This design comes from an exercise in tuning for small area and a short achievable clock period on the open sky130 flow, not from production work.
At most, simulation tests tie the RTL to the original design; equivalence was not proved.
Not every run is shown, and edits may drop behaviour that the tests do not exercise.
Only the layout flow was run in runs 2 and 3; the RTL was not checked for function there.
No driver is modelled on the clock port, so clocking that relies on it looks cheaper here than on a real chip.
Power and IR drop assume default switching activity.

**flow/run.sh**
```bash
#!/bin/bash
# synth_recipe.tcl (not shown) runs the flow's synth.tcl, then flattens the netlist and writes it again
# the make line also repeats each setting of config.mk as NAME=value (left out here)
make -C /OpenROAD-flow-scripts/flow DESIGN_CONFIG=/design/flow/config.mk WORK_HOME=/design/flow/orfs CLKGATE_MAP_FILE= SYNTH_SCRIPT=/design/flow/synth_recipe.tcl finish
```
**flow/config.mk**
```make
export PLATFORM = sky130hd
export DESIGN_NAME = CPU_16_TOP
export DESIGN_NICKNAME = CPU_16_TOP
export VERILOG_FILES = /design/flow/design.v
export SDC_FILE = /design/flow/constraint.sdc
export NUM_CORES = 4
export LEC_CHECK = 0
export CAP_MARGIN = 20
export CORE_MARGIN = 2
export CORE_UTILIZATION = 30
export PLACE_DENSITY = 0.4
export SLEW_MARGIN = 20
```
**flow/constraint.sdc**
```tcl
create_clock -name core_clock -period 11.0 [get_ports {clk}]
set_input_delay 2.2000 -clock core_clock [delete_from_list [all_inputs] [get_ports {clk}]]
set_output_delay 2.2000 -clock core_clock [all_outputs]
set_load 0.01 [all_outputs]
```
**flow/design.v**
```verilog
module CPU_16_TOP(
    input clk,
    input reset,
    input [15:0] Instruction,
    output [15:0] ALU_out,
    output [15:0] Program_cout, DATA_R1, DATA_R2,
    output [3:0] ALUop, Rd,
    output ALU_z, Read_Memory, B_int
    );
    wire [3:0] op = Instruction[15:12];
    wire [3:0] rd = Instruction[11:8];
    wire [3:0] rs = Instruction[7:4];
    wire [3:0] f  = Instruction[3:0];
    wire [15:0] imm = {{12{f[3]}}, f};
    wire is_r   = (op == 4'd0);
    wire is_lw  = (op == 4'd1);
    wire is_sw  = (op == 4'd2);
    wire is_adi = (op == 4'd3);
    wire is_beq = (op == 4'd4);
    wire is_bne = (op == 4'd5);
    wire is_j   = (op == 4'd6);
    wire use_imm = is_lw | is_sw | is_adi;
    wire [3:0] aluop = is_r ? ((f[3:2] == 2'b00) ? f : 4'd0)
                     : ((is_beq | is_bne) ? 4'd1 : 4'd0);
    wire reg_we = is_r | is_lw | is_adi;
    reg [15:0] R [0:15];
    wire [15:0] A = R[rs];
    wire [15:0] B = R[rd];
    wire [15:0] Bsel = use_imm ? imm : B;
    wire [15:0] sum  = A + Bsel;
    wire [15:0] diff = A - Bsel;
    wire [15:0] shl  = (|A[15:4]) ? 16'd0 : (Bsel << A[3:0]);
    wire [15:0] andv = A & Bsel;
    reg  [15:0] res;
    always @(*) begin
        case (aluop[1:0])
            2'd0: res = sum;
            2'd1: res = diff;
            2'd2: res = shl;
            default: res = andv;
        endcase
    end
    wire zero = (res == 16'd0);
    reg [7:0] E [0:127];    
    reg [7:0] O [0:127];    
    wire [7:0] a  = A[7:0] + imm[7:0];           
    wire [7:0] a1 = A[7:0] + imm[7:0] + 8'd1;    
    wire [6:0] orow = a[7:1];                    
    wire [6:0] erow = a1[7:1];                   
    wire [7:0] ob = O[orow];
    wire [7:0] eb = E[erow];
    wire [15:0] mword = a[0] ? {ob, eb} : {eb, ob};
    always @(posedge clk) begin
        if (is_sw) begin
            O[orow] <= a[0] ? B[15:8] : B[7:0];
            E[erow] <= a[0] ? B[7:0] : B[15:8];
        end
    end
    wire [15:0] wdata = is_lw ? mword : res;
    always @(posedge clk) begin
        if (reg_we)
            R[rd] <= wdata;
    end
    reg [15:0] pc;
    wire [15:0] pc2 = pc + 16'd2;
    wire [15:0] off = is_j ? {{3{Instruction[11]}}, Instruction[11:0], 1'b0}
                           : {{11{f[3]}}, f, 1'b0};
    wire [15:0] target = pc2 + off;
    wire taken = is_j | (is_beq & zero) | (is_bne & ~zero);
    always @(posedge clk) begin
        if (reset)
            pc <= 16'd0;
        else
            pc <= taken ? target : pc2;
    end
    assign ALU_out = res;
    assign Program_cout = pc;
    assign DATA_R1 = A;
    assign DATA_R2 = B;
    assign ALUop = aluop;
    assign Rd = rd;
    assign ALU_z = zero;
    assign Read_Memory = is_lw;
    assign B_int = is_beq;
endmodule
```
Run 1, port wiring:
Bar = 200 µm.
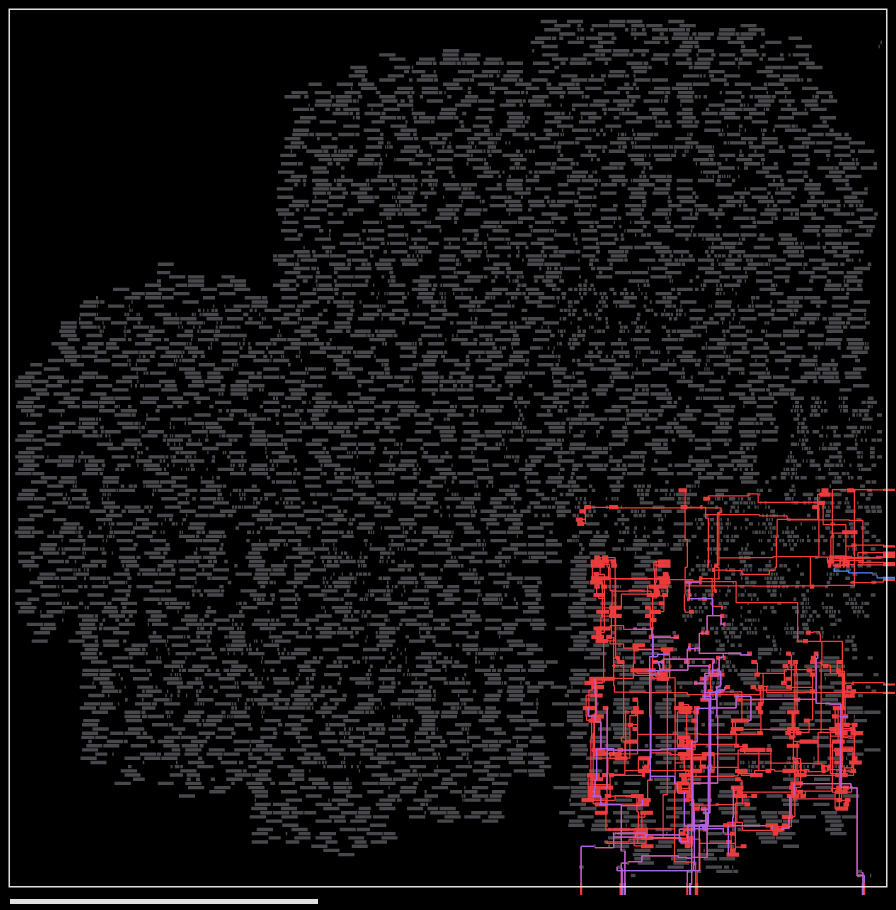
[purple] Rd | direction: output | edge: south | end cells: 0 | wire: 2310 µm
[blue] B_int | direction: output | edge: east | end cells: 1 | wire: 33.0 µm
[red] Instruction | direction: input | edge: 10 east, 6 south | end cells: 329 | wire: 9000 µm
Buffers on Ports: 89
# IOs: 93

Run 1, routed metal per tile:
Bar = 200 µm. 28 x 28 tiles, from dark blue (low) to red (high), scaled to the fullest tile. Values are wire area over tile area, all layers added.
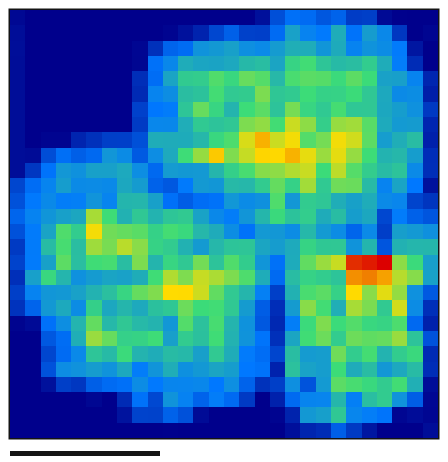
emptiest ninth of the die: north-west
fullest tile: 0.55
tiles over half the peak: 17%
nearly empty tiles: 17%
Total GRT Usage: 20.8%
Detailed Route WL: 344000 µm
Routed WL per cell: 32.2 µm
via count: 58500

Run 1, the routed nets:
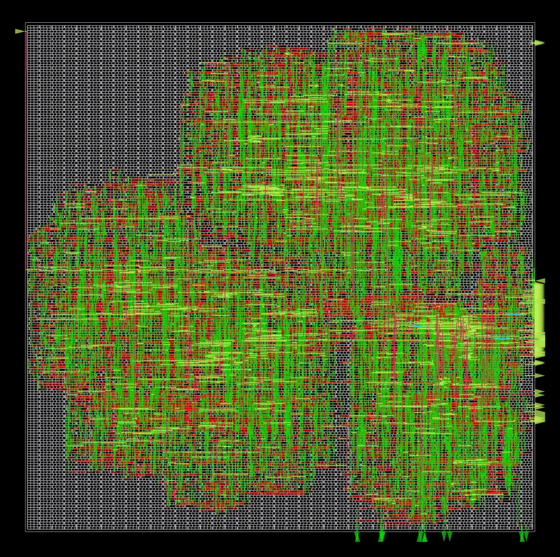
metal2 WL: 160000 µm
M1 WL: 156000 µm
highest routed layer: met5
met3 WL: 19500 µm

==> results.json, run 1 <==
{
  "status": "complete, no violations",
  "worstPathArrival_ns": 8.30,
  "die_h_um": 569,
  "h-tree-depth": 5,
  "fin_worst_skew_ns": 0.0844,
  "grt_antenna_before_repair": 15,
  "startpoint_type": "input pin",
  "clock_buffers": 339,
  "final_area_mm2": 0.112,
  "cts_root_buffer": "clkbuf_16",
  "largest_cell_class": "flip-flops and latches",
  "slew_violations": 0,
  "synth_area_leader_cell": "edfxtp_1",
  "postCtsHoldBufs": 0,
  "fin_tns_setup_ns": 0,
  "n_tap_cell": 4180,
  "grt_pass1_vias": 58100,
  "bufAreaShareNonClock_pct": 3.52,
  "fin_util_pct": 35.4,
  "critPathSlowestCell": "clkdlybuf4s50_1",
  "synthCells": 5974,
  "die_w_um": 569,
  "ys_top_cells_by_area": "edfxtp_1 72%, mux4_2 4.5%, mux2i_1 2.7%, a22oi_1 2.0%, a221oi_1 1.7%",
  "syn_to_final_growth_pct": 17.4,
  "place_inst": 10200,
  "drt_iter0_markers": 6262,
  "grt_max_degree": 89,
  "sh_seq_area_pct": 61.8
}
run 1: flip-flops by register name (all words and copies together) (netlist names):
name and flops:
R 256, pc 15, E 1024, O 1024
run 1: final timing paths:
kind,start,end,depth (start not counted)
hold reg to reg,pc[15],pc[15],3
hold / removal,pc[15],pc[15],3
setup reg to reg,R[11][2],R[10][10],18
setup / recovery,Instruction[15],ALU_z,22
run 1: logic make-up after synthesis:
| family | Yosys count | share of synthesized area, % |
|---|---|---|
| buffers and inverters | 456 | 2.05 |
| adders and majority gates | 46 | 0.624 |
| AOI/OAI and AO/OA | 1386 | 10.9 |
| muxes | 487 | 7.69 |
| and+or+nand+nor | 1209 | 5.56 |
| other | 1 | 0.00391 |
| xor gates and xnor gates | 70 | 0.670 |
| DFF | 2319 | 72.5 |
run 1: worst min-delay path: cells and delay by family, from the launching register on:
kind                      cells  cell delay (ns)
xor gates and xnor gates      1             0.09
and+or+nand+nor               1             0.08
muxes                         1             0.12
DFF                           1             0.34
run 1: layer usage:
metal,wire length [µm],track usage (%)
met1,156000,29.6
met2,160000,33.2
met4,8360,5.04
met3,19500,3.00
met5,34,0
run 1: timing repair:
item,CTS,global route
hold endpoints to repair,0,0
endpoints found under the setup margin,0,2
resized for setup,0,6
Run 1, metal 1:
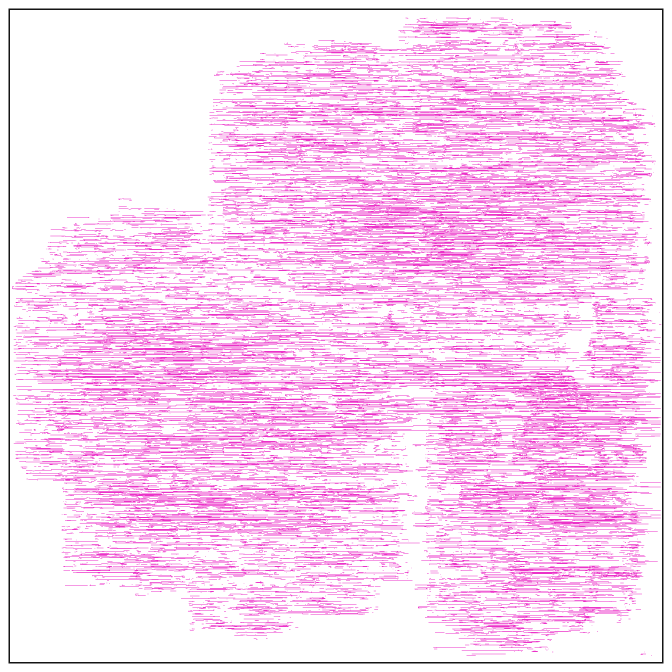

==> run 2: changes to the inputs <==
--- a/flow/design.v
+++ b/flow/design.v
@@ -42,3 +42,17 @@
     end
-    wire zero = (res == 16'd0);
+    wire z_add = ((A ^ Bsel) == {A[14:0] | Bsel[14:0], 1'b0});
+    wire z_sub = (A == Bsel);
+    wire [15:0] keep = 16'hffff >> A[3:0];       
+    wire z_shl = (|A[15:4]) | ((Bsel & keep) == 16'd0);
+    wire z_and = (andv == 16'd0);
+    reg zero;
+    always @(*) begin
+        case (aluop[1:0])
+            2'd0: zero = z_add;
+            2'd1: zero = z_sub;
+            2'd2: zero = z_shl;
+            default: zero = z_and;
+        endcase
+    end
+    wire eq = (A == B);                          
     reg [7:0] E [0:127];    
@@ -68,3 +82,3 @@
     wire [15:0] target = pc2 + off;
-    wire taken = is_j | (is_beq & zero) | (is_bne & ~zero);
+    wire taken = is_j | (is_beq & eq) | (is_bne & ~eq);
     always @(posedge clk) begin
==> flow/flow/run.sh (new file) <==
#!/bin/bash
# Standard synthesis, then the standard ORFS layout with cell resizing not
# limited to same-footprint cells and a capped timing-repair effort.
set -uo pipefail
D=$(pwd)
H=$D/flow/hook.tcl
bash standard.sh synth > $D/synth.log 2>&1 || exit 1
bash standard.sh MATCH_CELL_FOOTPRINT=0 PRE_FLOORPLAN_TCL=$H PRE_CTS_TCL=$H PRE_GLOBAL_ROUTE_TCL=$H finish > $D/layout.log 2>&1
==> flow/flow/hook.tcl (new file) <==
# Timing repair as ORFS does it, with a cap on its iterations so that an
# unreachable setup margin does not keep it searching.
proc repair_timing_helper { args } {
  set additional_args {}
  append_env_var additional_args SETUP_SLACK_MARGIN -setup_margin 1
  append_env_var additional_args HOLD_SLACK_MARGIN -hold_margin 1
  append_env_var additional_args SETUP_MOVE_SEQUENCE -sequence 1
  append_env_var additional_args TNS_END_PERCENT -repair_tns 1
  append_env_var additional_args SKIP_PIN_SWAP -skip_pin_swap 0
  append_env_var additional_args SKIP_GATE_CLONING -skip_gate_cloning 0
  append_env_var additional_args SKIP_BUFFER_REMOVAL -skip_buffer_removal 0
  append_env_var additional_args SKIP_LAST_GASP -skip_last_gasp 0
  append_env_var additional_args SKIP_VT_SWAP -skip_vt_swap 0
  append_env_var additional_args SKIP_CRIT_VT_SWAP -skip_crit_vt_swap 0
  append_env_var additional_args MATCH_CELL_FOOTPRINT -match_cell_footprint 0
  lappend additional_args {*}$args -max_iterations 1500 -verbose
  log_cmd repair_timing {*}$additional_args
}
==> flow/standard.sh (new file) <==
#!/bin/bash
# synth_recipe.tcl (not shown) runs the flow's synth.tcl, then flattens the netlist and writes it again
# the make line also repeats each setting of config.mk as NAME=value (left out here)
make -C /OpenROAD-flow-scripts/flow DESIGN_CONFIG=/design/flow/config.mk WORK_HOME=/design/flow/orfs CLKGATE_MAP_FILE= SYNTH_SCRIPT=/design/flow/synth_recipe.tcl "${@:-finish}"
--- a/flow/config.mk
+++ b/flow/config.mk
@@ -9,4 +9,8 @@
 export CORE_MARGIN = 2
-export CORE_UTILIZATION = 30
-export PLACE_DENSITY = 0.4
+export CORE_UTILIZATION = 55
+export CTS_CLUSTER_DIAMETER = 60
+export CTS_CLUSTER_SIZE = 30
+export PLACE_DENSITY = 0.65
+export SETUP_SLACK_MARGIN = 4
 export SLEW_MARGIN = 20
+export TNS_END_PERCENT = 5
removed: flow/run.sh
Run 2, metal 1:
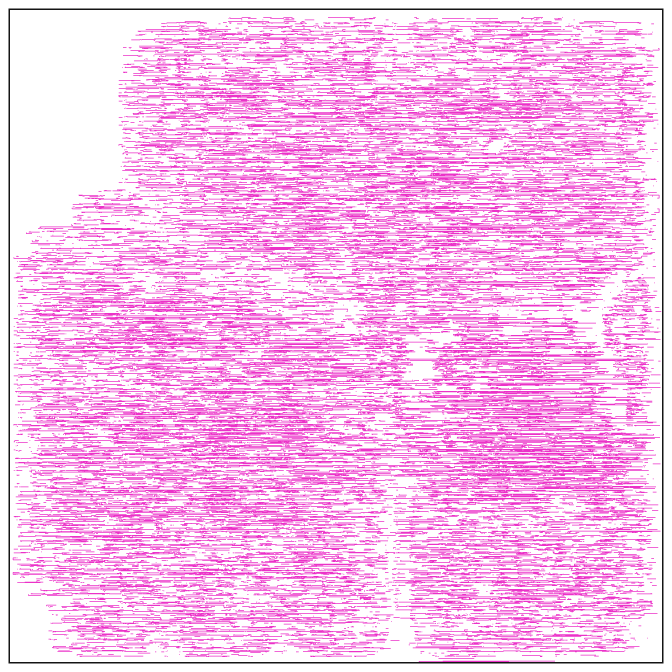
main direction: horizontal
share of all routed wire: 38%
Detailed Route WL: 324000 µm
via count: 65500
GR Layer Usage met1: 49.4%

Run 2, the routed nets:
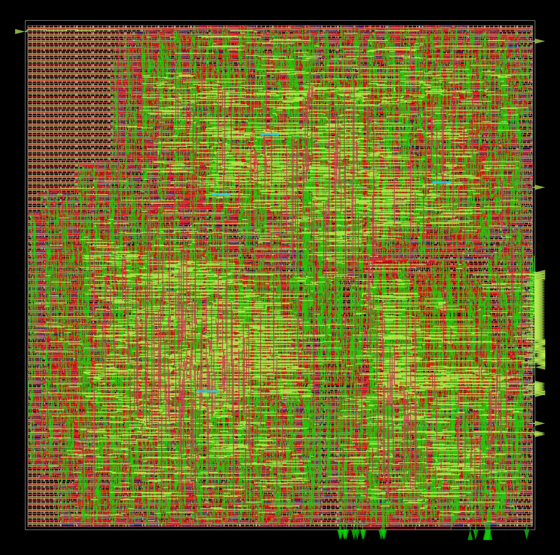
metal2 WL: 143000 µm
M1 WL: 124000 µm
met3 WL: 41600 µm
Routed WL per cell: 34.0 µm

==> run 2 against run 1 <==
Net effect:
- non-clock buffer count up 353
- core utilization up 29 points
- critical path depth down 3
- fmax up 24%
- clock skew down 0.037 ns
- die area down 43%
- synthesized area up 4.8%
- final cell count down 11%
- cell area up 3.3%
- clock-buffer cell count down 195
- largest cell class unchanged
==> results.json, run 2 <==
{
  "synth_area_leader_cell": "edfxtp_1",
  "synthAdderAreaFrac_pct": 0.944,
  "timing.rr.start": "R[3][1]",
  "biggestRegsByFlops": "E (1024), O (1024), R (256)",
  "crit_start": "Instruction[8]",
  "syn_to_final_growth_pct": 15.7,
  "synth-xor-area-share_pct": 0.755,
  "ys_top_cells_by_area": "edfxtp_1 69%, mux4_2 6.7%, mux2i_1 3.2%, nand2_1 2.2%, nor2_1 1.4%",
  "hold_path_depth": 3,
  "largest_cell_class": "flip-flops and latches",
  "crit_end": "ALU_out[10]",
  "grt_max_degree": 129,
  "sh_seq_area_pct": 59.8,
  "fin_worst_skew_ns": 0.0472,
  "ys_warn_count": 1,
  "grt_busiest_layer": "met2",
  "bufAreaShareNonClock_pct": 6.43,
  "io-pin-count": 93,
  "inv_count": 76,
  "slew_violations": 0,
  "drtAntennaViolNets": 0,
  "status": "complete, no violations",
  "synth_top_family_by_area": "multiplexers",
  "hold_path_end": "pc[15]",
  "ir_worst_vdd_uv": 209,
  "die_h_um": 431,
  "synth_compound_area_share_pct": 8.63,
  "worstPathArrival_ns": 6.25,
  "die_w_um": 431,
  "r2r-end": "R[13][7]",
  "postCtsHoldBufs": 0,
  "highest_layer": "met5",
  "cts_resized": 376,
  "synthCells": 6537,
  "clock_buffers": 144,
  "drt_iter0_markers": 9922,
  "startpoint_type": "input pin",
  "grtUsageMet2_pct": 50.3,
  "grt_use_met3_pct": 7.99,
  "synthSimpleGateAreaFrac_pct": 7.13,
  "muxShareOfSynthArea_pct": 10.9,
  "netlist_area_mm2": 0.100,
  "n_tap_cell": 2370,
  "worstRegToRegCells": 21
}
Run 2, port wiring:
Bar = 100 µm.
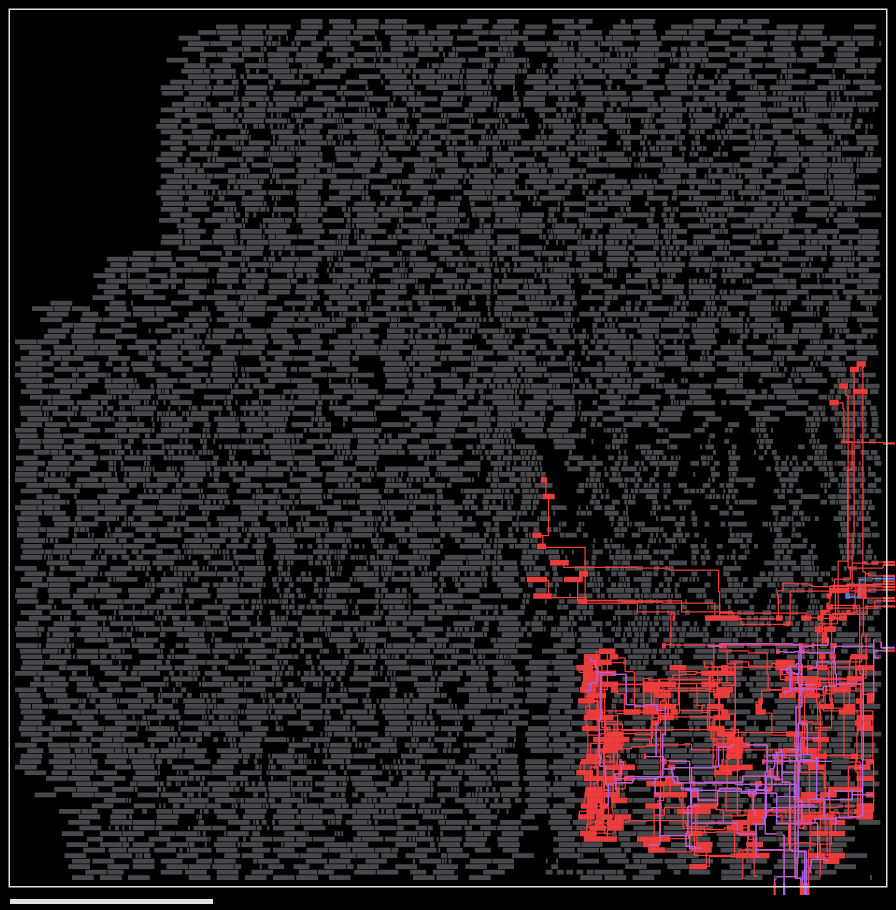
[purple] Rd | direction: output | edge: 3 south, 1 east | end cells: 0 | wire: 2170 µm
[blue] B_int | direction: output | edge: east | end cells: 1 | wire: 23.5 µm
[red] Instruction | direction: input | edge: 12 east, 4 south | end cells: 246 | wire: 8710 µm

Run 2, routed metal per tile:
Bar = 100 µm. 22 x 22 tiles, from dark blue (low) to red (high), scaled to the fullest tile. Values are wire area over tile area, all layers added.
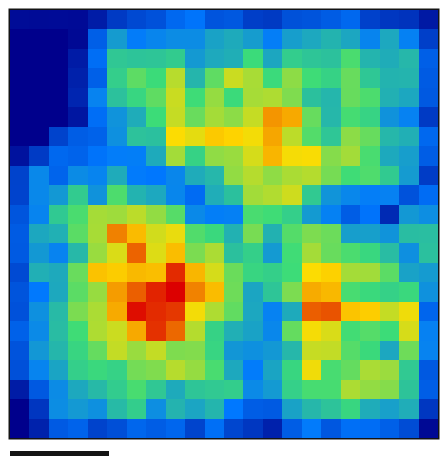
nearly empty tiles: 4.3%
tiles over half the peak: 36%
densest ninth of the die: center
emptiest ninth of the die: north-west
fullest tile: 0.72
mean over tiles: 0.30
Total GRT Usage: 34.0%

-- run 2: changes by cell type in the layout (fill, tap and decap cells not counted), sizes merged, moves of 67 or more --
cell / change
buf: +343
nand2: +193
a22oi: -190
clkbuf: -170
a221oi: -140
mux4: +114
nor3: +102
a22o: -93
o21ai: +93
a21oi: +67
-- run 2: per-stage QoR --
step | hold slack, ns | area [µm²] | utilization, % | instances | total power [mW]
after CTS | 0.715 | 115000 | 63.3 | 9432 | 23.9
after detailed placement | 0.695 | 106000 | 58.8 | 8999 | 17.5
after global routing | 0.745 | 116000 | 64.1 | 9511 | 25.0
final | 0.706 | 116000 | 64.1 | 9516 | 24.5
after floorplan | 0.623 | 101000 | - | 6539 | 14.4
after global placement | 0.652 | 106000 | 58.8 | 8997 | 17.5
-- run 2: worst max-delay path, stage by stage --
cell	delay, ns
buf_16	0.11
buf_4	0.11
buf_6	0.11
clkbuf_16	0.17
buf_4	0.12
mux4_2	0.50
mux2i_1	0.27
o21a_4	0.21
ha_4	0.24
or2_2	0.30
or3_1	0.35
o2111a_2	0.30
or2_4	0.27
a221o_1	0.35
nand2_2	0.11
o221ai_2	0.10
nor2_1	0.14
nor2_2	0.09
buf_2	0.15
## Run 3: files that changed since run 2, shown whole
==> flow/design.v <==
module g_nand2(input a, b, output y);      assign y = ~(a & b);            endmodule
module g_nor2(input a, b, output y);       assign y = ~(a | b);            endmodule
module g_nand2b(input a, bn, output y);    assign y = ~(a & ~bn);          endmodule
module g_nor2b(input a, bn, output y);     assign y = ~(a | ~bn);          endmodule
module g_inv(input a, output y);           assign y = ~a;                  endmodule
module g_xor2(input a, b, output y);       assign y = a ^ b;               endmodule
module g_xnor2(input a, b, output y);      assign y = ~(a ^ b);            endmodule
module g_aoi21(input a1, a2, b1, output y); assign y = ~((a1 & a2) | b1);  endmodule
module g_oai21(input a1, a2, b1, output y); assign y = ~((a1 | a2) & b1);  endmodule
module g_o221ai(input a1, a2, b1, b2, c1, output y);
    assign y = ~((a1 | a2) & (b1 | b2) & c1);
endmodule
module g_aoi22(input a1, a2, b1, b2, output y);
    assign y = ~((a1 & a2) | (b1 & b2));
endmodule
module ks_adder #(parameter L = 4, parameter CIN = 0, parameter INVB = 0, parameter OUTN = 0) (
    input  [(1<<L)-1:0] a,
    input  [(1<<L)-1:0] b,
    output [(1<<L)-1:0] s
    );
    localparam W = 1 << L;
    wire [W-1:0] gq [0:L];
    wire [W-1:0] pq [0:L];
    wire [W-1:0] x;
    genvar i, k;
    generate
        for (i = 0; i < W; i = i + 1) begin : lv0
            if (INVB) begin : nb
                if (i == 0 && CIN) begin : c0
                    g_nor2b ug (.a(a[i]), .bn(b[i]), .y(gq[0][i]));    
                end else begin : g
                    g_nand2b ug (.a(a[i]), .bn(b[i]), .y(gq[0][i]));
                end
                g_nor2b up (.a(a[i]), .bn(b[i]), .y(pq[0][i]));
                g_xnor2 ux (.a(a[i]), .b(b[i]), .y(x[i]));
            end else begin : pb
                if (i == 0 && CIN) begin : c0
                    g_nor2 ug (.a(a[i]), .b(b[i]), .y(gq[0][i]));
                end else begin : g
                    g_nand2 ug (.a(a[i]), .b(b[i]), .y(gq[0][i]));
                end
                g_nor2 up (.a(a[i]), .b(b[i]), .y(pq[0][i]));
                g_xor2 ux (.a(a[i]), .b(b[i]), .y(x[i]));
            end
        end
        for (k = 1; k <= L; k = k + 1) begin : lv
            localparam D = 1 << (k - 1);
            for (i = 0; i < W; i = i + 1) begin : n
                if (i < D) begin : pass
                    g_inv ug (.a(gq[k-1][i]), .y(gq[k][i]));
                    assign pq[k][i] = 1'b0;
                end else if (k % 2 == 1) begin : odd
                    g_oai21 ug (.a1(pq[k-1][i]), .a2(gq[k-1][i-D]), .b1(gq[k-1][i]), .y(gq[k][i]));
                    if (i >= 2 * D) begin : p
                        g_nor2 up (.a(pq[k-1][i]), .b(pq[k-1][i-D]), .y(pq[k][i]));
                    end else begin : np
                        assign pq[k][i] = 1'b0;
                    end
                end else begin : even
                    g_aoi21 ug (.a1(pq[k-1][i]), .a2(gq[k-1][i-D]), .b1(gq[k-1][i]), .y(gq[k][i]));
                    if (i >= 2 * D) begin : p
                        g_nand2 up (.a(pq[k-1][i]), .b(pq[k-1][i-D]), .y(pq[k][i]));
                    end else begin : np
                        assign pq[k][i] = 1'b1;
                    end
                end
            end
        end
        for (i = 0; i < W; i = i + 1) begin : sm
            if (i == 0) begin : b0
                if ((CIN != 0) != (OUTN != 0)) begin : f
                    g_inv ui (.a(x[0]), .y(s[0]));
                end else begin : t
                    assign s[0] = x[0];
                end
            end else if ((L % 2 == 0) != (OUTN != 0)) begin : xn
                g_xnor2 us (.a(x[i]), .b(gq[L][i-1]), .y(s[i]));
            end else begin : xr
                g_xor2 us (.a(x[i]), .b(gq[L][i-1]), .y(s[i]));
            end
        end
    endgenerate
endmodule
module CPU_16_TOP(
    input clk,
    input reset,
    input [15:0] Instruction,
    output [15:0] ALU_out,
    output [15:0] Program_cout, DATA_R1, DATA_R2,
    output [3:0] ALUop, Rd,
    output ALU_z, Read_Memory, B_int
    );
    wire [3:0] op = Instruction[15:12];
    wire [3:0] rd = Instruction[11:8];
    wire [3:0] rs = Instruction[7:4];
    wire [3:0] f  = Instruction[3:0];
    wire [15:0] imm = {{12{f[3]}}, f};
    wire is_r   = (op == 4'd0);
    wire is_lw  = (op == 4'd1);
    wire is_sw  = (op == 4'd2);
    wire is_adi = (op == 4'd3);
    wire is_beq = (op == 4'd4);
    wire is_bne = (op == 4'd5);
    wire is_j   = (op == 4'd6);
    wire use_imm = is_lw | is_sw | is_adi;
    wire [3:0] aluop = is_r ? ((f[3:2] == 2'b00) ? f : 4'd0)
                     : ((is_beq | is_bne) ? 4'd1 : 4'd0);
    wire reg_we = is_r | is_lw | is_adi;
    reg [15:0] R [0:15];
    wire [15:0] rs_sel = 16'd1 << rs;
    wire [15:0] rd_sel = 16'd1 << rd;
    wire [15:0] A, B;
    genvar gb, gk;
    generate
        for (gb = 0; gb < 16; gb = gb + 1) begin : rrd
            wire [5:0] na, nb;
            for (gk = 0; gk < 6; gk = gk + 1) begin : t
                if (gk < 5) begin : full
                    aoi222 ua (.a0(R[3*gk][gb]), .s0(rs_sel[3*gk]), .a1(R[3*gk+1][gb]), .s1(rs_sel[3*gk+1]),
                               .a2(R[3*gk+2][gb]), .s2(rs_sel[3*gk+2]), .y(na[gk]));
                    aoi222 ub (.a0(R[3*gk][gb]), .s0(rd_sel[3*gk]), .a1(R[3*gk+1][gb]), .s1(rd_sel[3*gk+1]),
                               .a2(R[3*gk+2][gb]), .s2(rd_sel[3*gk+2]), .y(nb[gk]));
                end else begin : last
                    assign na[gk] = ~(R[15][gb] & rs_sel[15]);
                    assign nb[gk] = ~(R[15][gb] & rd_sel[15]);
                end
            end
            assign A[gb] = ~&na;
            assign B[gb] = ~&nb;
        end
    endgenerate
    wire [15:0] Bsel = use_imm ? imm : B;
    wire [15:0] sum_n, diff_n;
    ks_adder #(.L(4), .CIN(0), .INVB(0), .OUTN(1)) add_u (.a(A), .b(Bsel), .s(sum_n));
    ks_adder #(.L(4), .CIN(1), .INVB(1), .OUTN(1)) sub_u (.a(A), .b(Bsel), .s(diff_n));
    wire [15:0] shl  = (|A[15:4]) ? 16'd0 : (Bsel << A[3:0]);
    wire [15:0] andv = A & Bsel;
    wire sel_add = (aluop[1:0] == 2'd0);
    wire sel_sub = (aluop[1:0] == 2'd1);
    wire sel_shl = (aluop[1:0] == 2'd2);
    wire sel_and = (aluop[1:0] == 2'd3);
    wire [15:0] other_n, res;
    genvar gr;
    generate
        for (gr = 0; gr < 16; gr = gr + 1) begin : rmux
            g_aoi22 uo (.a1(shl[gr]), .a2(sel_shl), .b1(andv[gr]), .b2(sel_and), .y(other_n[gr]));
            g_o221ai ur (.a1(sum_n[gr]), .a2(~sel_add), .b1(diff_n[gr]), .b2(~sel_sub), .c1(other_n[gr]), .y(res[gr]));
        end
    endgenerate
    wire z_add = (((A ^ {A[14:0] | Bsel[14:0], 1'b0}) ^ Bsel) == 16'd0);
    wire eq = (A == B);            
    wire z_sub = eq;               
    wire [15:0] keep = 16'hffff >> A[3:0];       
    wire z_shl = (|A[15:4]) | ((Bsel & keep) == 16'd0);
    wire z_and = (andv == 16'd0);
    reg zero;
    always @(*) begin
        case (aluop[1:0])
            2'd0: zero = z_add;
            2'd1: zero = z_sub;
            2'd2: zero = z_shl;
            default: zero = z_and;
        endcase
    end
    reg [7:0] E [0:127];    
    reg [7:0] O [0:127];    
    wire [7:0] a, a1;                            
    ks_adder #(.L(3), .CIN(0), .INVB(0), .OUTN(0)) adr_u  (.a(A[7:0]), .b(imm[7:0]), .s(a));
    ks_adder #(.L(3), .CIN(1), .INVB(0), .OUTN(0)) adr1_u (.a(A[7:0]), .b(imm[7:0]), .s(a1));
    wire [6:0] orow = a[7:1];                    
    wire [6:0] erow = a1[7:1];                   
    wire [127:0] osel = 128'd1 << orow;
    wire [127:0] esel = 128'd1 << erow;
    wire [7:0] ob, eb;
    generate
        for (gb = 0; gb < 8; gb = gb + 1) begin : mrd
            wire [42:0] no, ne;
            for (gk = 0; gk < 43; gk = gk + 1) begin : t
                if (gk < 42) begin : full
                    aoi222 uo (.a0(O[3*gk][gb]), .s0(osel[3*gk]), .a1(O[3*gk+1][gb]), .s1(osel[3*gk+1]),
                               .a2(O[3*gk+2][gb]), .s2(osel[3*gk+2]), .y(no[gk]));
                    aoi222 ue (.a0(E[3*gk][gb]), .s0(esel[3*gk]), .a1(E[3*gk+1][gb]), .s1(esel[3*gk+1]),
                               .a2(E[3*gk+2][gb]), .s2(esel[3*gk+2]), .y(ne[gk]));
                end else begin : last
                    assign no[gk] = ~((O[126][gb] & osel[126]) | (O[127][gb] & osel[127]));
                    assign ne[gk] = ~((E[126][gb] & esel[126]) | (E[127][gb] & esel[127]));
                end
            end
            assign ob[gb] = ~&no;
            assign eb[gb] = ~&ne;
        end
    endgenerate
    wire [15:0] mword = a[0] ? {ob, eb} : {eb, ob};
    always @(posedge clk) begin
        if (is_sw) begin
            O[orow] <= a[0] ? B[15:8] : B[7:0];
            E[erow] <= a[0] ? B[7:0] : B[15:8];
        end
    end
    wire [15:0] wdata = is_lw ? mword : res;
    always @(posedge clk) begin
        if (reg_we)
            R[rd] <= wdata;
    end
    reg [15:0] pc;
    wire [15:0] pc2 = pc + 16'd2;
    wire [15:0] off = is_j ? {{3{Instruction[11]}}, Instruction[11:0], 1'b0}
                           : {{11{f[3]}}, f, 1'b0};
    wire [15:0] target = pc2 + off;
    wire taken = is_j | (is_beq & eq) | (is_bne & ~eq);
    always @(posedge clk) begin
        if (reset)
            pc <= 16'd0;
        else
            pc <= taken ? target : pc2;
    end
    assign ALU_out = res;
    assign Program_cout = pc;
    assign DATA_R1 = A;
    assign DATA_R2 = B;
    assign ALUop = aluop;
    assign Rd = rd;
    assign ALU_z = zero;
    assign Read_Memory = is_lw;
    assign B_int = is_beq;
endmodule
module aoi222(
    input a0, s0, a1, s1, a2, s2,
    output y
    );
    assign y = ~((a0 & s0) | (a1 & s1) | (a2 & s2));
endmodule
==> flow/config.mk <==
export PLATFORM = sky130hd
export DESIGN_NAME = CPU_16_TOP
export DESIGN_NICKNAME = CPU_16_TOP
export VERILOG_FILES = /design/flow/design.v
export SDC_FILE = /design/flow/constraint.sdc
export NUM_CORES = 4
export LEC_CHECK = 0
export CAP_MARGIN = 20
export CORE_MARGIN = 2
export CORE_UTILIZATION = 55
export CTS_CLUSTER_DIAMETER = 60
export CTS_CLUSTER_SIZE = 30
export PLACE_DENSITY = 0.65
export SETUP_SLACK_MARGIN = 4
export SLEW_MARGIN = 20
export SYNTH_HIERARCHICAL = 1
export SYNTH_MINIMUM_KEEP_SIZE = 0
export TNS_END_PERCENT = 5
Run 3, the routed nets:
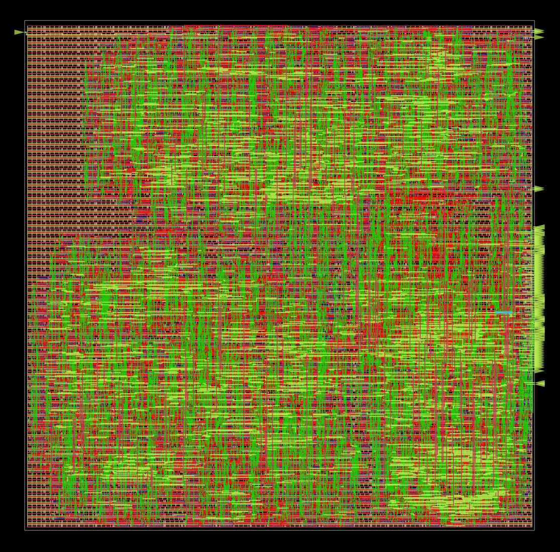
met3 WL: 31400 µm
via count: 58200

Run 3, cells by drive strength:
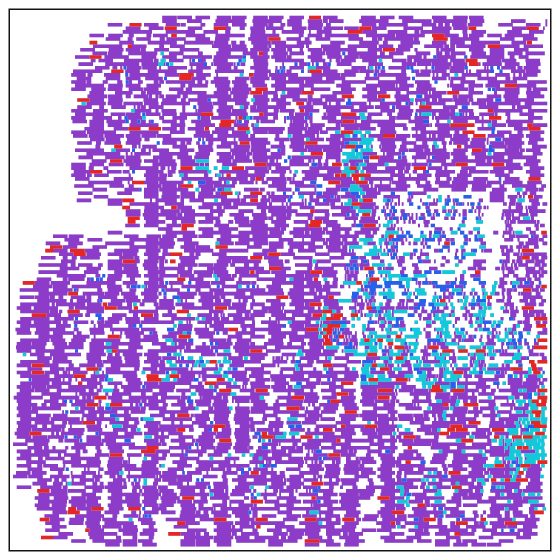
[blue] drive 2 | cells: 430
[cyan] drive 3 to 4 | cells: 638
[purple] drive 1 or less | cells: 4709
[red] drive 6 and up | cells: 309
non-clock buffer count: 544
area growth from synthesis to layout: 16.6%
final instance area: 0.106 mm²

==> run 3 against run 2 <==
Net effect:
- largest power group unchanged
- non-clock buffer count is 251 lower
- clock skew hardly changed
- still clean
- sequential power hardly changed
- sequential share of layout area is 6.0 points higher
==> results.json, run 3 <==
{
  "critPathSlowestCell": "a222oi_1",
  "drtAntennaViolNets": 0,
  "ys_warn_count": 11,
  "wl_met1_um": 102000,
  "place_inst": 7692,
  "inv_count": 95,
  "largest_cell_class": "flip-flops and latches",
  "core_area_mm2": 0.163,
  "io-pin-count": 93,
  "rsz0062_at_grt": "yes",
  "hold_path_depth": 2,
  "grt_use_met3_pct": 5.62,
  "worstRegToRegCells": 23,
  "fin_worst_skew_ns": 0.0473,
  "fin_cells": 8261,
  "clock_buffers": 143,
  "netlist_area_mm2": 0.0905,
  "pwr_density_cell_mw_per_mm2": 199,
  "critPathMaxStageDelay_ns": 0.80,
  "grt_busiest_layer": "met2",
  "status": "complete, no violations",
  "postCtsHoldBufs": 0,
  "fp.dieArea_mm2": 0.168,
  "biggestRegsByFlops": "E (1024), O (1024), R (256)",
  "slew_violations": 0,
  "crit_buf_inv": 7,
  "via_per_inst": 7.04,
  "sh_seq_area_pct": 65.8,
  "die_w_um": 410,
  "die_h_um": 410,
  "highest_layer": "met5",
  "critPathTopFamily": "compound AO/OA/AOI/OAI gates",
  "wl_per_cell_um": 31.8,
  "bufAreaShareNonClock_pct": 4.79,
  "n_tap_cell": 2175,
  "ir_worst_vdd_uv": 161,
  "synthCells": 5428,
  "drt_iter0_markers": 12200,
  "cpMostUsedCell": "buf_4",
  "cp.depth": 18,
  "grt_use_total_pct": 30.6,
  "dr_wl_met2_um": 121000,
  "worstPathArrival_ns": 6.16,
  "clkLatencyLatePin_ns": 0.81,
  "path_cells": "buf_12 -> buf_8 -> nand2b_4 -> nor2_4 -> buf_4 -> a222oi_1 -> nand3_2 -> buf_4 -> a211o_4 -> o21ai_0 -> buf_4 -> clkinvlp_4 -> nor4_2 -> o21ai_1 -> or4_4 -> o211ai_1 -> a21boi_4 -> buf_6",
  "grt_max_degree": 129,
  "leakagePower_nw": 33.2,
  "grtUsageMet2_pct": 46.7,
  "startpoint_type": "input pin"
}
Run 3, port wiring:
Bar = 100 µm.
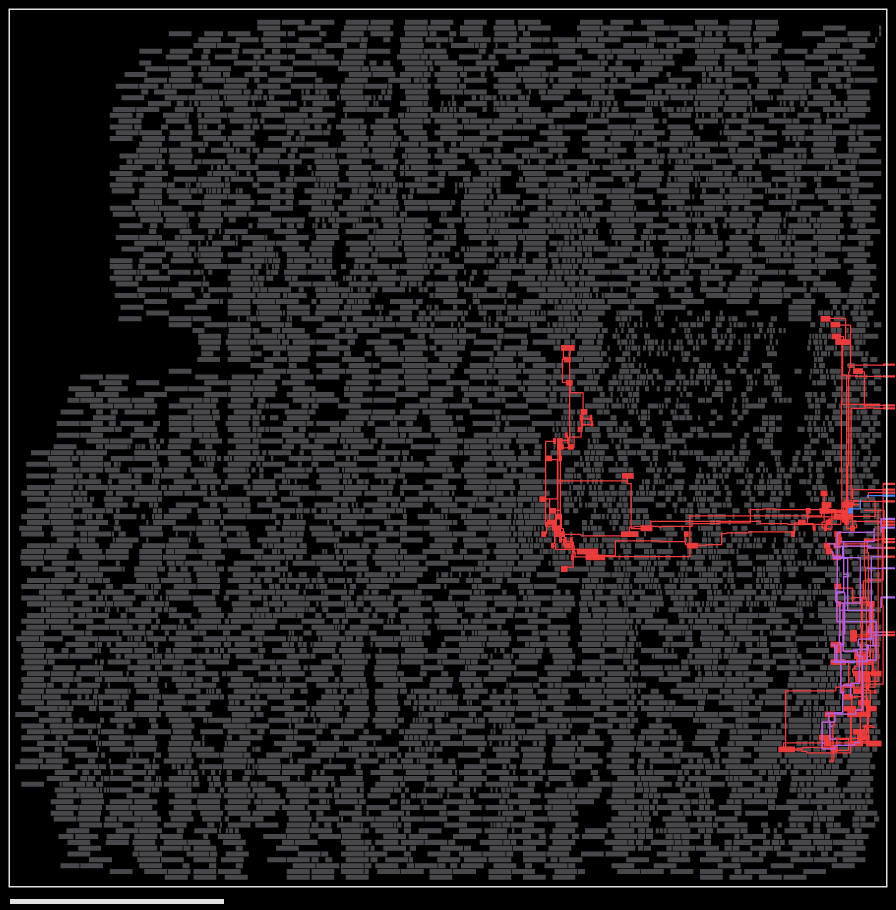
[red] Instruction | direction: input | edge: east | end cells: 112 | wire: 3590 µm
[purple] Rd | direction: output | edge: east | end cells: 0 | wire: 740 µm
[blue] B_int | direction: output | edge: east | end cells: 1 | wire: 17.3 µm

Run 3, metal 1:
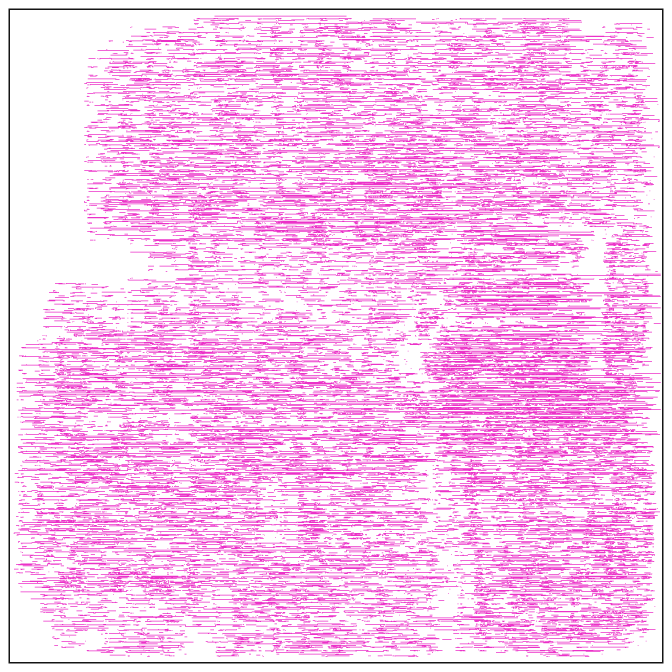
nets with wire on the layer: 5826
wire length on this layer: 102 mm
main direction: horizontal
Detailed Route WL: 263000 µm
GR Layer Usage met1: 45.0%

[run 3: through the flow]
step / setup slack [ns] / util [%] / hold WS (ns) / power [mW] / cell area, µm²
6_report: 2.64 / 64.7 / 0.655 / 21.0 / 106000
5_1_grt: 2.64 / 64.7 / 0.708 / 21.5 / 106000
4_1_cts: 2.79 / 63.7 / 0.654 / 20.6 / 104000
3_5_place_dp: 0.140 / 58.4 / 0.633 / 14.4 / 95300
3_3_place_gp: 0.102 / 58.4 / 0.618 / 14.3 / 95300
2_1_floorplan: 3.67 / - / 0.619 / 12.5 / 91200
[run 3: timing repair]
| action | CTS | global route |
|---|---|---|
| setup endpoints to repair | 3387 | 669 |
| setup buffers | 214 | 95 |
| hold endpoints to repair | 0 | 0 |
| gates cloned | 6 | 1 |
| gates resized for setup | 525 | 214 |
| pin swaps | 136 | 111 |
[run 3: where the power goes]
group	switching (mW)	internal, mW	leakage [nW]	total, mW
clock network	3.10	2.74	2.36	5.84
logic	3.31	1.44	10.0	4.75
registers	0.0155	10.4	20.9	10.4
[run 3: path summary, 6_finish.rpt]
check,start,end
max,Instruction[10],ALU_z
min,pc[1],pc[1]
max reg2reg,R[3][1],R[13][8]
min reg2reg,pc[1],pc[1]
Run 3, routed metal per tile:
Bar = 100 µm. 20 x 20 tiles, from dark blue (low) to red (high), scaled to the fullest tile. Values are wire area over tile area, all layers added.
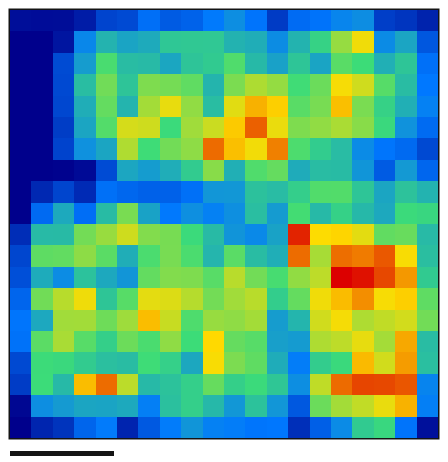

==> run 4: changes to the inputs <==
--- a/flow/design.v
+++ b/flow/design.v
@@ -12,2 +12,11 @@
 endmodule
+module g_nand3(input a, b, c, output y);  assign y = ~(a & b & c);        endmodule
+module g_nor3(input a, b, c, output y);   assign y = ~(a | b | c);        endmodule
+module g_or2(input a, b, output y);        assign y = a | b;               endmodule
+module g_a221oi(input a1, a2, b1, b2, c1, output y);
+    assign y = ~((a1 & a2) | (b1 & b2) | c1);
+endmodule
+module g_mux4(input a0, a1, a2, a3, s0, s1, output y);
+    assign y = s1 ? (s0 ? a3 : a2) : (s0 ? a1 : a0);
+endmodule
 module g_aoi22(input a1, a2, b1, b2, output y);
@@ -18,3 +27,5 @@
     input  [(1<<L)-1:0] b,
-    output [(1<<L)-1:0] s
+    output [(1<<L)-1:0] s,
+    output [(1<<L)-1:0] xo,      
+    output [(1<<L)-1:0] pno      
     );
@@ -68,2 +79,4 @@
         end
+        assign xo = x;
+        assign pno = pq[0];
         for (i = 0; i < W; i = i + 1) begin : sm
@@ -111,28 +124,59 @@
     wire [15:0] rd_sel = 16'd1 << rd;
-    wire [15:0] A, B;
+    wire [16:0] rcol [0:15];
     genvar gb, gk;
     generate
-        for (gb = 0; gb < 16; gb = gb + 1) begin : rrd
+        for (gk = 0; gk < 16; gk = gk + 1) begin : rc
+            assign rcol[gk] = {|R[gk][15:4], R[gk]};
+        end
+    endgenerate
+    wire nu = ~use_imm;
+    wire [15:0] A, B, Bseln;
+    wire bigA;
+    generate
+        for (gb = 0; gb < 17; gb = gb + 1) begin : rrd
             wire [5:0] na, nb;
+            wire ha1, ha2, hb1, hb2;
             for (gk = 0; gk < 6; gk = gk + 1) begin : t
                 if (gk < 5) begin : full
-                    aoi222 ua (.a0(R[3*gk][gb]), .s0(rs_sel[3*gk]), .a1(R[3*gk+1][gb]), .s1(rs_sel[3*gk+1]),
-                               .a2(R[3*gk+2][gb]), .s2(rs_sel[3*gk+2]), .y(na[gk]));
-                    aoi222 ub (.a0(R[3*gk][gb]), .s0(rd_sel[3*gk]), .a1(R[3*gk+1][gb]), .s1(rd_sel[3*gk+1]),
-                               .a2(R[3*gk+2][gb]), .s2(rd_sel[3*gk+2]), .y(nb[gk]));
+                    aoi222 ua (.a0(rcol[3*gk][gb]), .s0(rs_sel[3*gk]), .a1(rcol[3*gk+1][gb]), .s1(rs_sel[3*gk+1]),
+                               .a2(rcol[3*gk+2][gb]), .s2(rs_sel[3*gk+2]), .y(na[gk]));
+                    if (gb < 16) begin : bp
+                        aoi222 ub (.a0(rcol[3*gk][gb]), .s0(rd_sel[3*gk]), .a1(rcol[3*gk+1][gb]), .s1(rd_sel[3*gk+1]),
+                                   .a2(rcol[3*gk+2][gb]), .s2(rd_sel[3*gk+2]), .y(nb[gk]));
+                    end
                 end else begin : last
-                    assign na[gk] = ~(R[15][gb] & rs_sel[15]);
-                    assign nb[gk] = ~(R[15][gb] & rd_sel[15]);
-                end
-            end
-            assign A[gb] = ~&na;
-            assign B[gb] = ~&nb;
-        end
-    endgenerate
-    wire [15:0] Bsel = use_imm ? imm : B;
-    wire [15:0] sum_n, diff_n;
-    ks_adder #(.L(4), .CIN(0), .INVB(0), .OUTN(1)) add_u (.a(A), .b(Bsel), .s(sum_n));
-    ks_adder #(.L(4), .CIN(1), .INVB(1), .OUTN(1)) sub_u (.a(A), .b(Bsel), .s(diff_n));
-    wire [15:0] shl  = (|A[15:4]) ? 16'd0 : (Bsel << A[3:0]);
-    wire [15:0] andv = A & Bsel;
+                    g_nand2 ua (.a(rcol[15][gb]), .b(rs_sel[15]), .y(na[gk]));
+                    if (gb < 16) begin : bp
+                        g_nand2 ub (.a(rcol[15][gb]), .b(rd_sel[15]), .y(nb[gk]));
+                    end
+                end
+            end
+            g_nand3 ua1 (.a(na[0]), .b(na[1]), .c(na[2]), .y(ha1));
+            g_nand3 ua2 (.a(na[3]), .b(na[4]), .c(na[5]), .y(ha2));
+            if (gb < 16) begin : ab
+                g_or2 uao (.a(ha1), .b(ha2), .y(A[gb]));
+                g_nand3 ub1 (.a(nb[0]), .b(nb[1]), .c(nb[2]), .y(hb1));
+                g_nand3 ub2 (.a(nb[3]), .b(nb[4]), .c(nb[5]), .y(hb2));
+                g_or2 ubo (.a(hb1), .b(hb2), .y(B[gb]));
+                g_a221oi ubs (.a1(hb1), .a2(nu), .b1(hb2), .b2(nu), .c1(imm[gb] & use_imm), .y(Bseln[gb]));
+            end else begin : big
+                g_or2 uao (.a(ha1), .b(ha2), .y(bigA));
+            end
+        end
+    endgenerate
+    wire [15:0] sum_n, diff_n, x_add, pn_add, x_sub, pn_sub;
+    ks_adder #(.L(4), .CIN(0), .INVB(1), .OUTN(1)) add_u (.a(A), .b(Bseln), .s(sum_n), .xo(x_add), .pno(pn_add));
+    ks_adder #(.L(4), .CIN(1), .INVB(1), .OUTN(1)) sub_u (.a(A), .b(B), .s(diff_n), .xo(x_sub), .pno(pn_sub));
+    wire [15:0] sh1, shl;
+    generate
+        for (gb = 0; gb < 16; gb = gb + 1) begin : shf
+            g_mux4 u1 (.a0(B[gb]), .a1(gb >= 1 ? B[(gb+15)%16] : 1'b0),
+                       .a2(gb >= 2 ? B[(gb+14)%16] : 1'b0), .a3(gb >= 3 ? B[(gb+13)%16] : 1'b0),
+                       .s0(A[0]), .s1(A[1]), .y(sh1[gb]));
+            g_mux4 u2 (.a0(sh1[gb]), .a1(gb >= 4 ? sh1[(gb+12)%16] : 1'b0),
+                       .a2(gb >= 8 ? sh1[(gb+8)%16] : 1'b0), .a3(gb >= 12 ? sh1[(gb+4)%16] : 1'b0),
+                       .s0(A[2]), .s1(A[3]), .y(shl[gb]));
+        end
+    endgenerate
+    wire [15:0] andv = A & B;
     wire sel_add = (aluop[1:0] == 2'd0);
@@ -141,15 +185,22 @@
     wire sel_and = (aluop[1:0] == 2'd3);
+    wire shl_on = sel_shl & ~bigA;
     wire [15:0] other_n, res;
-    genvar gr;
-    generate
-        for (gr = 0; gr < 16; gr = gr + 1) begin : rmux
-            g_aoi22 uo (.a1(shl[gr]), .a2(sel_shl), .b1(andv[gr]), .b2(sel_and), .y(other_n[gr]));
-            g_o221ai ur (.a1(sum_n[gr]), .a2(~sel_add), .b1(diff_n[gr]), .b2(~sel_sub), .c1(other_n[gr]), .y(res[gr]));
-        end
-    endgenerate
-    wire z_add = (((A ^ {A[14:0] | Bsel[14:0], 1'b0}) ^ Bsel) == 16'd0);
-    wire eq = (A == B);            
-    wire z_sub = eq;               
+    generate
+        for (gb = 0; gb < 16; gb = gb + 1) begin : rmux
+            g_aoi22 uo (.a1(shl[gb]), .a2(shl_on), .b1(andv[gb]), .b2(sel_and), .y(other_n[gb]));
+            g_o221ai ur (.a1(sum_n[gb]), .a2(~sel_add), .b1(diff_n[gb]), .b2(~sel_sub), .c1(other_n[gb]), .y(res[gb]));
+        end
+    endgenerate
+    wire [15:0] t_add;
+    assign t_add[0] = x_add[0];
+    generate
+        for (gb = 1; gb < 16; gb = gb + 1) begin : za
+            g_xnor2 ut (.a(x_add[gb]), .b(pn_add[gb-1]), .y(t_add[gb]));
+        end
+    endgenerate
+    wire z_add = ~|t_add;
+    wire eq = &x_sub;
+    wire z_sub = eq;
     wire [15:0] keep = 16'hffff >> A[3:0];       
-    wire z_shl = (|A[15:4]) | ((Bsel & keep) == 16'd0);
+    wire z_shl = bigA | ((B & keep) == 16'd0);
     wire z_and = (andv == 16'd0);
@@ -188,4 +239,4 @@
             end
-            assign ob[gb] = ~&no;
-            assign eb[gb] = ~&ne;
+            mor43 co (.n(no), .y(ob[gb]));
+            mor43 ce (.n(ne), .y(eb[gb]));
         end
@@ -232 +283,22 @@
 endmodule
+module mor43(
+    input [42:0] n,
+    output y
+    );
+    wire [14:0] h;
+    wire [4:0] m;
+    wire [1:0] q;
+    genvar i;
+    generate
+        for (i = 0; i < 14; i = i + 1) begin : l1
+            g_nand3 u (.a(n[3*i]), .b(n[3*i+1]), .c(n[3*i+2]), .y(h[i]));
+        end
+        g_inv u14 (.a(n[42]), .y(h[14]));
+        for (i = 0; i < 5; i = i + 1) begin : l2
+            g_nor3 u (.a(h[3*i]), .b(h[3*i+1]), .c(h[3*i+2]), .y(m[i]));
+        end
+    endgenerate
+    g_nand3 u30 (.a(m[0]), .b(m[1]), .c(m[2]), .y(q[0]));
+    g_nand2 u31 (.a(m[3]), .b(m[4]), .y(q[1]));
+    g_or2 u4 (.a(q[0]), .b(q[1]), .y(y));
+endmodule
Run 4, routed metal per tile:
Bar = 100 µm. 21 x 21 tiles, from dark blue (low) to red (high), scaled to the fullest tile. Values are wire area over tile area, all layers added.
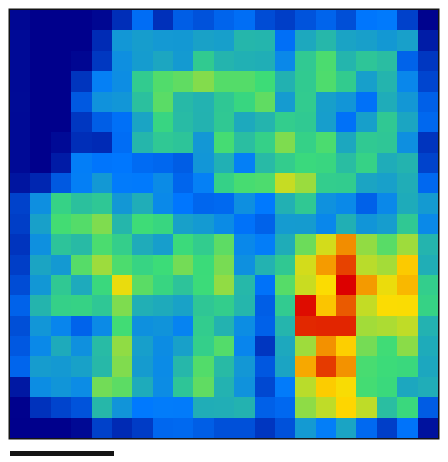
tiles over half the peak: 20%
fullest tile: 0.73
nearly empty tiles: 5.7%
Routed WL per cell: 31.9 µm
via count: 57500

Run 4, the routed nets:
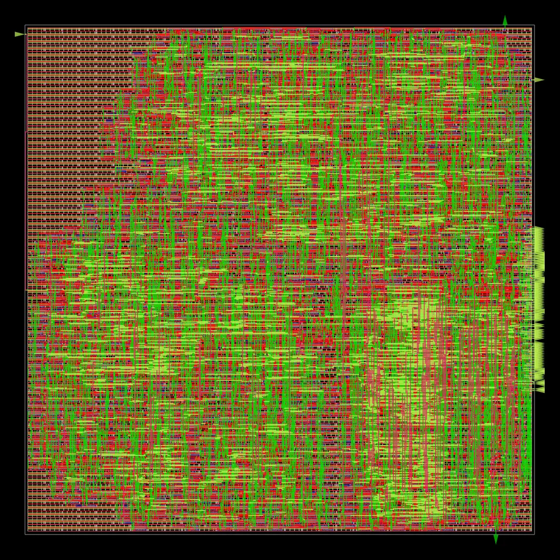
Detailed Route WL: 260000 µm
Total GRT Usage: 30.4%

==> run 4 against run 3 <==
Net effect:
- critical path type unchanged
- highest routed layer is now met4
- still clean on timing, DRC and antenna
- largest power group unchanged
- die area up 0.37%
- setup slack better by 0.42 ns
- critical endpoint unchanged
- via count down 1.2%
- final cell count down 1.4%
==> results.json, run 4 <==
{
  "io-pin-count": 93,
  "via_per_inst": 7.06,
  "timing.rr.start": "R[9][6]",
  "dr_wl_met2_um": 119000,
  "clkLatencyLatePin_ns": 0.83,
  "syn_to_final_growth_pct": 13.8,
  "num-nonclk-buffers": 407,
  "grt_max_degree": 129,
  "n_tap_cell": 2189,
  "inv_count": 85,
  "grt_use_met3_pct": 6.31,
  "status": "complete, no violations",
  "drtAntennaViolNets": 0,
  "grt_busiest_layer": "met2",
  "bufAreaShareNonClock_pct": 3.55,
  "final_area_mm2": 0.103,
  "sh_seq_area_pct": 67.2,
  "core_area_mm2": 0.164,
  "die_h_um": 410,
  "leakagePower_nw": 33.0,
  "rsz0062_at_grt": "yes",
  "pwr-share-seq_pct": 51.2,
  "startpoint_type": "input pin",
  "combPwrFrac_pct": 19.6,
  "fin_worst_skew_ns": 0.0549,
  "fin_cells": 8142,
  "switching_share_pct": 29.6,
  "intPower_mw": 14.2,
  "setup_slack_ns": 3.06,
  "ys_warn_count": 11,
  "use_met1_pct": 43.6,
  "p_clk_share_pct": 29.2,
  "ir_worst_vdd_uv": 175,
  "slew_violations": 0,
  "place_inst": 7755,
  "pwr_density_cell_mw_per_mm2": 195,
  "power.group.top": "registers",
  "clock_buffers": 151,
  "wl_met3_um": 29900,
  "wl_met1_um": 99800,
  "synthCells": 5365,
  "crit_end": "ALU_z",
  "dp_slack_ns": 0.970,
  "worstRegToRegCells": 19,
  "highest_layer": "met4",
  "die_w_um": 410
}
Run 4, metal 1:
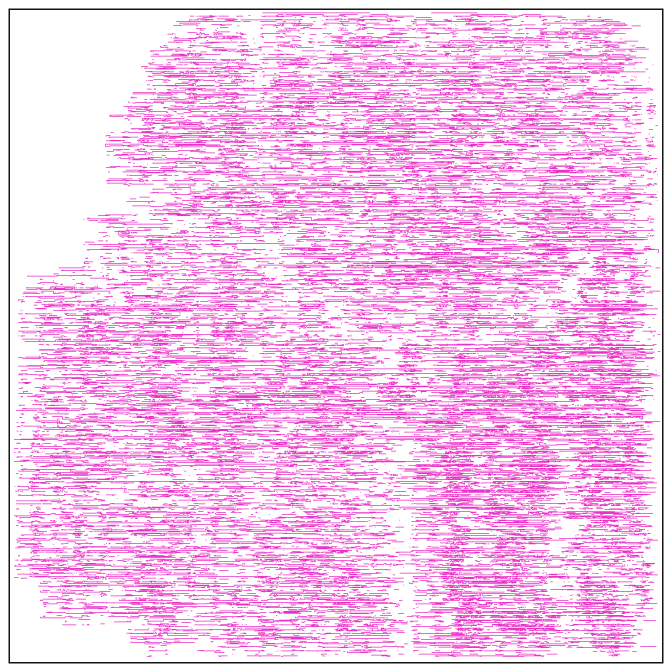
share of all routed wire: 38%
wire length on this layer: 99.8 mm
nets with wire on the layer: 5678
main direction: horizontal

Run 4, cells by drive strength:
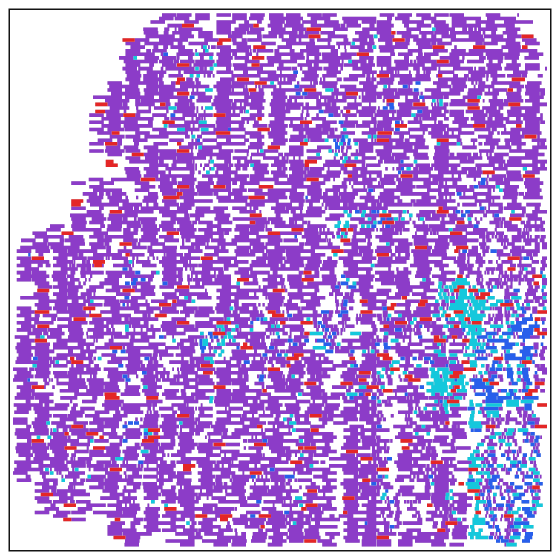
[cyan] drive 3 to 4 | cells: 462
[red] drive 6 and up | cells: 274
[blue] drive 2 | cells: 314
[purple] drive 1 or less | cells: 4902

-- run 4: how the worst min path moves through the flow --
stage                 from     end  slack (ns)  depth (start not counted)
finish              pc[14]  pc[14]        0.67                          3
global route        pc[14]  pc[14]        0.67                          3
CTS                 pc[14]  pc[14]        0.65                          3
detailed placement  pc[14]  pc[14]        0.64                          3
global placement    pc[14]  pc[14]        0.64                          3
floorplan            pc[1]   pc[1]        0.61                          1
-- run 4: what timing repair did --
| action | CTS | global route |
|---|---|---|
| endpoints found under the setup margin | 1604 | 274 |
| gates resized for setup | 327 | 27 |
| hold buffers | 0 | 0 |
| buffers inserted | 121 | 5 |
| cloned | 2 | 0 |
| endpoints found under the hold margin | 0 | 0 |
| pin swaps | 114 | 29 |
-- run 4: worst max-delay path: stages --
cell      delay (ns)
buf_12          0.10
or2_4           0.18
buf_6           0.11
nor2_4          0.05
buf_6           0.14
a222oi_1        0.52
nand3_2         0.30
a221oi_4        0.43
buf_4           0.18
nor2b_4         0.21
xnor2_2         0.08
nor4_2          0.31
nand4_1         0.33
nor2_1          0.20
a211oi_1        0.08
a21oi_2         0.15
buf_2           0.15
Run 4, port wiring:
Bar = 100 µm.
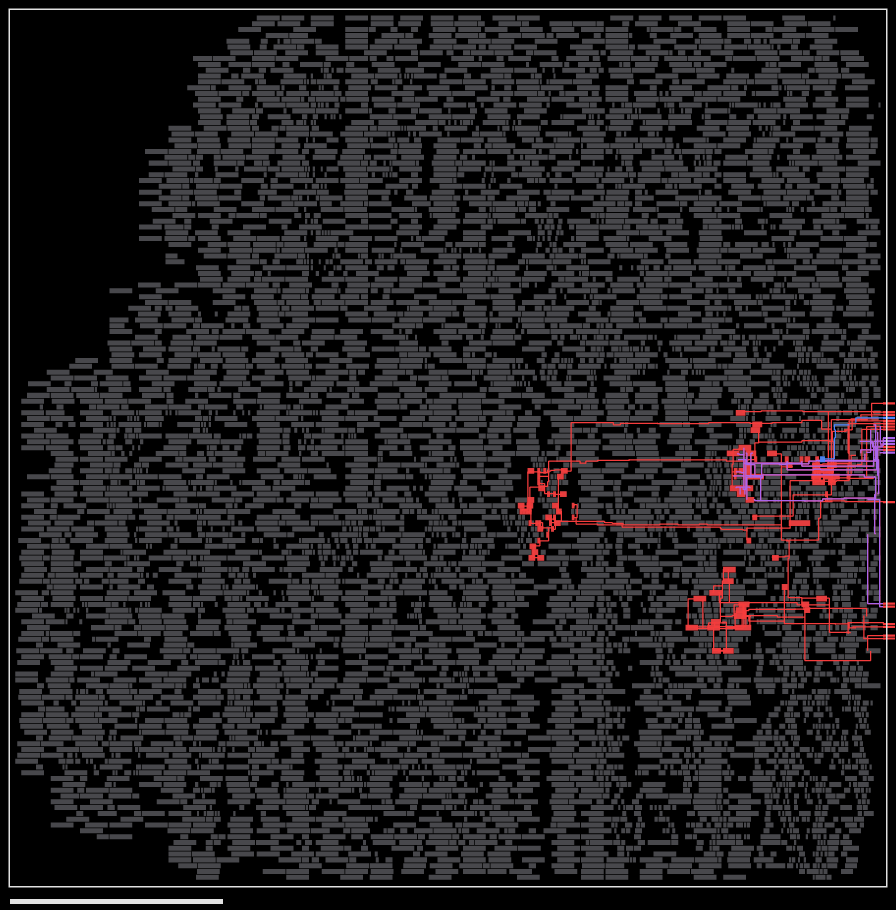

==> run 5: changes to the inputs <==
--- a/flow/design.v
+++ b/flow/design.v
@@ -21,2 +21,5 @@
 endmodule
+module g_a2bb2oi(input a1n, a2n, b1, b2, output y);
+    assign y = ~((~a1n & ~a2n) | (b1 & b2));
+endmodule
 module g_aoi22(input a1, a2, b1, b2, output y);
@@ -24,3 +27,4 @@
 endmodule
-module ks_adder #(parameter L = 4, parameter CIN = 0, parameter INVB = 0, parameter OUTN = 0) (
+module ks_adder #(parameter L = 4, parameter CIN = 0, parameter INVA = 0, parameter INVB = 0,
+                  parameter OUTN = 0) (
     input  [(1<<L)-1:0] a,
@@ -28,6 +32,7 @@
     output [(1<<L)-1:0] s,
-    output [(1<<L)-1:0] xo,      
-    output [(1<<L)-1:0] pno      
+    output [(1<<L)-1:0] xo,
+    output [(1<<L)-1:0] pq0o
     );
     localparam W = 1 << L;
+    localparam POL0 = (INVA != 0 && INVB != 0) ? 0 : 1;
     wire [W-1:0] gq [0:L];
@@ -38,11 +43,21 @@
         for (i = 0; i < W; i = i + 1) begin : lv0
-            if (INVB) begin : nb
+            if (INVA != 0 && INVB != 0) begin : nn
                 if (i == 0 && CIN) begin : c0
-                    g_nor2b ug (.a(a[i]), .bn(b[i]), .y(gq[0][i]));    
+                    g_nand2 ug (.a(a[i]), .b(b[i]), .y(gq[0][i]));
                 end else begin : g
-                    g_nand2b ug (.a(a[i]), .bn(b[i]), .y(gq[0][i]));
+                    g_nor2 ug (.a(a[i]), .b(b[i]), .y(gq[0][i]));
                 end
-                g_nor2b up (.a(a[i]), .bn(b[i]), .y(pq[0][i]));
-                g_xnor2 ux (.a(a[i]), .b(b[i]), .y(x[i]));
-            end else begin : pb
+                g_nand2 up (.a(a[i]), .b(b[i]), .y(pq[0][i]));
+                g_xor2 ux (.a(a[i]), .b(b[i]), .y(x[i]));
+            end else if (INVA != 0 || INVB != 0) begin : np
+                wire u = INVA ? b[i] : a[i];
+                wire v = INVA ? a[i] : b[i];
+                if (i == 0 && CIN) begin : c0
+                    g_nor2b ug (.a(u), .bn(v), .y(gq[0][i]));
+                end else begin : g
+                    g_nand2b ug (.a(u), .bn(v), .y(gq[0][i]));
+                end
+                g_nor2b up (.a(u), .bn(v), .y(pq[0][i]));
+                g_xnor2 ux (.a(u), .b(v), .y(x[i]));
+            end else begin : pp
                 if (i == 0 && CIN) begin : c0
@@ -58,2 +73,3 @@
             localparam D = 1 << (k - 1);
+            localparam INV_IN = POL0 ^ ((k - 1) % 2);
             for (i = 0; i < W; i = i + 1) begin : n
@@ -62,3 +78,3 @@
                     assign pq[k][i] = 1'b0;
-                end else if (k % 2 == 1) begin : odd
+                end else if (INV_IN) begin : odd
                     g_oai21 ug (.a1(pq[k-1][i]), .a2(gq[k-1][i-D]), .b1(gq[k-1][i]), .y(gq[k][i]));
@@ -80,3 +96,4 @@
         assign xo = x;
-        assign pno = pq[0];
+        assign pq0o = pq[0];
+        localparam CINV = POL0 ^ (L % 2);    
         for (i = 0; i < W; i = i + 1) begin : sm
@@ -88,3 +105,3 @@
                 end
-            end else if ((L % 2 == 0) != (OUTN != 0)) begin : xn
+            end else if ((CINV != 0) != (OUTN != 0)) begin : xn
                 g_xnor2 us (.a(x[i]), .b(gq[L][i-1]), .y(s[i]));
@@ -96,2 +113,23 @@
 endmodule
+module g_and16(
+    input [15:0] a,
+    output y
+    );
+    wire [7:0] l1;
+    wire [3:0] l2;
+    wire [1:0] l3;
+    genvar i;
+    generate
+        for (i = 0; i < 8; i = i + 1) begin : a1
+            g_nand2 u (.a(a[2*i]), .b(a[2*i+1]), .y(l1[i]));
+        end
+        for (i = 0; i < 4; i = i + 1) begin : a2
+            g_nor2 u (.a(l1[2*i]), .b(l1[2*i+1]), .y(l2[i]));
+        end
+        for (i = 0; i < 2; i = i + 1) begin : a3
+            g_nand2 u (.a(l2[2*i]), .b(l2[2*i+1]), .y(l3[i]));
+        end
+    endgenerate
+    g_nor2 u4 (.a(l3[0]), .b(l3[1]), .y(y));
+endmodule
 module CPU_16_TOP(
@@ -132,3 +170,3 @@
     wire nu = ~use_imm;
-    wire [15:0] A, B, Bseln;
+    wire [15:0] A, B, An, Bn, Bseln;
     wire bigA;
@@ -156,6 +194,8 @@
             if (gb < 16) begin : ab
-                g_or2 uao (.a(ha1), .b(ha2), .y(A[gb]));
+                g_nor2 uao (.a(ha1), .b(ha2), .y(An[gb]));
+                g_inv uai (.a(An[gb]), .y(A[gb]));
                 g_nand3 ub1 (.a(nb[0]), .b(nb[1]), .c(nb[2]), .y(hb1));
                 g_nand3 ub2 (.a(nb[3]), .b(nb[4]), .c(nb[5]), .y(hb2));
-                g_or2 ubo (.a(hb1), .b(hb2), .y(B[gb]));
+                g_nor2 ubo (.a(hb1), .b(hb2), .y(Bn[gb]));
+                g_inv ubi (.a(Bn[gb]), .y(B[gb]));
                 g_a221oi ubs (.a1(hb1), .a2(nu), .b1(hb2), .b2(nu), .c1(imm[gb] & use_imm), .y(Bseln[gb]));
@@ -166,17 +206,17 @@
     endgenerate
-    wire [15:0] sum_n, diff_n, x_add, pn_add, x_sub, pn_sub;
-    ks_adder #(.L(4), .CIN(0), .INVB(1), .OUTN(1)) add_u (.a(A), .b(Bseln), .s(sum_n), .xo(x_add), .pno(pn_add));
-    ks_adder #(.L(4), .CIN(1), .INVB(1), .OUTN(1)) sub_u (.a(A), .b(B), .s(diff_n), .xo(x_sub), .pno(pn_sub));
-    wire [15:0] sh1, shl;
+    wire [15:0] sum_n, diff_n, x_add, p_add, x_sub, pn_sub;
+    ks_adder #(.L(4), .CIN(0), .INVA(1), .INVB(1), .OUTN(1)) add_u (.a(An), .b(Bseln), .s(sum_n), .xo(x_add), .pq0o(p_add));
+    ks_adder #(.L(4), .CIN(1), .INVA(1), .INVB(0), .OUTN(1)) sub_u (.a(An), .b(Bn), .s(diff_n), .xo(x_sub), .pq0o(pn_sub));
+    wire [15:0] sh1n, shln;
     generate
         for (gb = 0; gb < 16; gb = gb + 1) begin : shf
-            g_mux4 u1 (.a0(B[gb]), .a1(gb >= 1 ? B[(gb+15)%16] : 1'b0),
-                       .a2(gb >= 2 ? B[(gb+14)%16] : 1'b0), .a3(gb >= 3 ? B[(gb+13)%16] : 1'b0),
-                       .s0(A[0]), .s1(A[1]), .y(sh1[gb]));
-            g_mux4 u2 (.a0(sh1[gb]), .a1(gb >= 4 ? sh1[(gb+12)%16] : 1'b0),
-                       .a2(gb >= 8 ? sh1[(gb+8)%16] : 1'b0), .a3(gb >= 12 ? sh1[(gb+4)%16] : 1'b0),
-                       .s0(A[2]), .s1(A[3]), .y(shl[gb]));
+            g_mux4 u1 (.a3(Bn[gb]), .a2(gb >= 1 ? Bn[(gb+15)%16] : 1'b1),
+                       .a1(gb >= 2 ? Bn[(gb+14)%16] : 1'b1), .a0(gb >= 3 ? Bn[(gb+13)%16] : 1'b1),
+                       .s0(An[0]), .s1(An[1]), .y(sh1n[gb]));
+            g_mux4 u2 (.a3(sh1n[gb]), .a2(gb >= 4 ? sh1n[(gb+12)%16] : 1'b1),
+                       .a1(gb >= 8 ? sh1n[(gb+8)%16] : 1'b1), .a0(gb >= 12 ? sh1n[(gb+4)%16] : 1'b1),
+                       .s0(An[2]), .s1(An[3]), .y(shln[gb]));
         end
     endgenerate
-    wire [15:0] andv = A & B;
+    wire [15:0] andv;
     wire sel_add = (aluop[1:0] == 2'd0);
@@ -185,3 +225,3 @@
     wire sel_and = (aluop[1:0] == 2'd3);
-    wire shl_on = sel_shl & ~bigA;
+    wire shl_off = ~sel_shl | bigA;
     wire [15:0] other_n, res;
@@ -189,3 +229,4 @@
         for (gb = 0; gb < 16; gb = gb + 1) begin : rmux
-            g_aoi22 uo (.a1(shl[gb]), .a2(shl_on), .b1(andv[gb]), .b2(sel_and), .y(other_n[gb]));
+            g_nor2 ua (.a(An[gb]), .b(Bn[gb]), .y(andv[gb]));
+            g_a2bb2oi uo (.a1n(shln[gb]), .a2n(shl_off), .b1(andv[gb]), .b2(sel_and), .y(other_n[gb]));
             g_o221ai ur (.a1(sum_n[gb]), .a2(~sel_add), .b1(diff_n[gb]), .b2(~sel_sub), .c1(other_n[gb]), .y(res[gb]));
@@ -193,24 +234,29 @@
     endgenerate
-    wire [15:0] t_add;
-    assign t_add[0] = x_add[0];
+    wire [15:0] t_add_n, w_shl, w_and;
+    g_inv ut0 (.a(x_add[0]), .y(t_add_n[0]));
     generate
         for (gb = 1; gb < 16; gb = gb + 1) begin : za
-            g_xnor2 ut (.a(x_add[gb]), .b(pn_add[gb-1]), .y(t_add[gb]));
+            g_xnor2 ut (.a(x_add[gb]), .b(p_add[gb-1]), .y(t_add_n[gb]));
         end
     endgenerate
-    wire z_add = ~|t_add;
-    wire eq = &x_sub;
+    wire z_add;
+    g_and16 uza (.a(t_add_n), .y(z_add));
+    wire eq;
+    g_and16 uzs (.a(x_sub), .y(eq));
     wire z_sub = eq;
-    wire [15:0] keep = 16'hffff >> A[3:0];       
-    wire z_shl = bigA | ((B & keep) == 16'd0);
-    wire z_and = (andv == 16'd0);
-    reg zero;
-    always @(*) begin
-        case (aluop[1:0])
-            2'd0: zero = z_add;
-            2'd1: zero = z_sub;
-            2'd2: zero = z_shl;
-            default: zero = z_and;
-        endcase
-    end
+    wire [15:0] keep = 16'hffff >> ~An[3:0];
+    wire z_shl_lo, z_and;
+    generate
+        for (gb = 0; gb < 16; gb = gb + 1) begin : zs
+            g_nand2b uk (.a(keep[gb]), .bn(Bn[gb]), .y(w_shl[gb]));
+            g_or2 un (.a(An[gb]), .b(Bn[gb]), .y(w_and[gb]));
+        end
+    endgenerate
+    g_and16 uzh (.a(w_shl), .y(z_shl_lo));
+    g_and16 uzn (.a(w_and), .y(z_and));
+    wire z_shl = bigA | z_shl_lo;
+    wire zn1, zn2, zero;
+    g_aoi22 uz1 (.a1(z_add), .a2(sel_add), .b1(z_sub), .b2(sel_sub), .y(zn1));
+    assign zn2 = ~((z_shl & sel_shl) | (z_and & sel_and));
+    g_nand2 uz (.a(zn1), .b(zn2), .y(zero));
     reg [7:0] E [0:127];    
@@ -218,4 +264,4 @@
     wire [7:0] a, a1;                            
-    ks_adder #(.L(3), .CIN(0), .INVB(0), .OUTN(0)) adr_u  (.a(A[7:0]), .b(imm[7:0]), .s(a));
-    ks_adder #(.L(3), .CIN(1), .INVB(0), .OUTN(0)) adr1_u (.a(A[7:0]), .b(imm[7:0]), .s(a1));
+    ks_adder #(.L(3), .CIN(0), .INVA(1), .OUTN(0)) adr_u  (.a(An[7:0]), .b(imm[7:0]), .s(a), .xo(), .pq0o());
+    ks_adder #(.L(3), .CIN(1), .INVA(1), .OUTN(0)) adr1_u (.a(An[7:0]), .b(imm[7:0]), .s(a1), .xo(), .pq0o());
     wire [6:0] orow = a[7:1];                    
--- a/flow/config.mk
+++ b/flow/config.mk
@@ -9,6 +9,6 @@
 export CORE_MARGIN = 2
-export CORE_UTILIZATION = 55
+export CORE_UTILIZATION = 65
 export CTS_CLUSTER_DIAMETER = 60
 export CTS_CLUSTER_SIZE = 30
-export PLACE_DENSITY = 0.65
+export PLACE_DENSITY = 0.75
 export SETUP_SLACK_MARGIN = 4
Run 5, port wiring:
Bar = 100 µm.
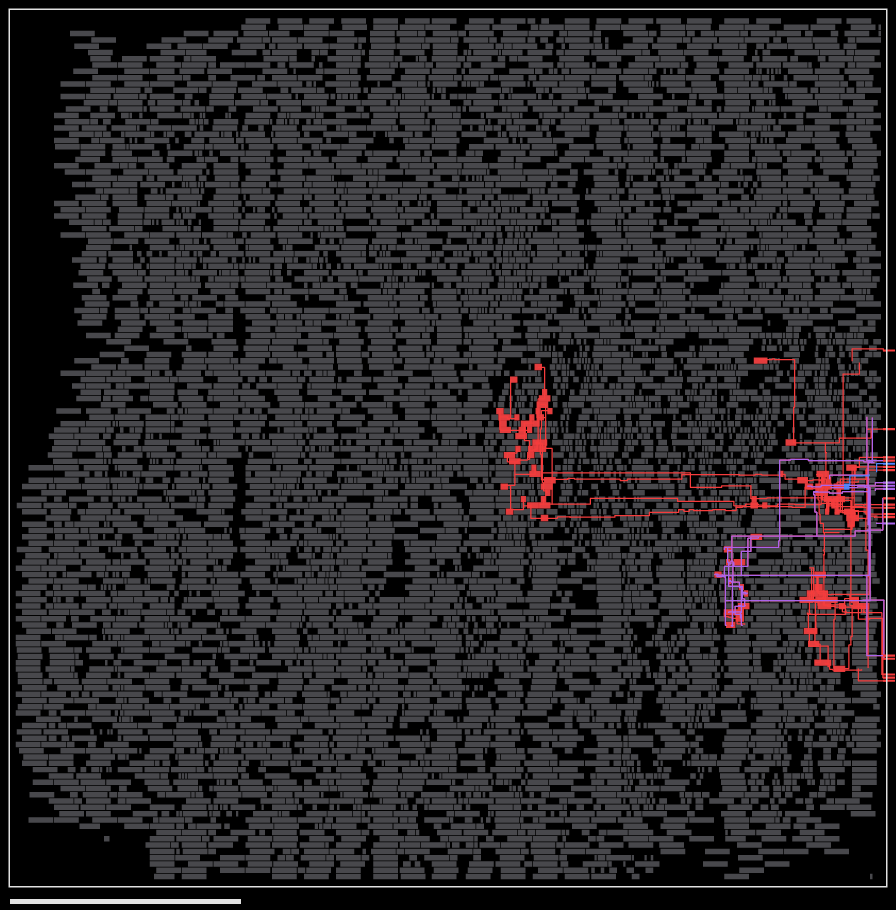
[blue] B_int | direction: output | edge: east | end cells: 1 | wire: 20.6 µm
[purple] Rd | direction: output | edge: east | end cells: 0 | wire: 911 µm
[red] Instruction | direction: input | edge: east | end cells: 100 | wire: 3030 µm

Run 5, cells by drive strength:
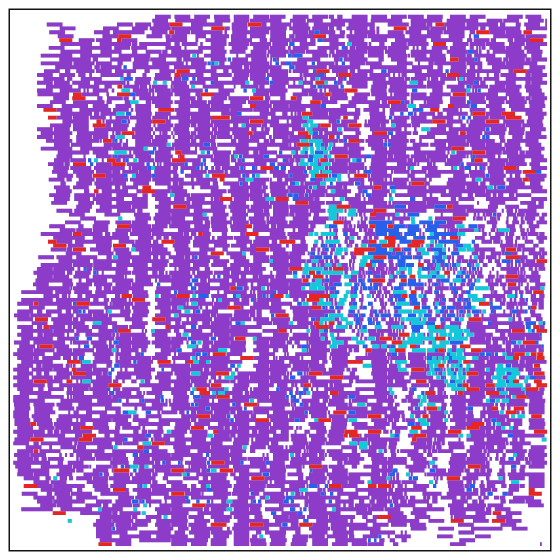
[cyan] drive 3 to 4 | cells: 456
[blue] drive 2 | cells: 499
[red] drive 6 and up | cells: 292
[purple] drive 1 or less | cells: 4822

Run 5, metal 1:
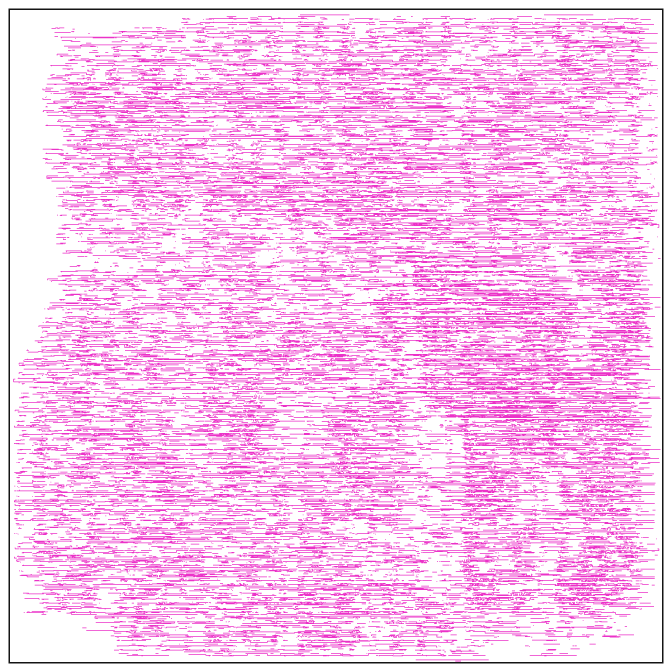
wire length on this layer: 90.6 mm
main direction: horizontal
share of all routed wire: 35%
nets with wire on the layer: 5810
GR Layer Usage met1: 50.5%
Detailed Route WL: 257000 µm
via count: 59200

Run 5, routed metal per tile:
Bar = 100 µm. 38 x 38 tiles, from dark blue (low) to red (high), scaled to the fullest tile. Values are wire area over tile area, all layers added.
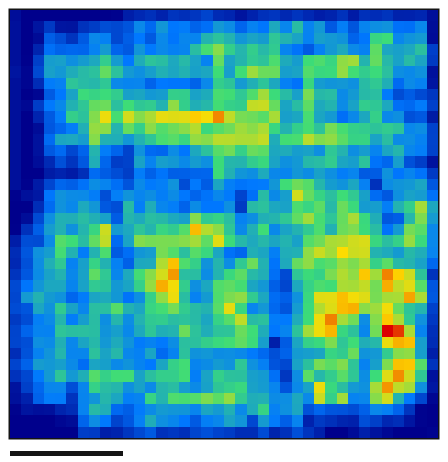
fullest tile: 0.92
tiles over half the peak: 19%
nearly empty tiles: 3.8%
mean over tiles: 0.32
Routed WL per cell: 32.3 µm
Total GRT Usage: 35.1%

==> run 5 against run 4 <==
Net effect:
- non-clock buffer count grew 17
- clock power shrank 5.4%
- clock skew shrank 0.0010 ns
- register-to-register slack is essentially flat
- fmax grew 3.7%
- hold slack lost 0.018 ns
- sequential power is essentially flat
- synthesized area grew 0.52%
- global-route usage grew 4.7 points
- critical endpoint is now ALU_out[10]
- highest routed layer is now met5
==> results.json, run 5 <==
{
  "combPwrFrac_pct": 21.8,
  "r2r-end": "R[9][12]",
  "switching_share_pct": 30.2,
  "clk_share_pct": 4.36,
  "io-pin-count": 93,
  "hold_path_depth": 3,
  "worstRegToRegCells": 21,
  "synthCells": 5483,
  "antenna_cells": 3,
  "die_h_um": 379,
  "inv_count": 117,
  "fin_worst_skew_ns": 0.0539,
  "place_inst": 7508,
  "critPathMaxStageDelay_ns": 0.54,
  "hold_path_startpoint": "pc[15]",
  "end_kind": "output pin",
  "critPathSlowestCell": "mux4_2",
  "ir_worst_vdd_uv": 165,
  "power.group.top": "registers",
  "pwr_density_cell_mw_per_mm2": 195,
  "via_per_inst": 7.44,
  "sh_seq_area_pct": 66.7,
  "slew_violations": 0,
  "leakagePower_nw": 33.6,
  "syn_to_final_growth_pct": 14.1,
  "num-nonclk-buffers": 424,
  "drtAntennaViolNets": 0,
  "pwr-share-seq_pct": 50.8,
  "hold_path_end": "pc[15]",
  "crit_end": "ALU_out[10]",
  "startpoint_type": "input pin",
  "rsz0062_at_grt": "yes",
  "fin_cells": 7948,
  "path_cells": "buf_8 -> nand2b_4 -> nor3_4 -> a222oi_1 -> nand3_2 -> nor2_4 -> buf_12 -> buf_4 -> mux4_2 -> mux4_2 -> a2bb2oi_2 -> o221ai_2 -> buf_6 -> buf_6",
  "intPower_mw": 14.2,
  "p_clk_share_pct": 27.4,
  "setup_slack_ns": 3.34,
  "n_tap_cell": 1876,
  "cts_buffers": 131,
  "fp.dieArea_mm2": 0.143,
  "postCtsSetupBuffers": 132,
  "multi_input_area_share_pct": 22.3,
  "cts_resized": 531,
  "status": "complete, no violations",
  "timing.rr.start": "R[0][0]",
  "ys_warn_count": 11,
  "dp_slack_ns": 1.21,
  "postCtsHoldBufs": 0,
  "clock_buffers": 143,
  "core_area_mm2": 0.140,
  "die_w_um": 379,
  "bufAreaShareNonClock_pct": 3.93,
  "worstPathArrival_ns": 5.46
}
[run 5: cell types whose count changed in the layout (fill, tap and decap cells not counted), moves of 23 or more]
cell / before / now
or2_4: 29 / 6
xnor2_1: 51 / 76
nor2_2: 15 / 190
nor2_1: 631 / 517
inv_1: 85 / 117
nand3_1: 329 / 306
nand2_1: 121 / 161
[run 5: stage by stage]
stage	hold slack [ns]	total power, mW	cell area [µm²]
after detailed placement	0.630	14.1	95600
after global placement	0.605	14.0	95500
after global routing	0.702	20.8	104000
after floorplan	0.615	12.4	91600
final	0.648	20.4	104000
after CTS	0.657	20.0	103000
[run 5: metal layers]
| metal | GRT usage [%] | share of wire (%) | vias up |
|---|---|---|---|
| li1 | - | - | 24300 |
| met1 | 50.5 | 35 | 29200 |
| met2 | 52.3 | 45 | 4990 |
| met3 | 8.77 | 15 | 718 |
| met4 | 13.9 | 4.5 | 4 |
| met5 | 0 | 0.053 | - |
[run 5: critical path, delay by kind of cell]
kind	cells	cell delay (ns)
compound gates	3	0.61
buf+inv	5	0.68
mux	2	1.06
simple gates	4	0.88
Run 5, the routed nets:
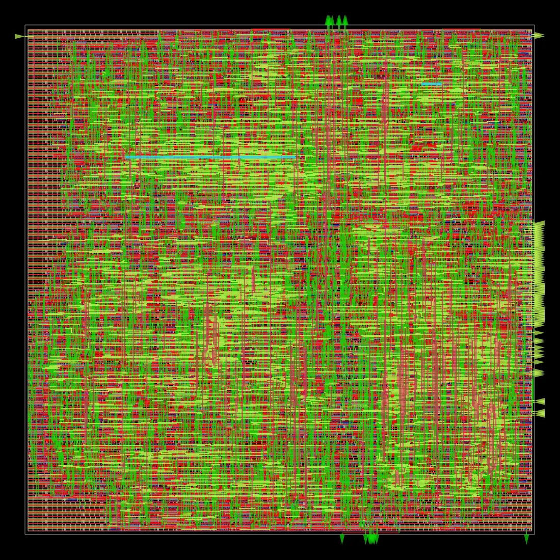

==> run 6: changes to the inputs <==
--- a/flow/design.v
+++ b/flow/design.v
@@ -209,11 +209,14 @@
     ks_adder #(.L(4), .CIN(1), .INVA(1), .INVB(0), .OUTN(1)) sub_u (.a(An), .b(Bn), .s(diff_n), .xo(x_sub), .pq0o(pn_sub));
-    wire [15:0] sh1n, shln;
+    wire [3:0] d1 = 4'd1 << ~An[1:0];
+    wire [3:0] d2 = (4'd1 << ~An[3:2]) & {4{~bigA}};
+    wire [15:0] sh1, shl, bz = B;
     generate
         for (gb = 0; gb < 16; gb = gb + 1) begin : shf
-            g_mux4 u1 (.a3(Bn[gb]), .a2(gb >= 1 ? Bn[(gb+15)%16] : 1'b1),
-                       .a1(gb >= 2 ? Bn[(gb+14)%16] : 1'b1), .a0(gb >= 3 ? Bn[(gb+13)%16] : 1'b1),
-                       .s0(An[0]), .s1(An[1]), .y(sh1n[gb]));
-            g_mux4 u2 (.a3(sh1n[gb]), .a2(gb >= 4 ? sh1n[(gb+12)%16] : 1'b1),
-                       .a1(gb >= 8 ? sh1n[(gb+8)%16] : 1'b1), .a0(gb >= 12 ? sh1n[(gb+4)%16] : 1'b1),
-                       .s0(An[2]), .s1(An[3]), .y(shln[gb]));
+            wire p0, p1, q0, q1;
+            g_aoi22 u1a (.a1(bz[gb]), .a2(d1[0]), .b1(gb >= 1 ? bz[(gb+15)%16] : 1'b0), .b2(d1[1]), .y(p0));
+            g_aoi22 u1b (.a1(gb >= 2 ? bz[(gb+14)%16] : 1'b0), .a2(d1[2]), .b1(gb >= 3 ? bz[(gb+13)%16] : 1'b0), .b2(d1[3]), .y(p1));
+            g_nand2 u1 (.a(p0), .b(p1), .y(sh1[gb]));
+            g_aoi22 u2a (.a1(sh1[gb]), .a2(d2[0]), .b1(gb >= 4 ? sh1[(gb+12)%16] : 1'b0), .b2(d2[1]), .y(q0));
+            g_aoi22 u2b (.a1(gb >= 8 ? sh1[(gb+8)%16] : 1'b0), .a2(d2[2]), .b1(gb >= 12 ? sh1[(gb+4)%16] : 1'b0), .b2(d2[3]), .y(q1));
+            g_nand2 u2 (.a(q0), .b(q1), .y(shl[gb]));
         end
@@ -225,3 +228,2 @@
     wire sel_and = (aluop[1:0] == 2'd3);
-    wire shl_off = ~sel_shl | bigA;
     wire [15:0] other_n, res;
@@ -230,3 +232,3 @@
             g_nor2 ua (.a(An[gb]), .b(Bn[gb]), .y(andv[gb]));
-            g_a2bb2oi uo (.a1n(shln[gb]), .a2n(shl_off), .b1(andv[gb]), .b2(sel_and), .y(other_n[gb]));
+            g_aoi22 uo (.a1(shl[gb]), .a2(sel_shl), .b1(andv[gb]), .b2(sel_and), .y(other_n[gb]));
             g_o221ai ur (.a1(sum_n[gb]), .a2(~sel_add), .b1(diff_n[gb]), .b2(~sel_sub), .c1(other_n[gb]), .y(res[gb]));
Run 6, the routed nets:
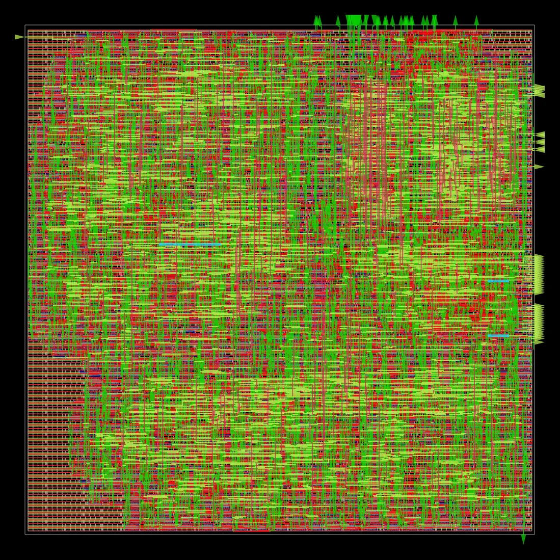
M1 WL: 92100 µm
Detailed Route WL: 255000 µm

Run 6, metal 1:
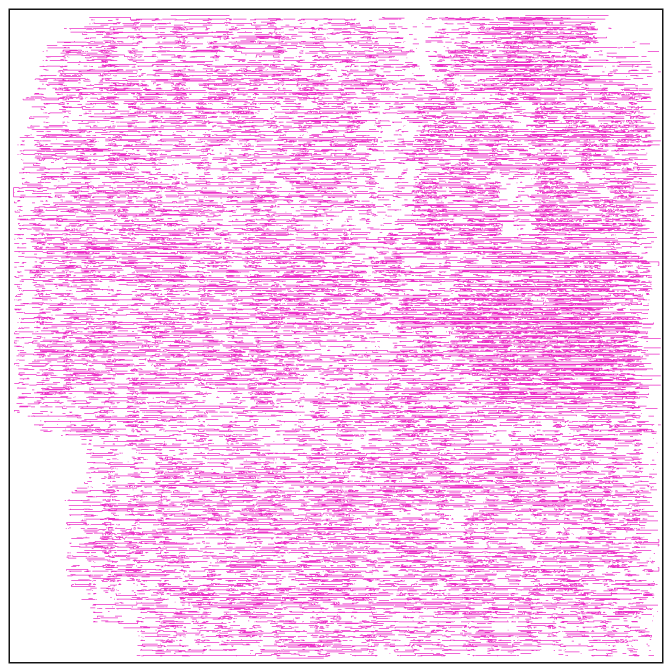
longest straight run: 88.8 µm
main direction: horizontal
nets with wire on the layer: 5964

Run 6, port wiring:
Bar = 100 µm.
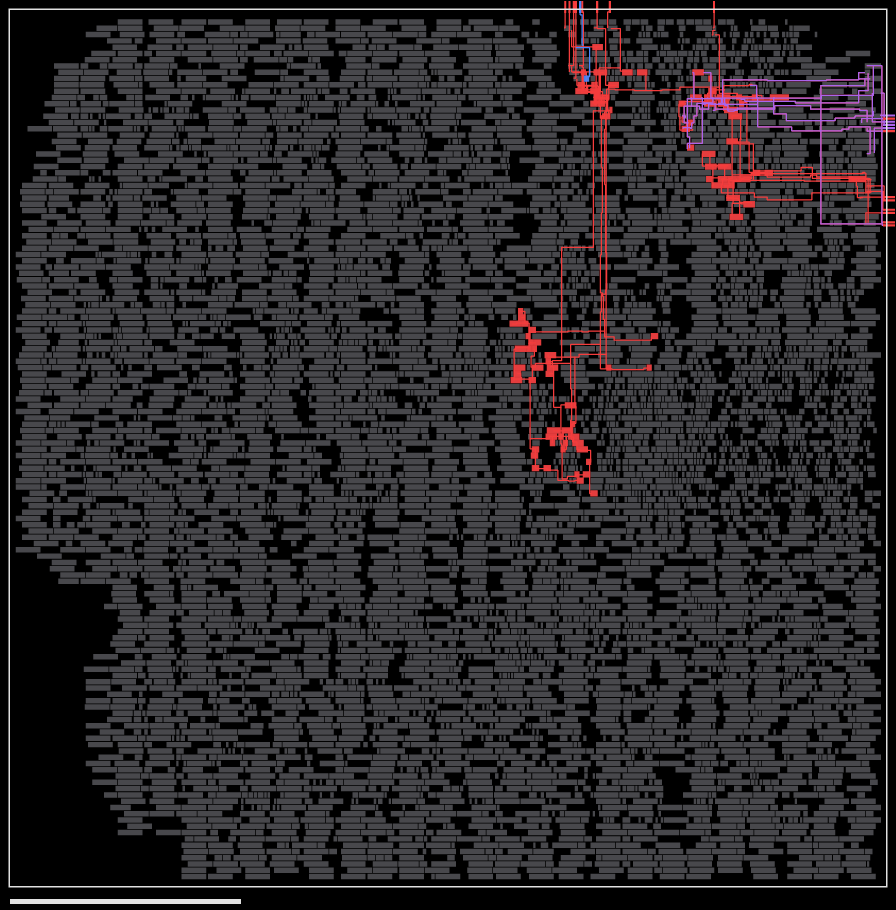
[blue] B_int | direction: output | edge: north | end cells: 1 | wire: 35.4 µm
[red] Instruction | direction: input | edge: 8 north, 8 east | end cells: 99 | wire: 3250 µm
[purple] Rd | direction: output | edge: east | end cells: 0 | wire: 925 µm

Run 6, routed metal per tile:
Bar = 100 µm. 38 x 38 tiles, from dark blue (low) to red (high), scaled to the fullest tile. Values are wire area over tile area, all layers added.
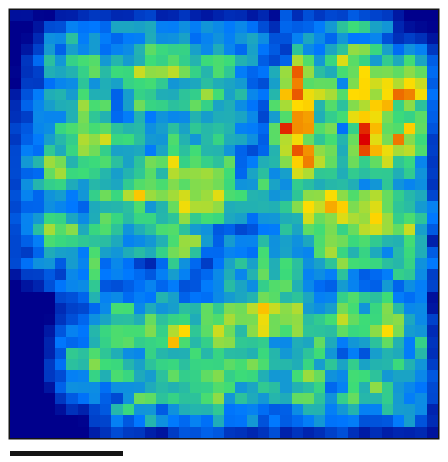
mean over tiles: 0.31
fullest tile: 0.85
tiles over half the peak: 24%
nearly empty tiles: 4.7%

==> run 6 against run 5 <==
Net effect:
- synthesized cell count up 1.1%
- largest power group unchanged
- cell area is 0.33% higher
- still clean
- register-to-register slack improved by 0.11 ns
==> results.json, run 6 <==
{
  "status": "complete, no violations",
  "crit_buf_inv": 5,
  "cts_buffers": 130,
  "grt_use_met3_pct": 7.67,
  "critPathSlowestCell": "a222oi_1",
  "leakagePower_nw": 33.9,
  "design_power_total_mw": 20.0,
  "syn_to_final_growth_pct": 14.3,
  "cts_num_sinks": 2319,
  "ys_warn_count": 11,
  "io-pin-count": 93,
  "rsz0062_at_grt": "yes",
  "die_w_um": 379,
  "ir_worst_vdd_uv": 163,
  "grt_busiest_layer": "met2",
  "hp-class": "reg2reg",
  "path_cells": "buf_12 -> nand2b_4 -> nor2_1 -> buf_6 -> a222oi_1 -> nand3_1 -> buf_4 -> a221oi_4 -> buf_4 -> xor2_2 -> xnor2_2 -> nand2_1 -> nor2_2 -> nand2_1 -> nor2_2 -> a22oi_2 -> nand2_2 -> buf_6",
  "slew_violations": 0,
  "fin_worst_skew_ns": 0.0604,
  "setup_slack_ns": 3.39,
  "final_area_mm2": 0.105,
  "worstPathArrival_ns": 5.41,
  "synthCells": 5546,
  "pwr_density_cell_mw_per_mm2": 191,
  "use_met1_pct": 51.1,
  "dp_slack_ns": 1.18,
  "via_per_inst": 7.35,
  "fin_cells": 8066,
  "fp.dieArea_mm2": 0.144,
  "core_area_mm2": 0.140,
  "place_inst": 7588,
  "grt_use_total_pct": 35.0,
  "postCtsHoldBufs": 0,
  "critPathTopFamily": "simple AND/OR/NAND/NOR gates",
  "end_kind": "output pin",
  "die_h_um": 379,
  "wl_per_cell_um": 31.6
}
run 6: timing repair:
item / CTS / global route
hold endpoints to repair: 0 / 0
buffers inserted: 206 / 28
gates cloned: 5 / 0
resized for setup: 430 / 121
pin swaps: 180 / 84
setup endpoints to repair: 1849 / 275
run 6: path summary, 6_finish.rpt:
path                                      start       end  slack, ns  cells past startpoint
worst max-delay path            Instruction[10]     ALU_z       3.39                     18
worst min-delay path                      pc[1]     pc[1]       0.61                      1
worst max register to register          R[6][1]  R[10][9]       4.97                     22
worst min register to register            pc[1]     pc[1]       0.61                      1
run 6: area by class of cell:
cell class / instances / area share, %
Tap cell: 1876 / 2.24
Timing Repair Buffer: 489 / 4.24
Clock buffer: 139 / 3.25
Antenna cell: 1 / 0.00239
Inverter: 114 / 0.438
Clock inverter: 99 / 1.13
Multi-Input combinational cell: 3029 / 22.2
Sequential cell: 2319 / 66.5
run 6: metal layers:
layer  vias to the layer above  routed length (µm)
met4                         6               10000
met5                         -                  71
met2                      4749              116000
met3                       617               36400
li1                      24600                   -
met1                     29300               92100
run 6: power by group:
group	total, mW	internal [mW]	switching (mW)
registers	10.3	10.3	0.0189
clock network	5.57	2.52	3.05
logic	4.10	1.18	2.92
total	20.0	14.0	5.99
Run 6, cells by drive strength:
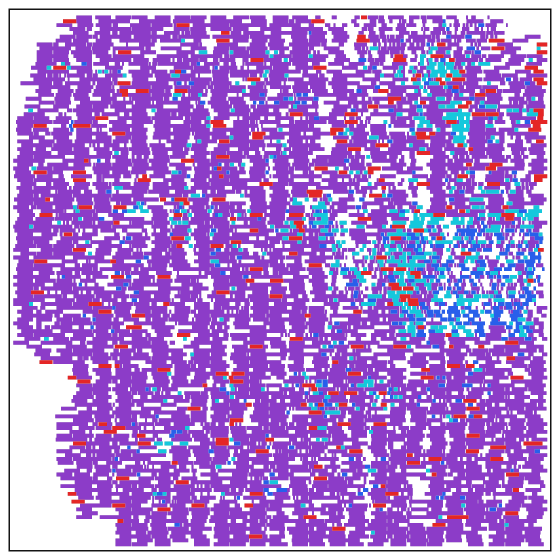

==> run 7: changes to the inputs <==
--- a/flow/flow/hook.tcl
+++ b/flow/flow/hook.tcl
@@ -15,3 +15,3 @@
   append_env_var additional_args MATCH_CELL_FOOTPRINT -match_cell_footprint 0
-  lappend additional_args {*}$args -max_iterations 1500 -verbose
+  lappend additional_args {*}$args -max_iterations 3000 -verbose
   log_cmd repair_timing {*}$additional_args
Run 7, cells by drive strength:
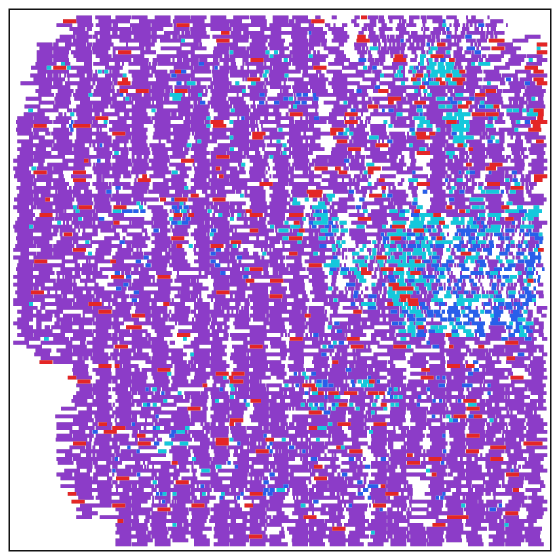
[purple] drive 1 or less | cells: 4898
[blue] drive 2 | cells: 469
[red] drive 6 and up | cells: 287
[cyan] drive 3 to 4 | cells: 551

Run 7, port wiring:
Bar = 100 µm.
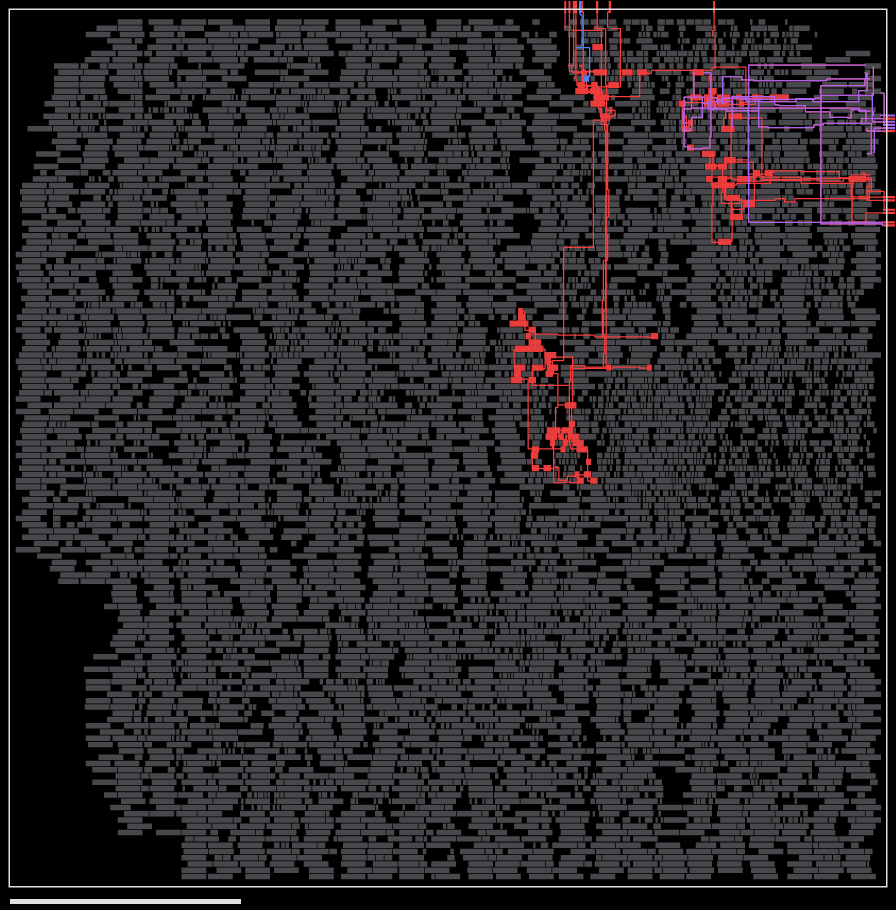
[purple] Rd | direction: output | edge: east | end cells: 0 | wire: 1030 µm
[red] Instruction | direction: input | edge: 8 north, 8 east | end cells: 99 | wire: 3400 µm
[blue] B_int | direction: output | edge: north | end cells: 1 | wire: 35.4 µm

Run 7, the routed nets:
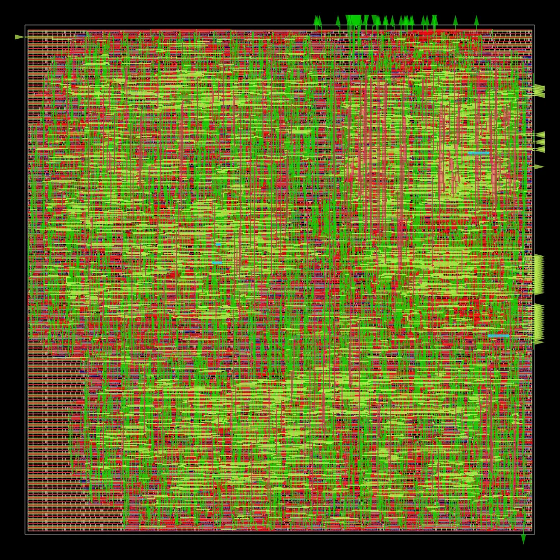
metal2 WL: 116000 µm
via count: 59500
Total GRT Usage: 35.2%
M1 WL: 92600 µm
met3 WL: 37200 µm

Run 7, metal 1:
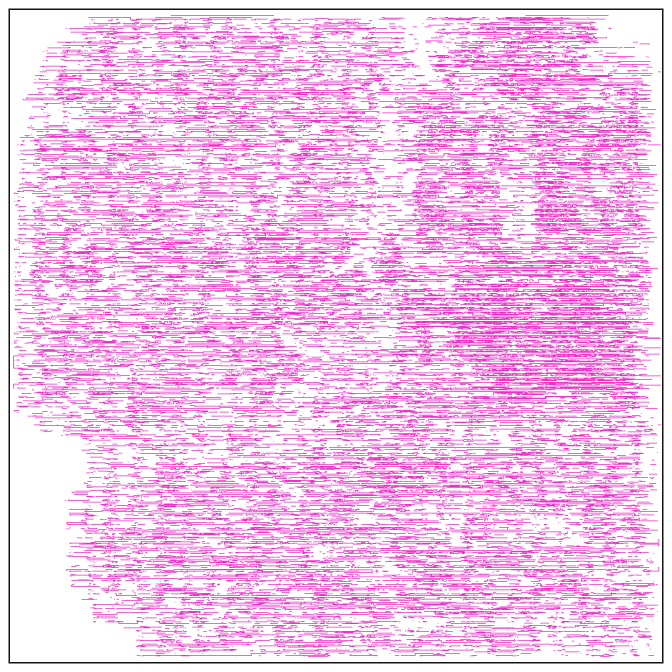
longest straight run: 130 µm
main direction: horizontal
share of all routed wire: 36%
nets with wire on the layer: 5979
wire length on this layer: 92.6 mm
Detailed Route WL: 257000 µm
GR Layer Usage met1: 51.2%

==> run 7 against run 6 <==
Net effect:
- clock power about the same
- final cell count is 0.22% higher
- core utilization grew 0.11 points
- cell area up 0.15%
- global-route usage grew 0.21 points
==> results.json, run 7 <==
{
  "ys_warn_count": 11,
  "highest_layer": "met5",
  "postCtsSetupBuffers": 219,
  "powerSeq_mw": 10.3,
  "design_power_total_mw": 20.1,
  "status": "complete, no violations",
  "reg2reg_slack_ns": 5.02,
  "pg_comb_mw": 4.21,
  "core_area_mm2": 0.140,
  "end_kind": "output pin",
  "intPower_mw": 14.1,
  "slew_violations": 0,
  "hold_path_depth": 1,
  "r2r-end": "R[5][3]",
  "cts_num_sinks": 2319,
  "cts_resized": 486,
  "wl_per_cell_um": 31.7,
  "via_per_inst": 7.36,
  "clock_power_mw": 5.57,
  "die_h_um": 379,
  "place_inst": 7588,
  "io-pin-count": 93,
  "final_area_mm2": 0.105,
  "dp_slack_ns": 1.18,
  "worstRegToRegCells": 20,
  "ir_worst_vdd_uv": 162,
  "worstPathArrival_ns": 5.35,
  "power.group.top": "registers"
}
==> run 7: cell types whose count changed in the layout (fill, tap and decap cells not counted), moves of 4 or more <==
cell | previous run | this run
nand2_2 | 38 | 47
buf_4 | 330 | 339
nand2_4 | 17 | 12
buf_8 | 3 | 7
a21oi_4 | 4 | 9
nor2_2 | 102 | 92
nor2_1 | 584 | 594
==> run 7: worst max-delay path, cell delays in order <==
cell      delay (ns)
buf_8           0.15
nand2b_4        0.22
buf_12          0.12
nor2_4          0.07
buf_4           0.15
a222oi_1        0.29
nand3_1         0.30
nor2_4          0.41
xor2_1          0.35
xnor2_1         0.17
nand2_1         0.08
nor2_1          0.10
nand2_1         0.14
nor2_2          0.16
a22oi_2         0.09
nand2_2         0.19
buf_6           0.13
==> run 7: area by class of cell <==
type / count / area [µm²] / area share (%)
Sequential cell: 2319 / 69500 / 66.4
Multi-Input combinational cell: 3030 / 23300 / 22.2
Timing Repair Buffer: 504 / 4560 / 4.36
Clock buffer: 139 / 3390 / 3.24
Tap cell: 1876 / 2350 / 2.24
Clock inverter: 99 / 1180 / 1.13
Inverter: 114 / 458 / 0.437
Antenna cell: 3 / 7.51 / 0.00717

static timing again, ports no longer ideal:
How much do the figures lean on ideal ports? The routed layouts below were timed once more, with nothing changed but the port constraints. Step 1 sets driving cells, clkbuf_16 on the clock port and buf_2 on the other inputs (assumed; they add their load-dependent delay and slew). Step 2 times the ports against the registers' clock, not the clock port: input delays grow and output delays shrink by t, the midpoint of the rising clock arrivals with the driver on. Three values: ideal, step 1, step 2; two values: the first two.
| run | shift t [ns] | setup slack, ns | hold slack, ns | worst slew at a driven data input, ns | cell pins on the clock port's net |
|---|---|---|---|---|---|
| run 1 | 0.957 | 0.503 / 0.479 / 0.359 | 0.658 / 0.658 / 0.658 | 0.09 | 1 |
| run 2 | 0.932 | 2.554 / 2.345 / 1.622 | 0.706 / 0.706 / 0.706 | 0.22 | 1 |
| run 3 | 0.865 | 2.641 / 2.576 / 1.789 | 0.655 / 0.655 / 0.655 | 0.09 | 1 |
| run 4 | 0.881 | 3.059 / 2.973 / 2.576 | 0.666 / 0.666 / 0.666 | 0.09 | 1 |
| run 5 | 0.867 | 3.344 / 3.266 / 2.561 | 0.648 / 0.648 / 0.648 | 0.13 | 1 |
| run 6 | 0.891 | 3.386 / 3.241 / 2.682 | 0.611 / 0.611 / 0.611 | 0.14 | 1 |
| run 7 | 0.887 | 3.450 / 3.258 / 2.750 | 0.613 / 0.613 / 0.613 | 0.21 | 1 |
After both steps setup and hold are still met in every run listed. For run 2, which loses most, drivers alone change the setup slack by -0.209 ns; drivers and shift together by -0.932 ns.
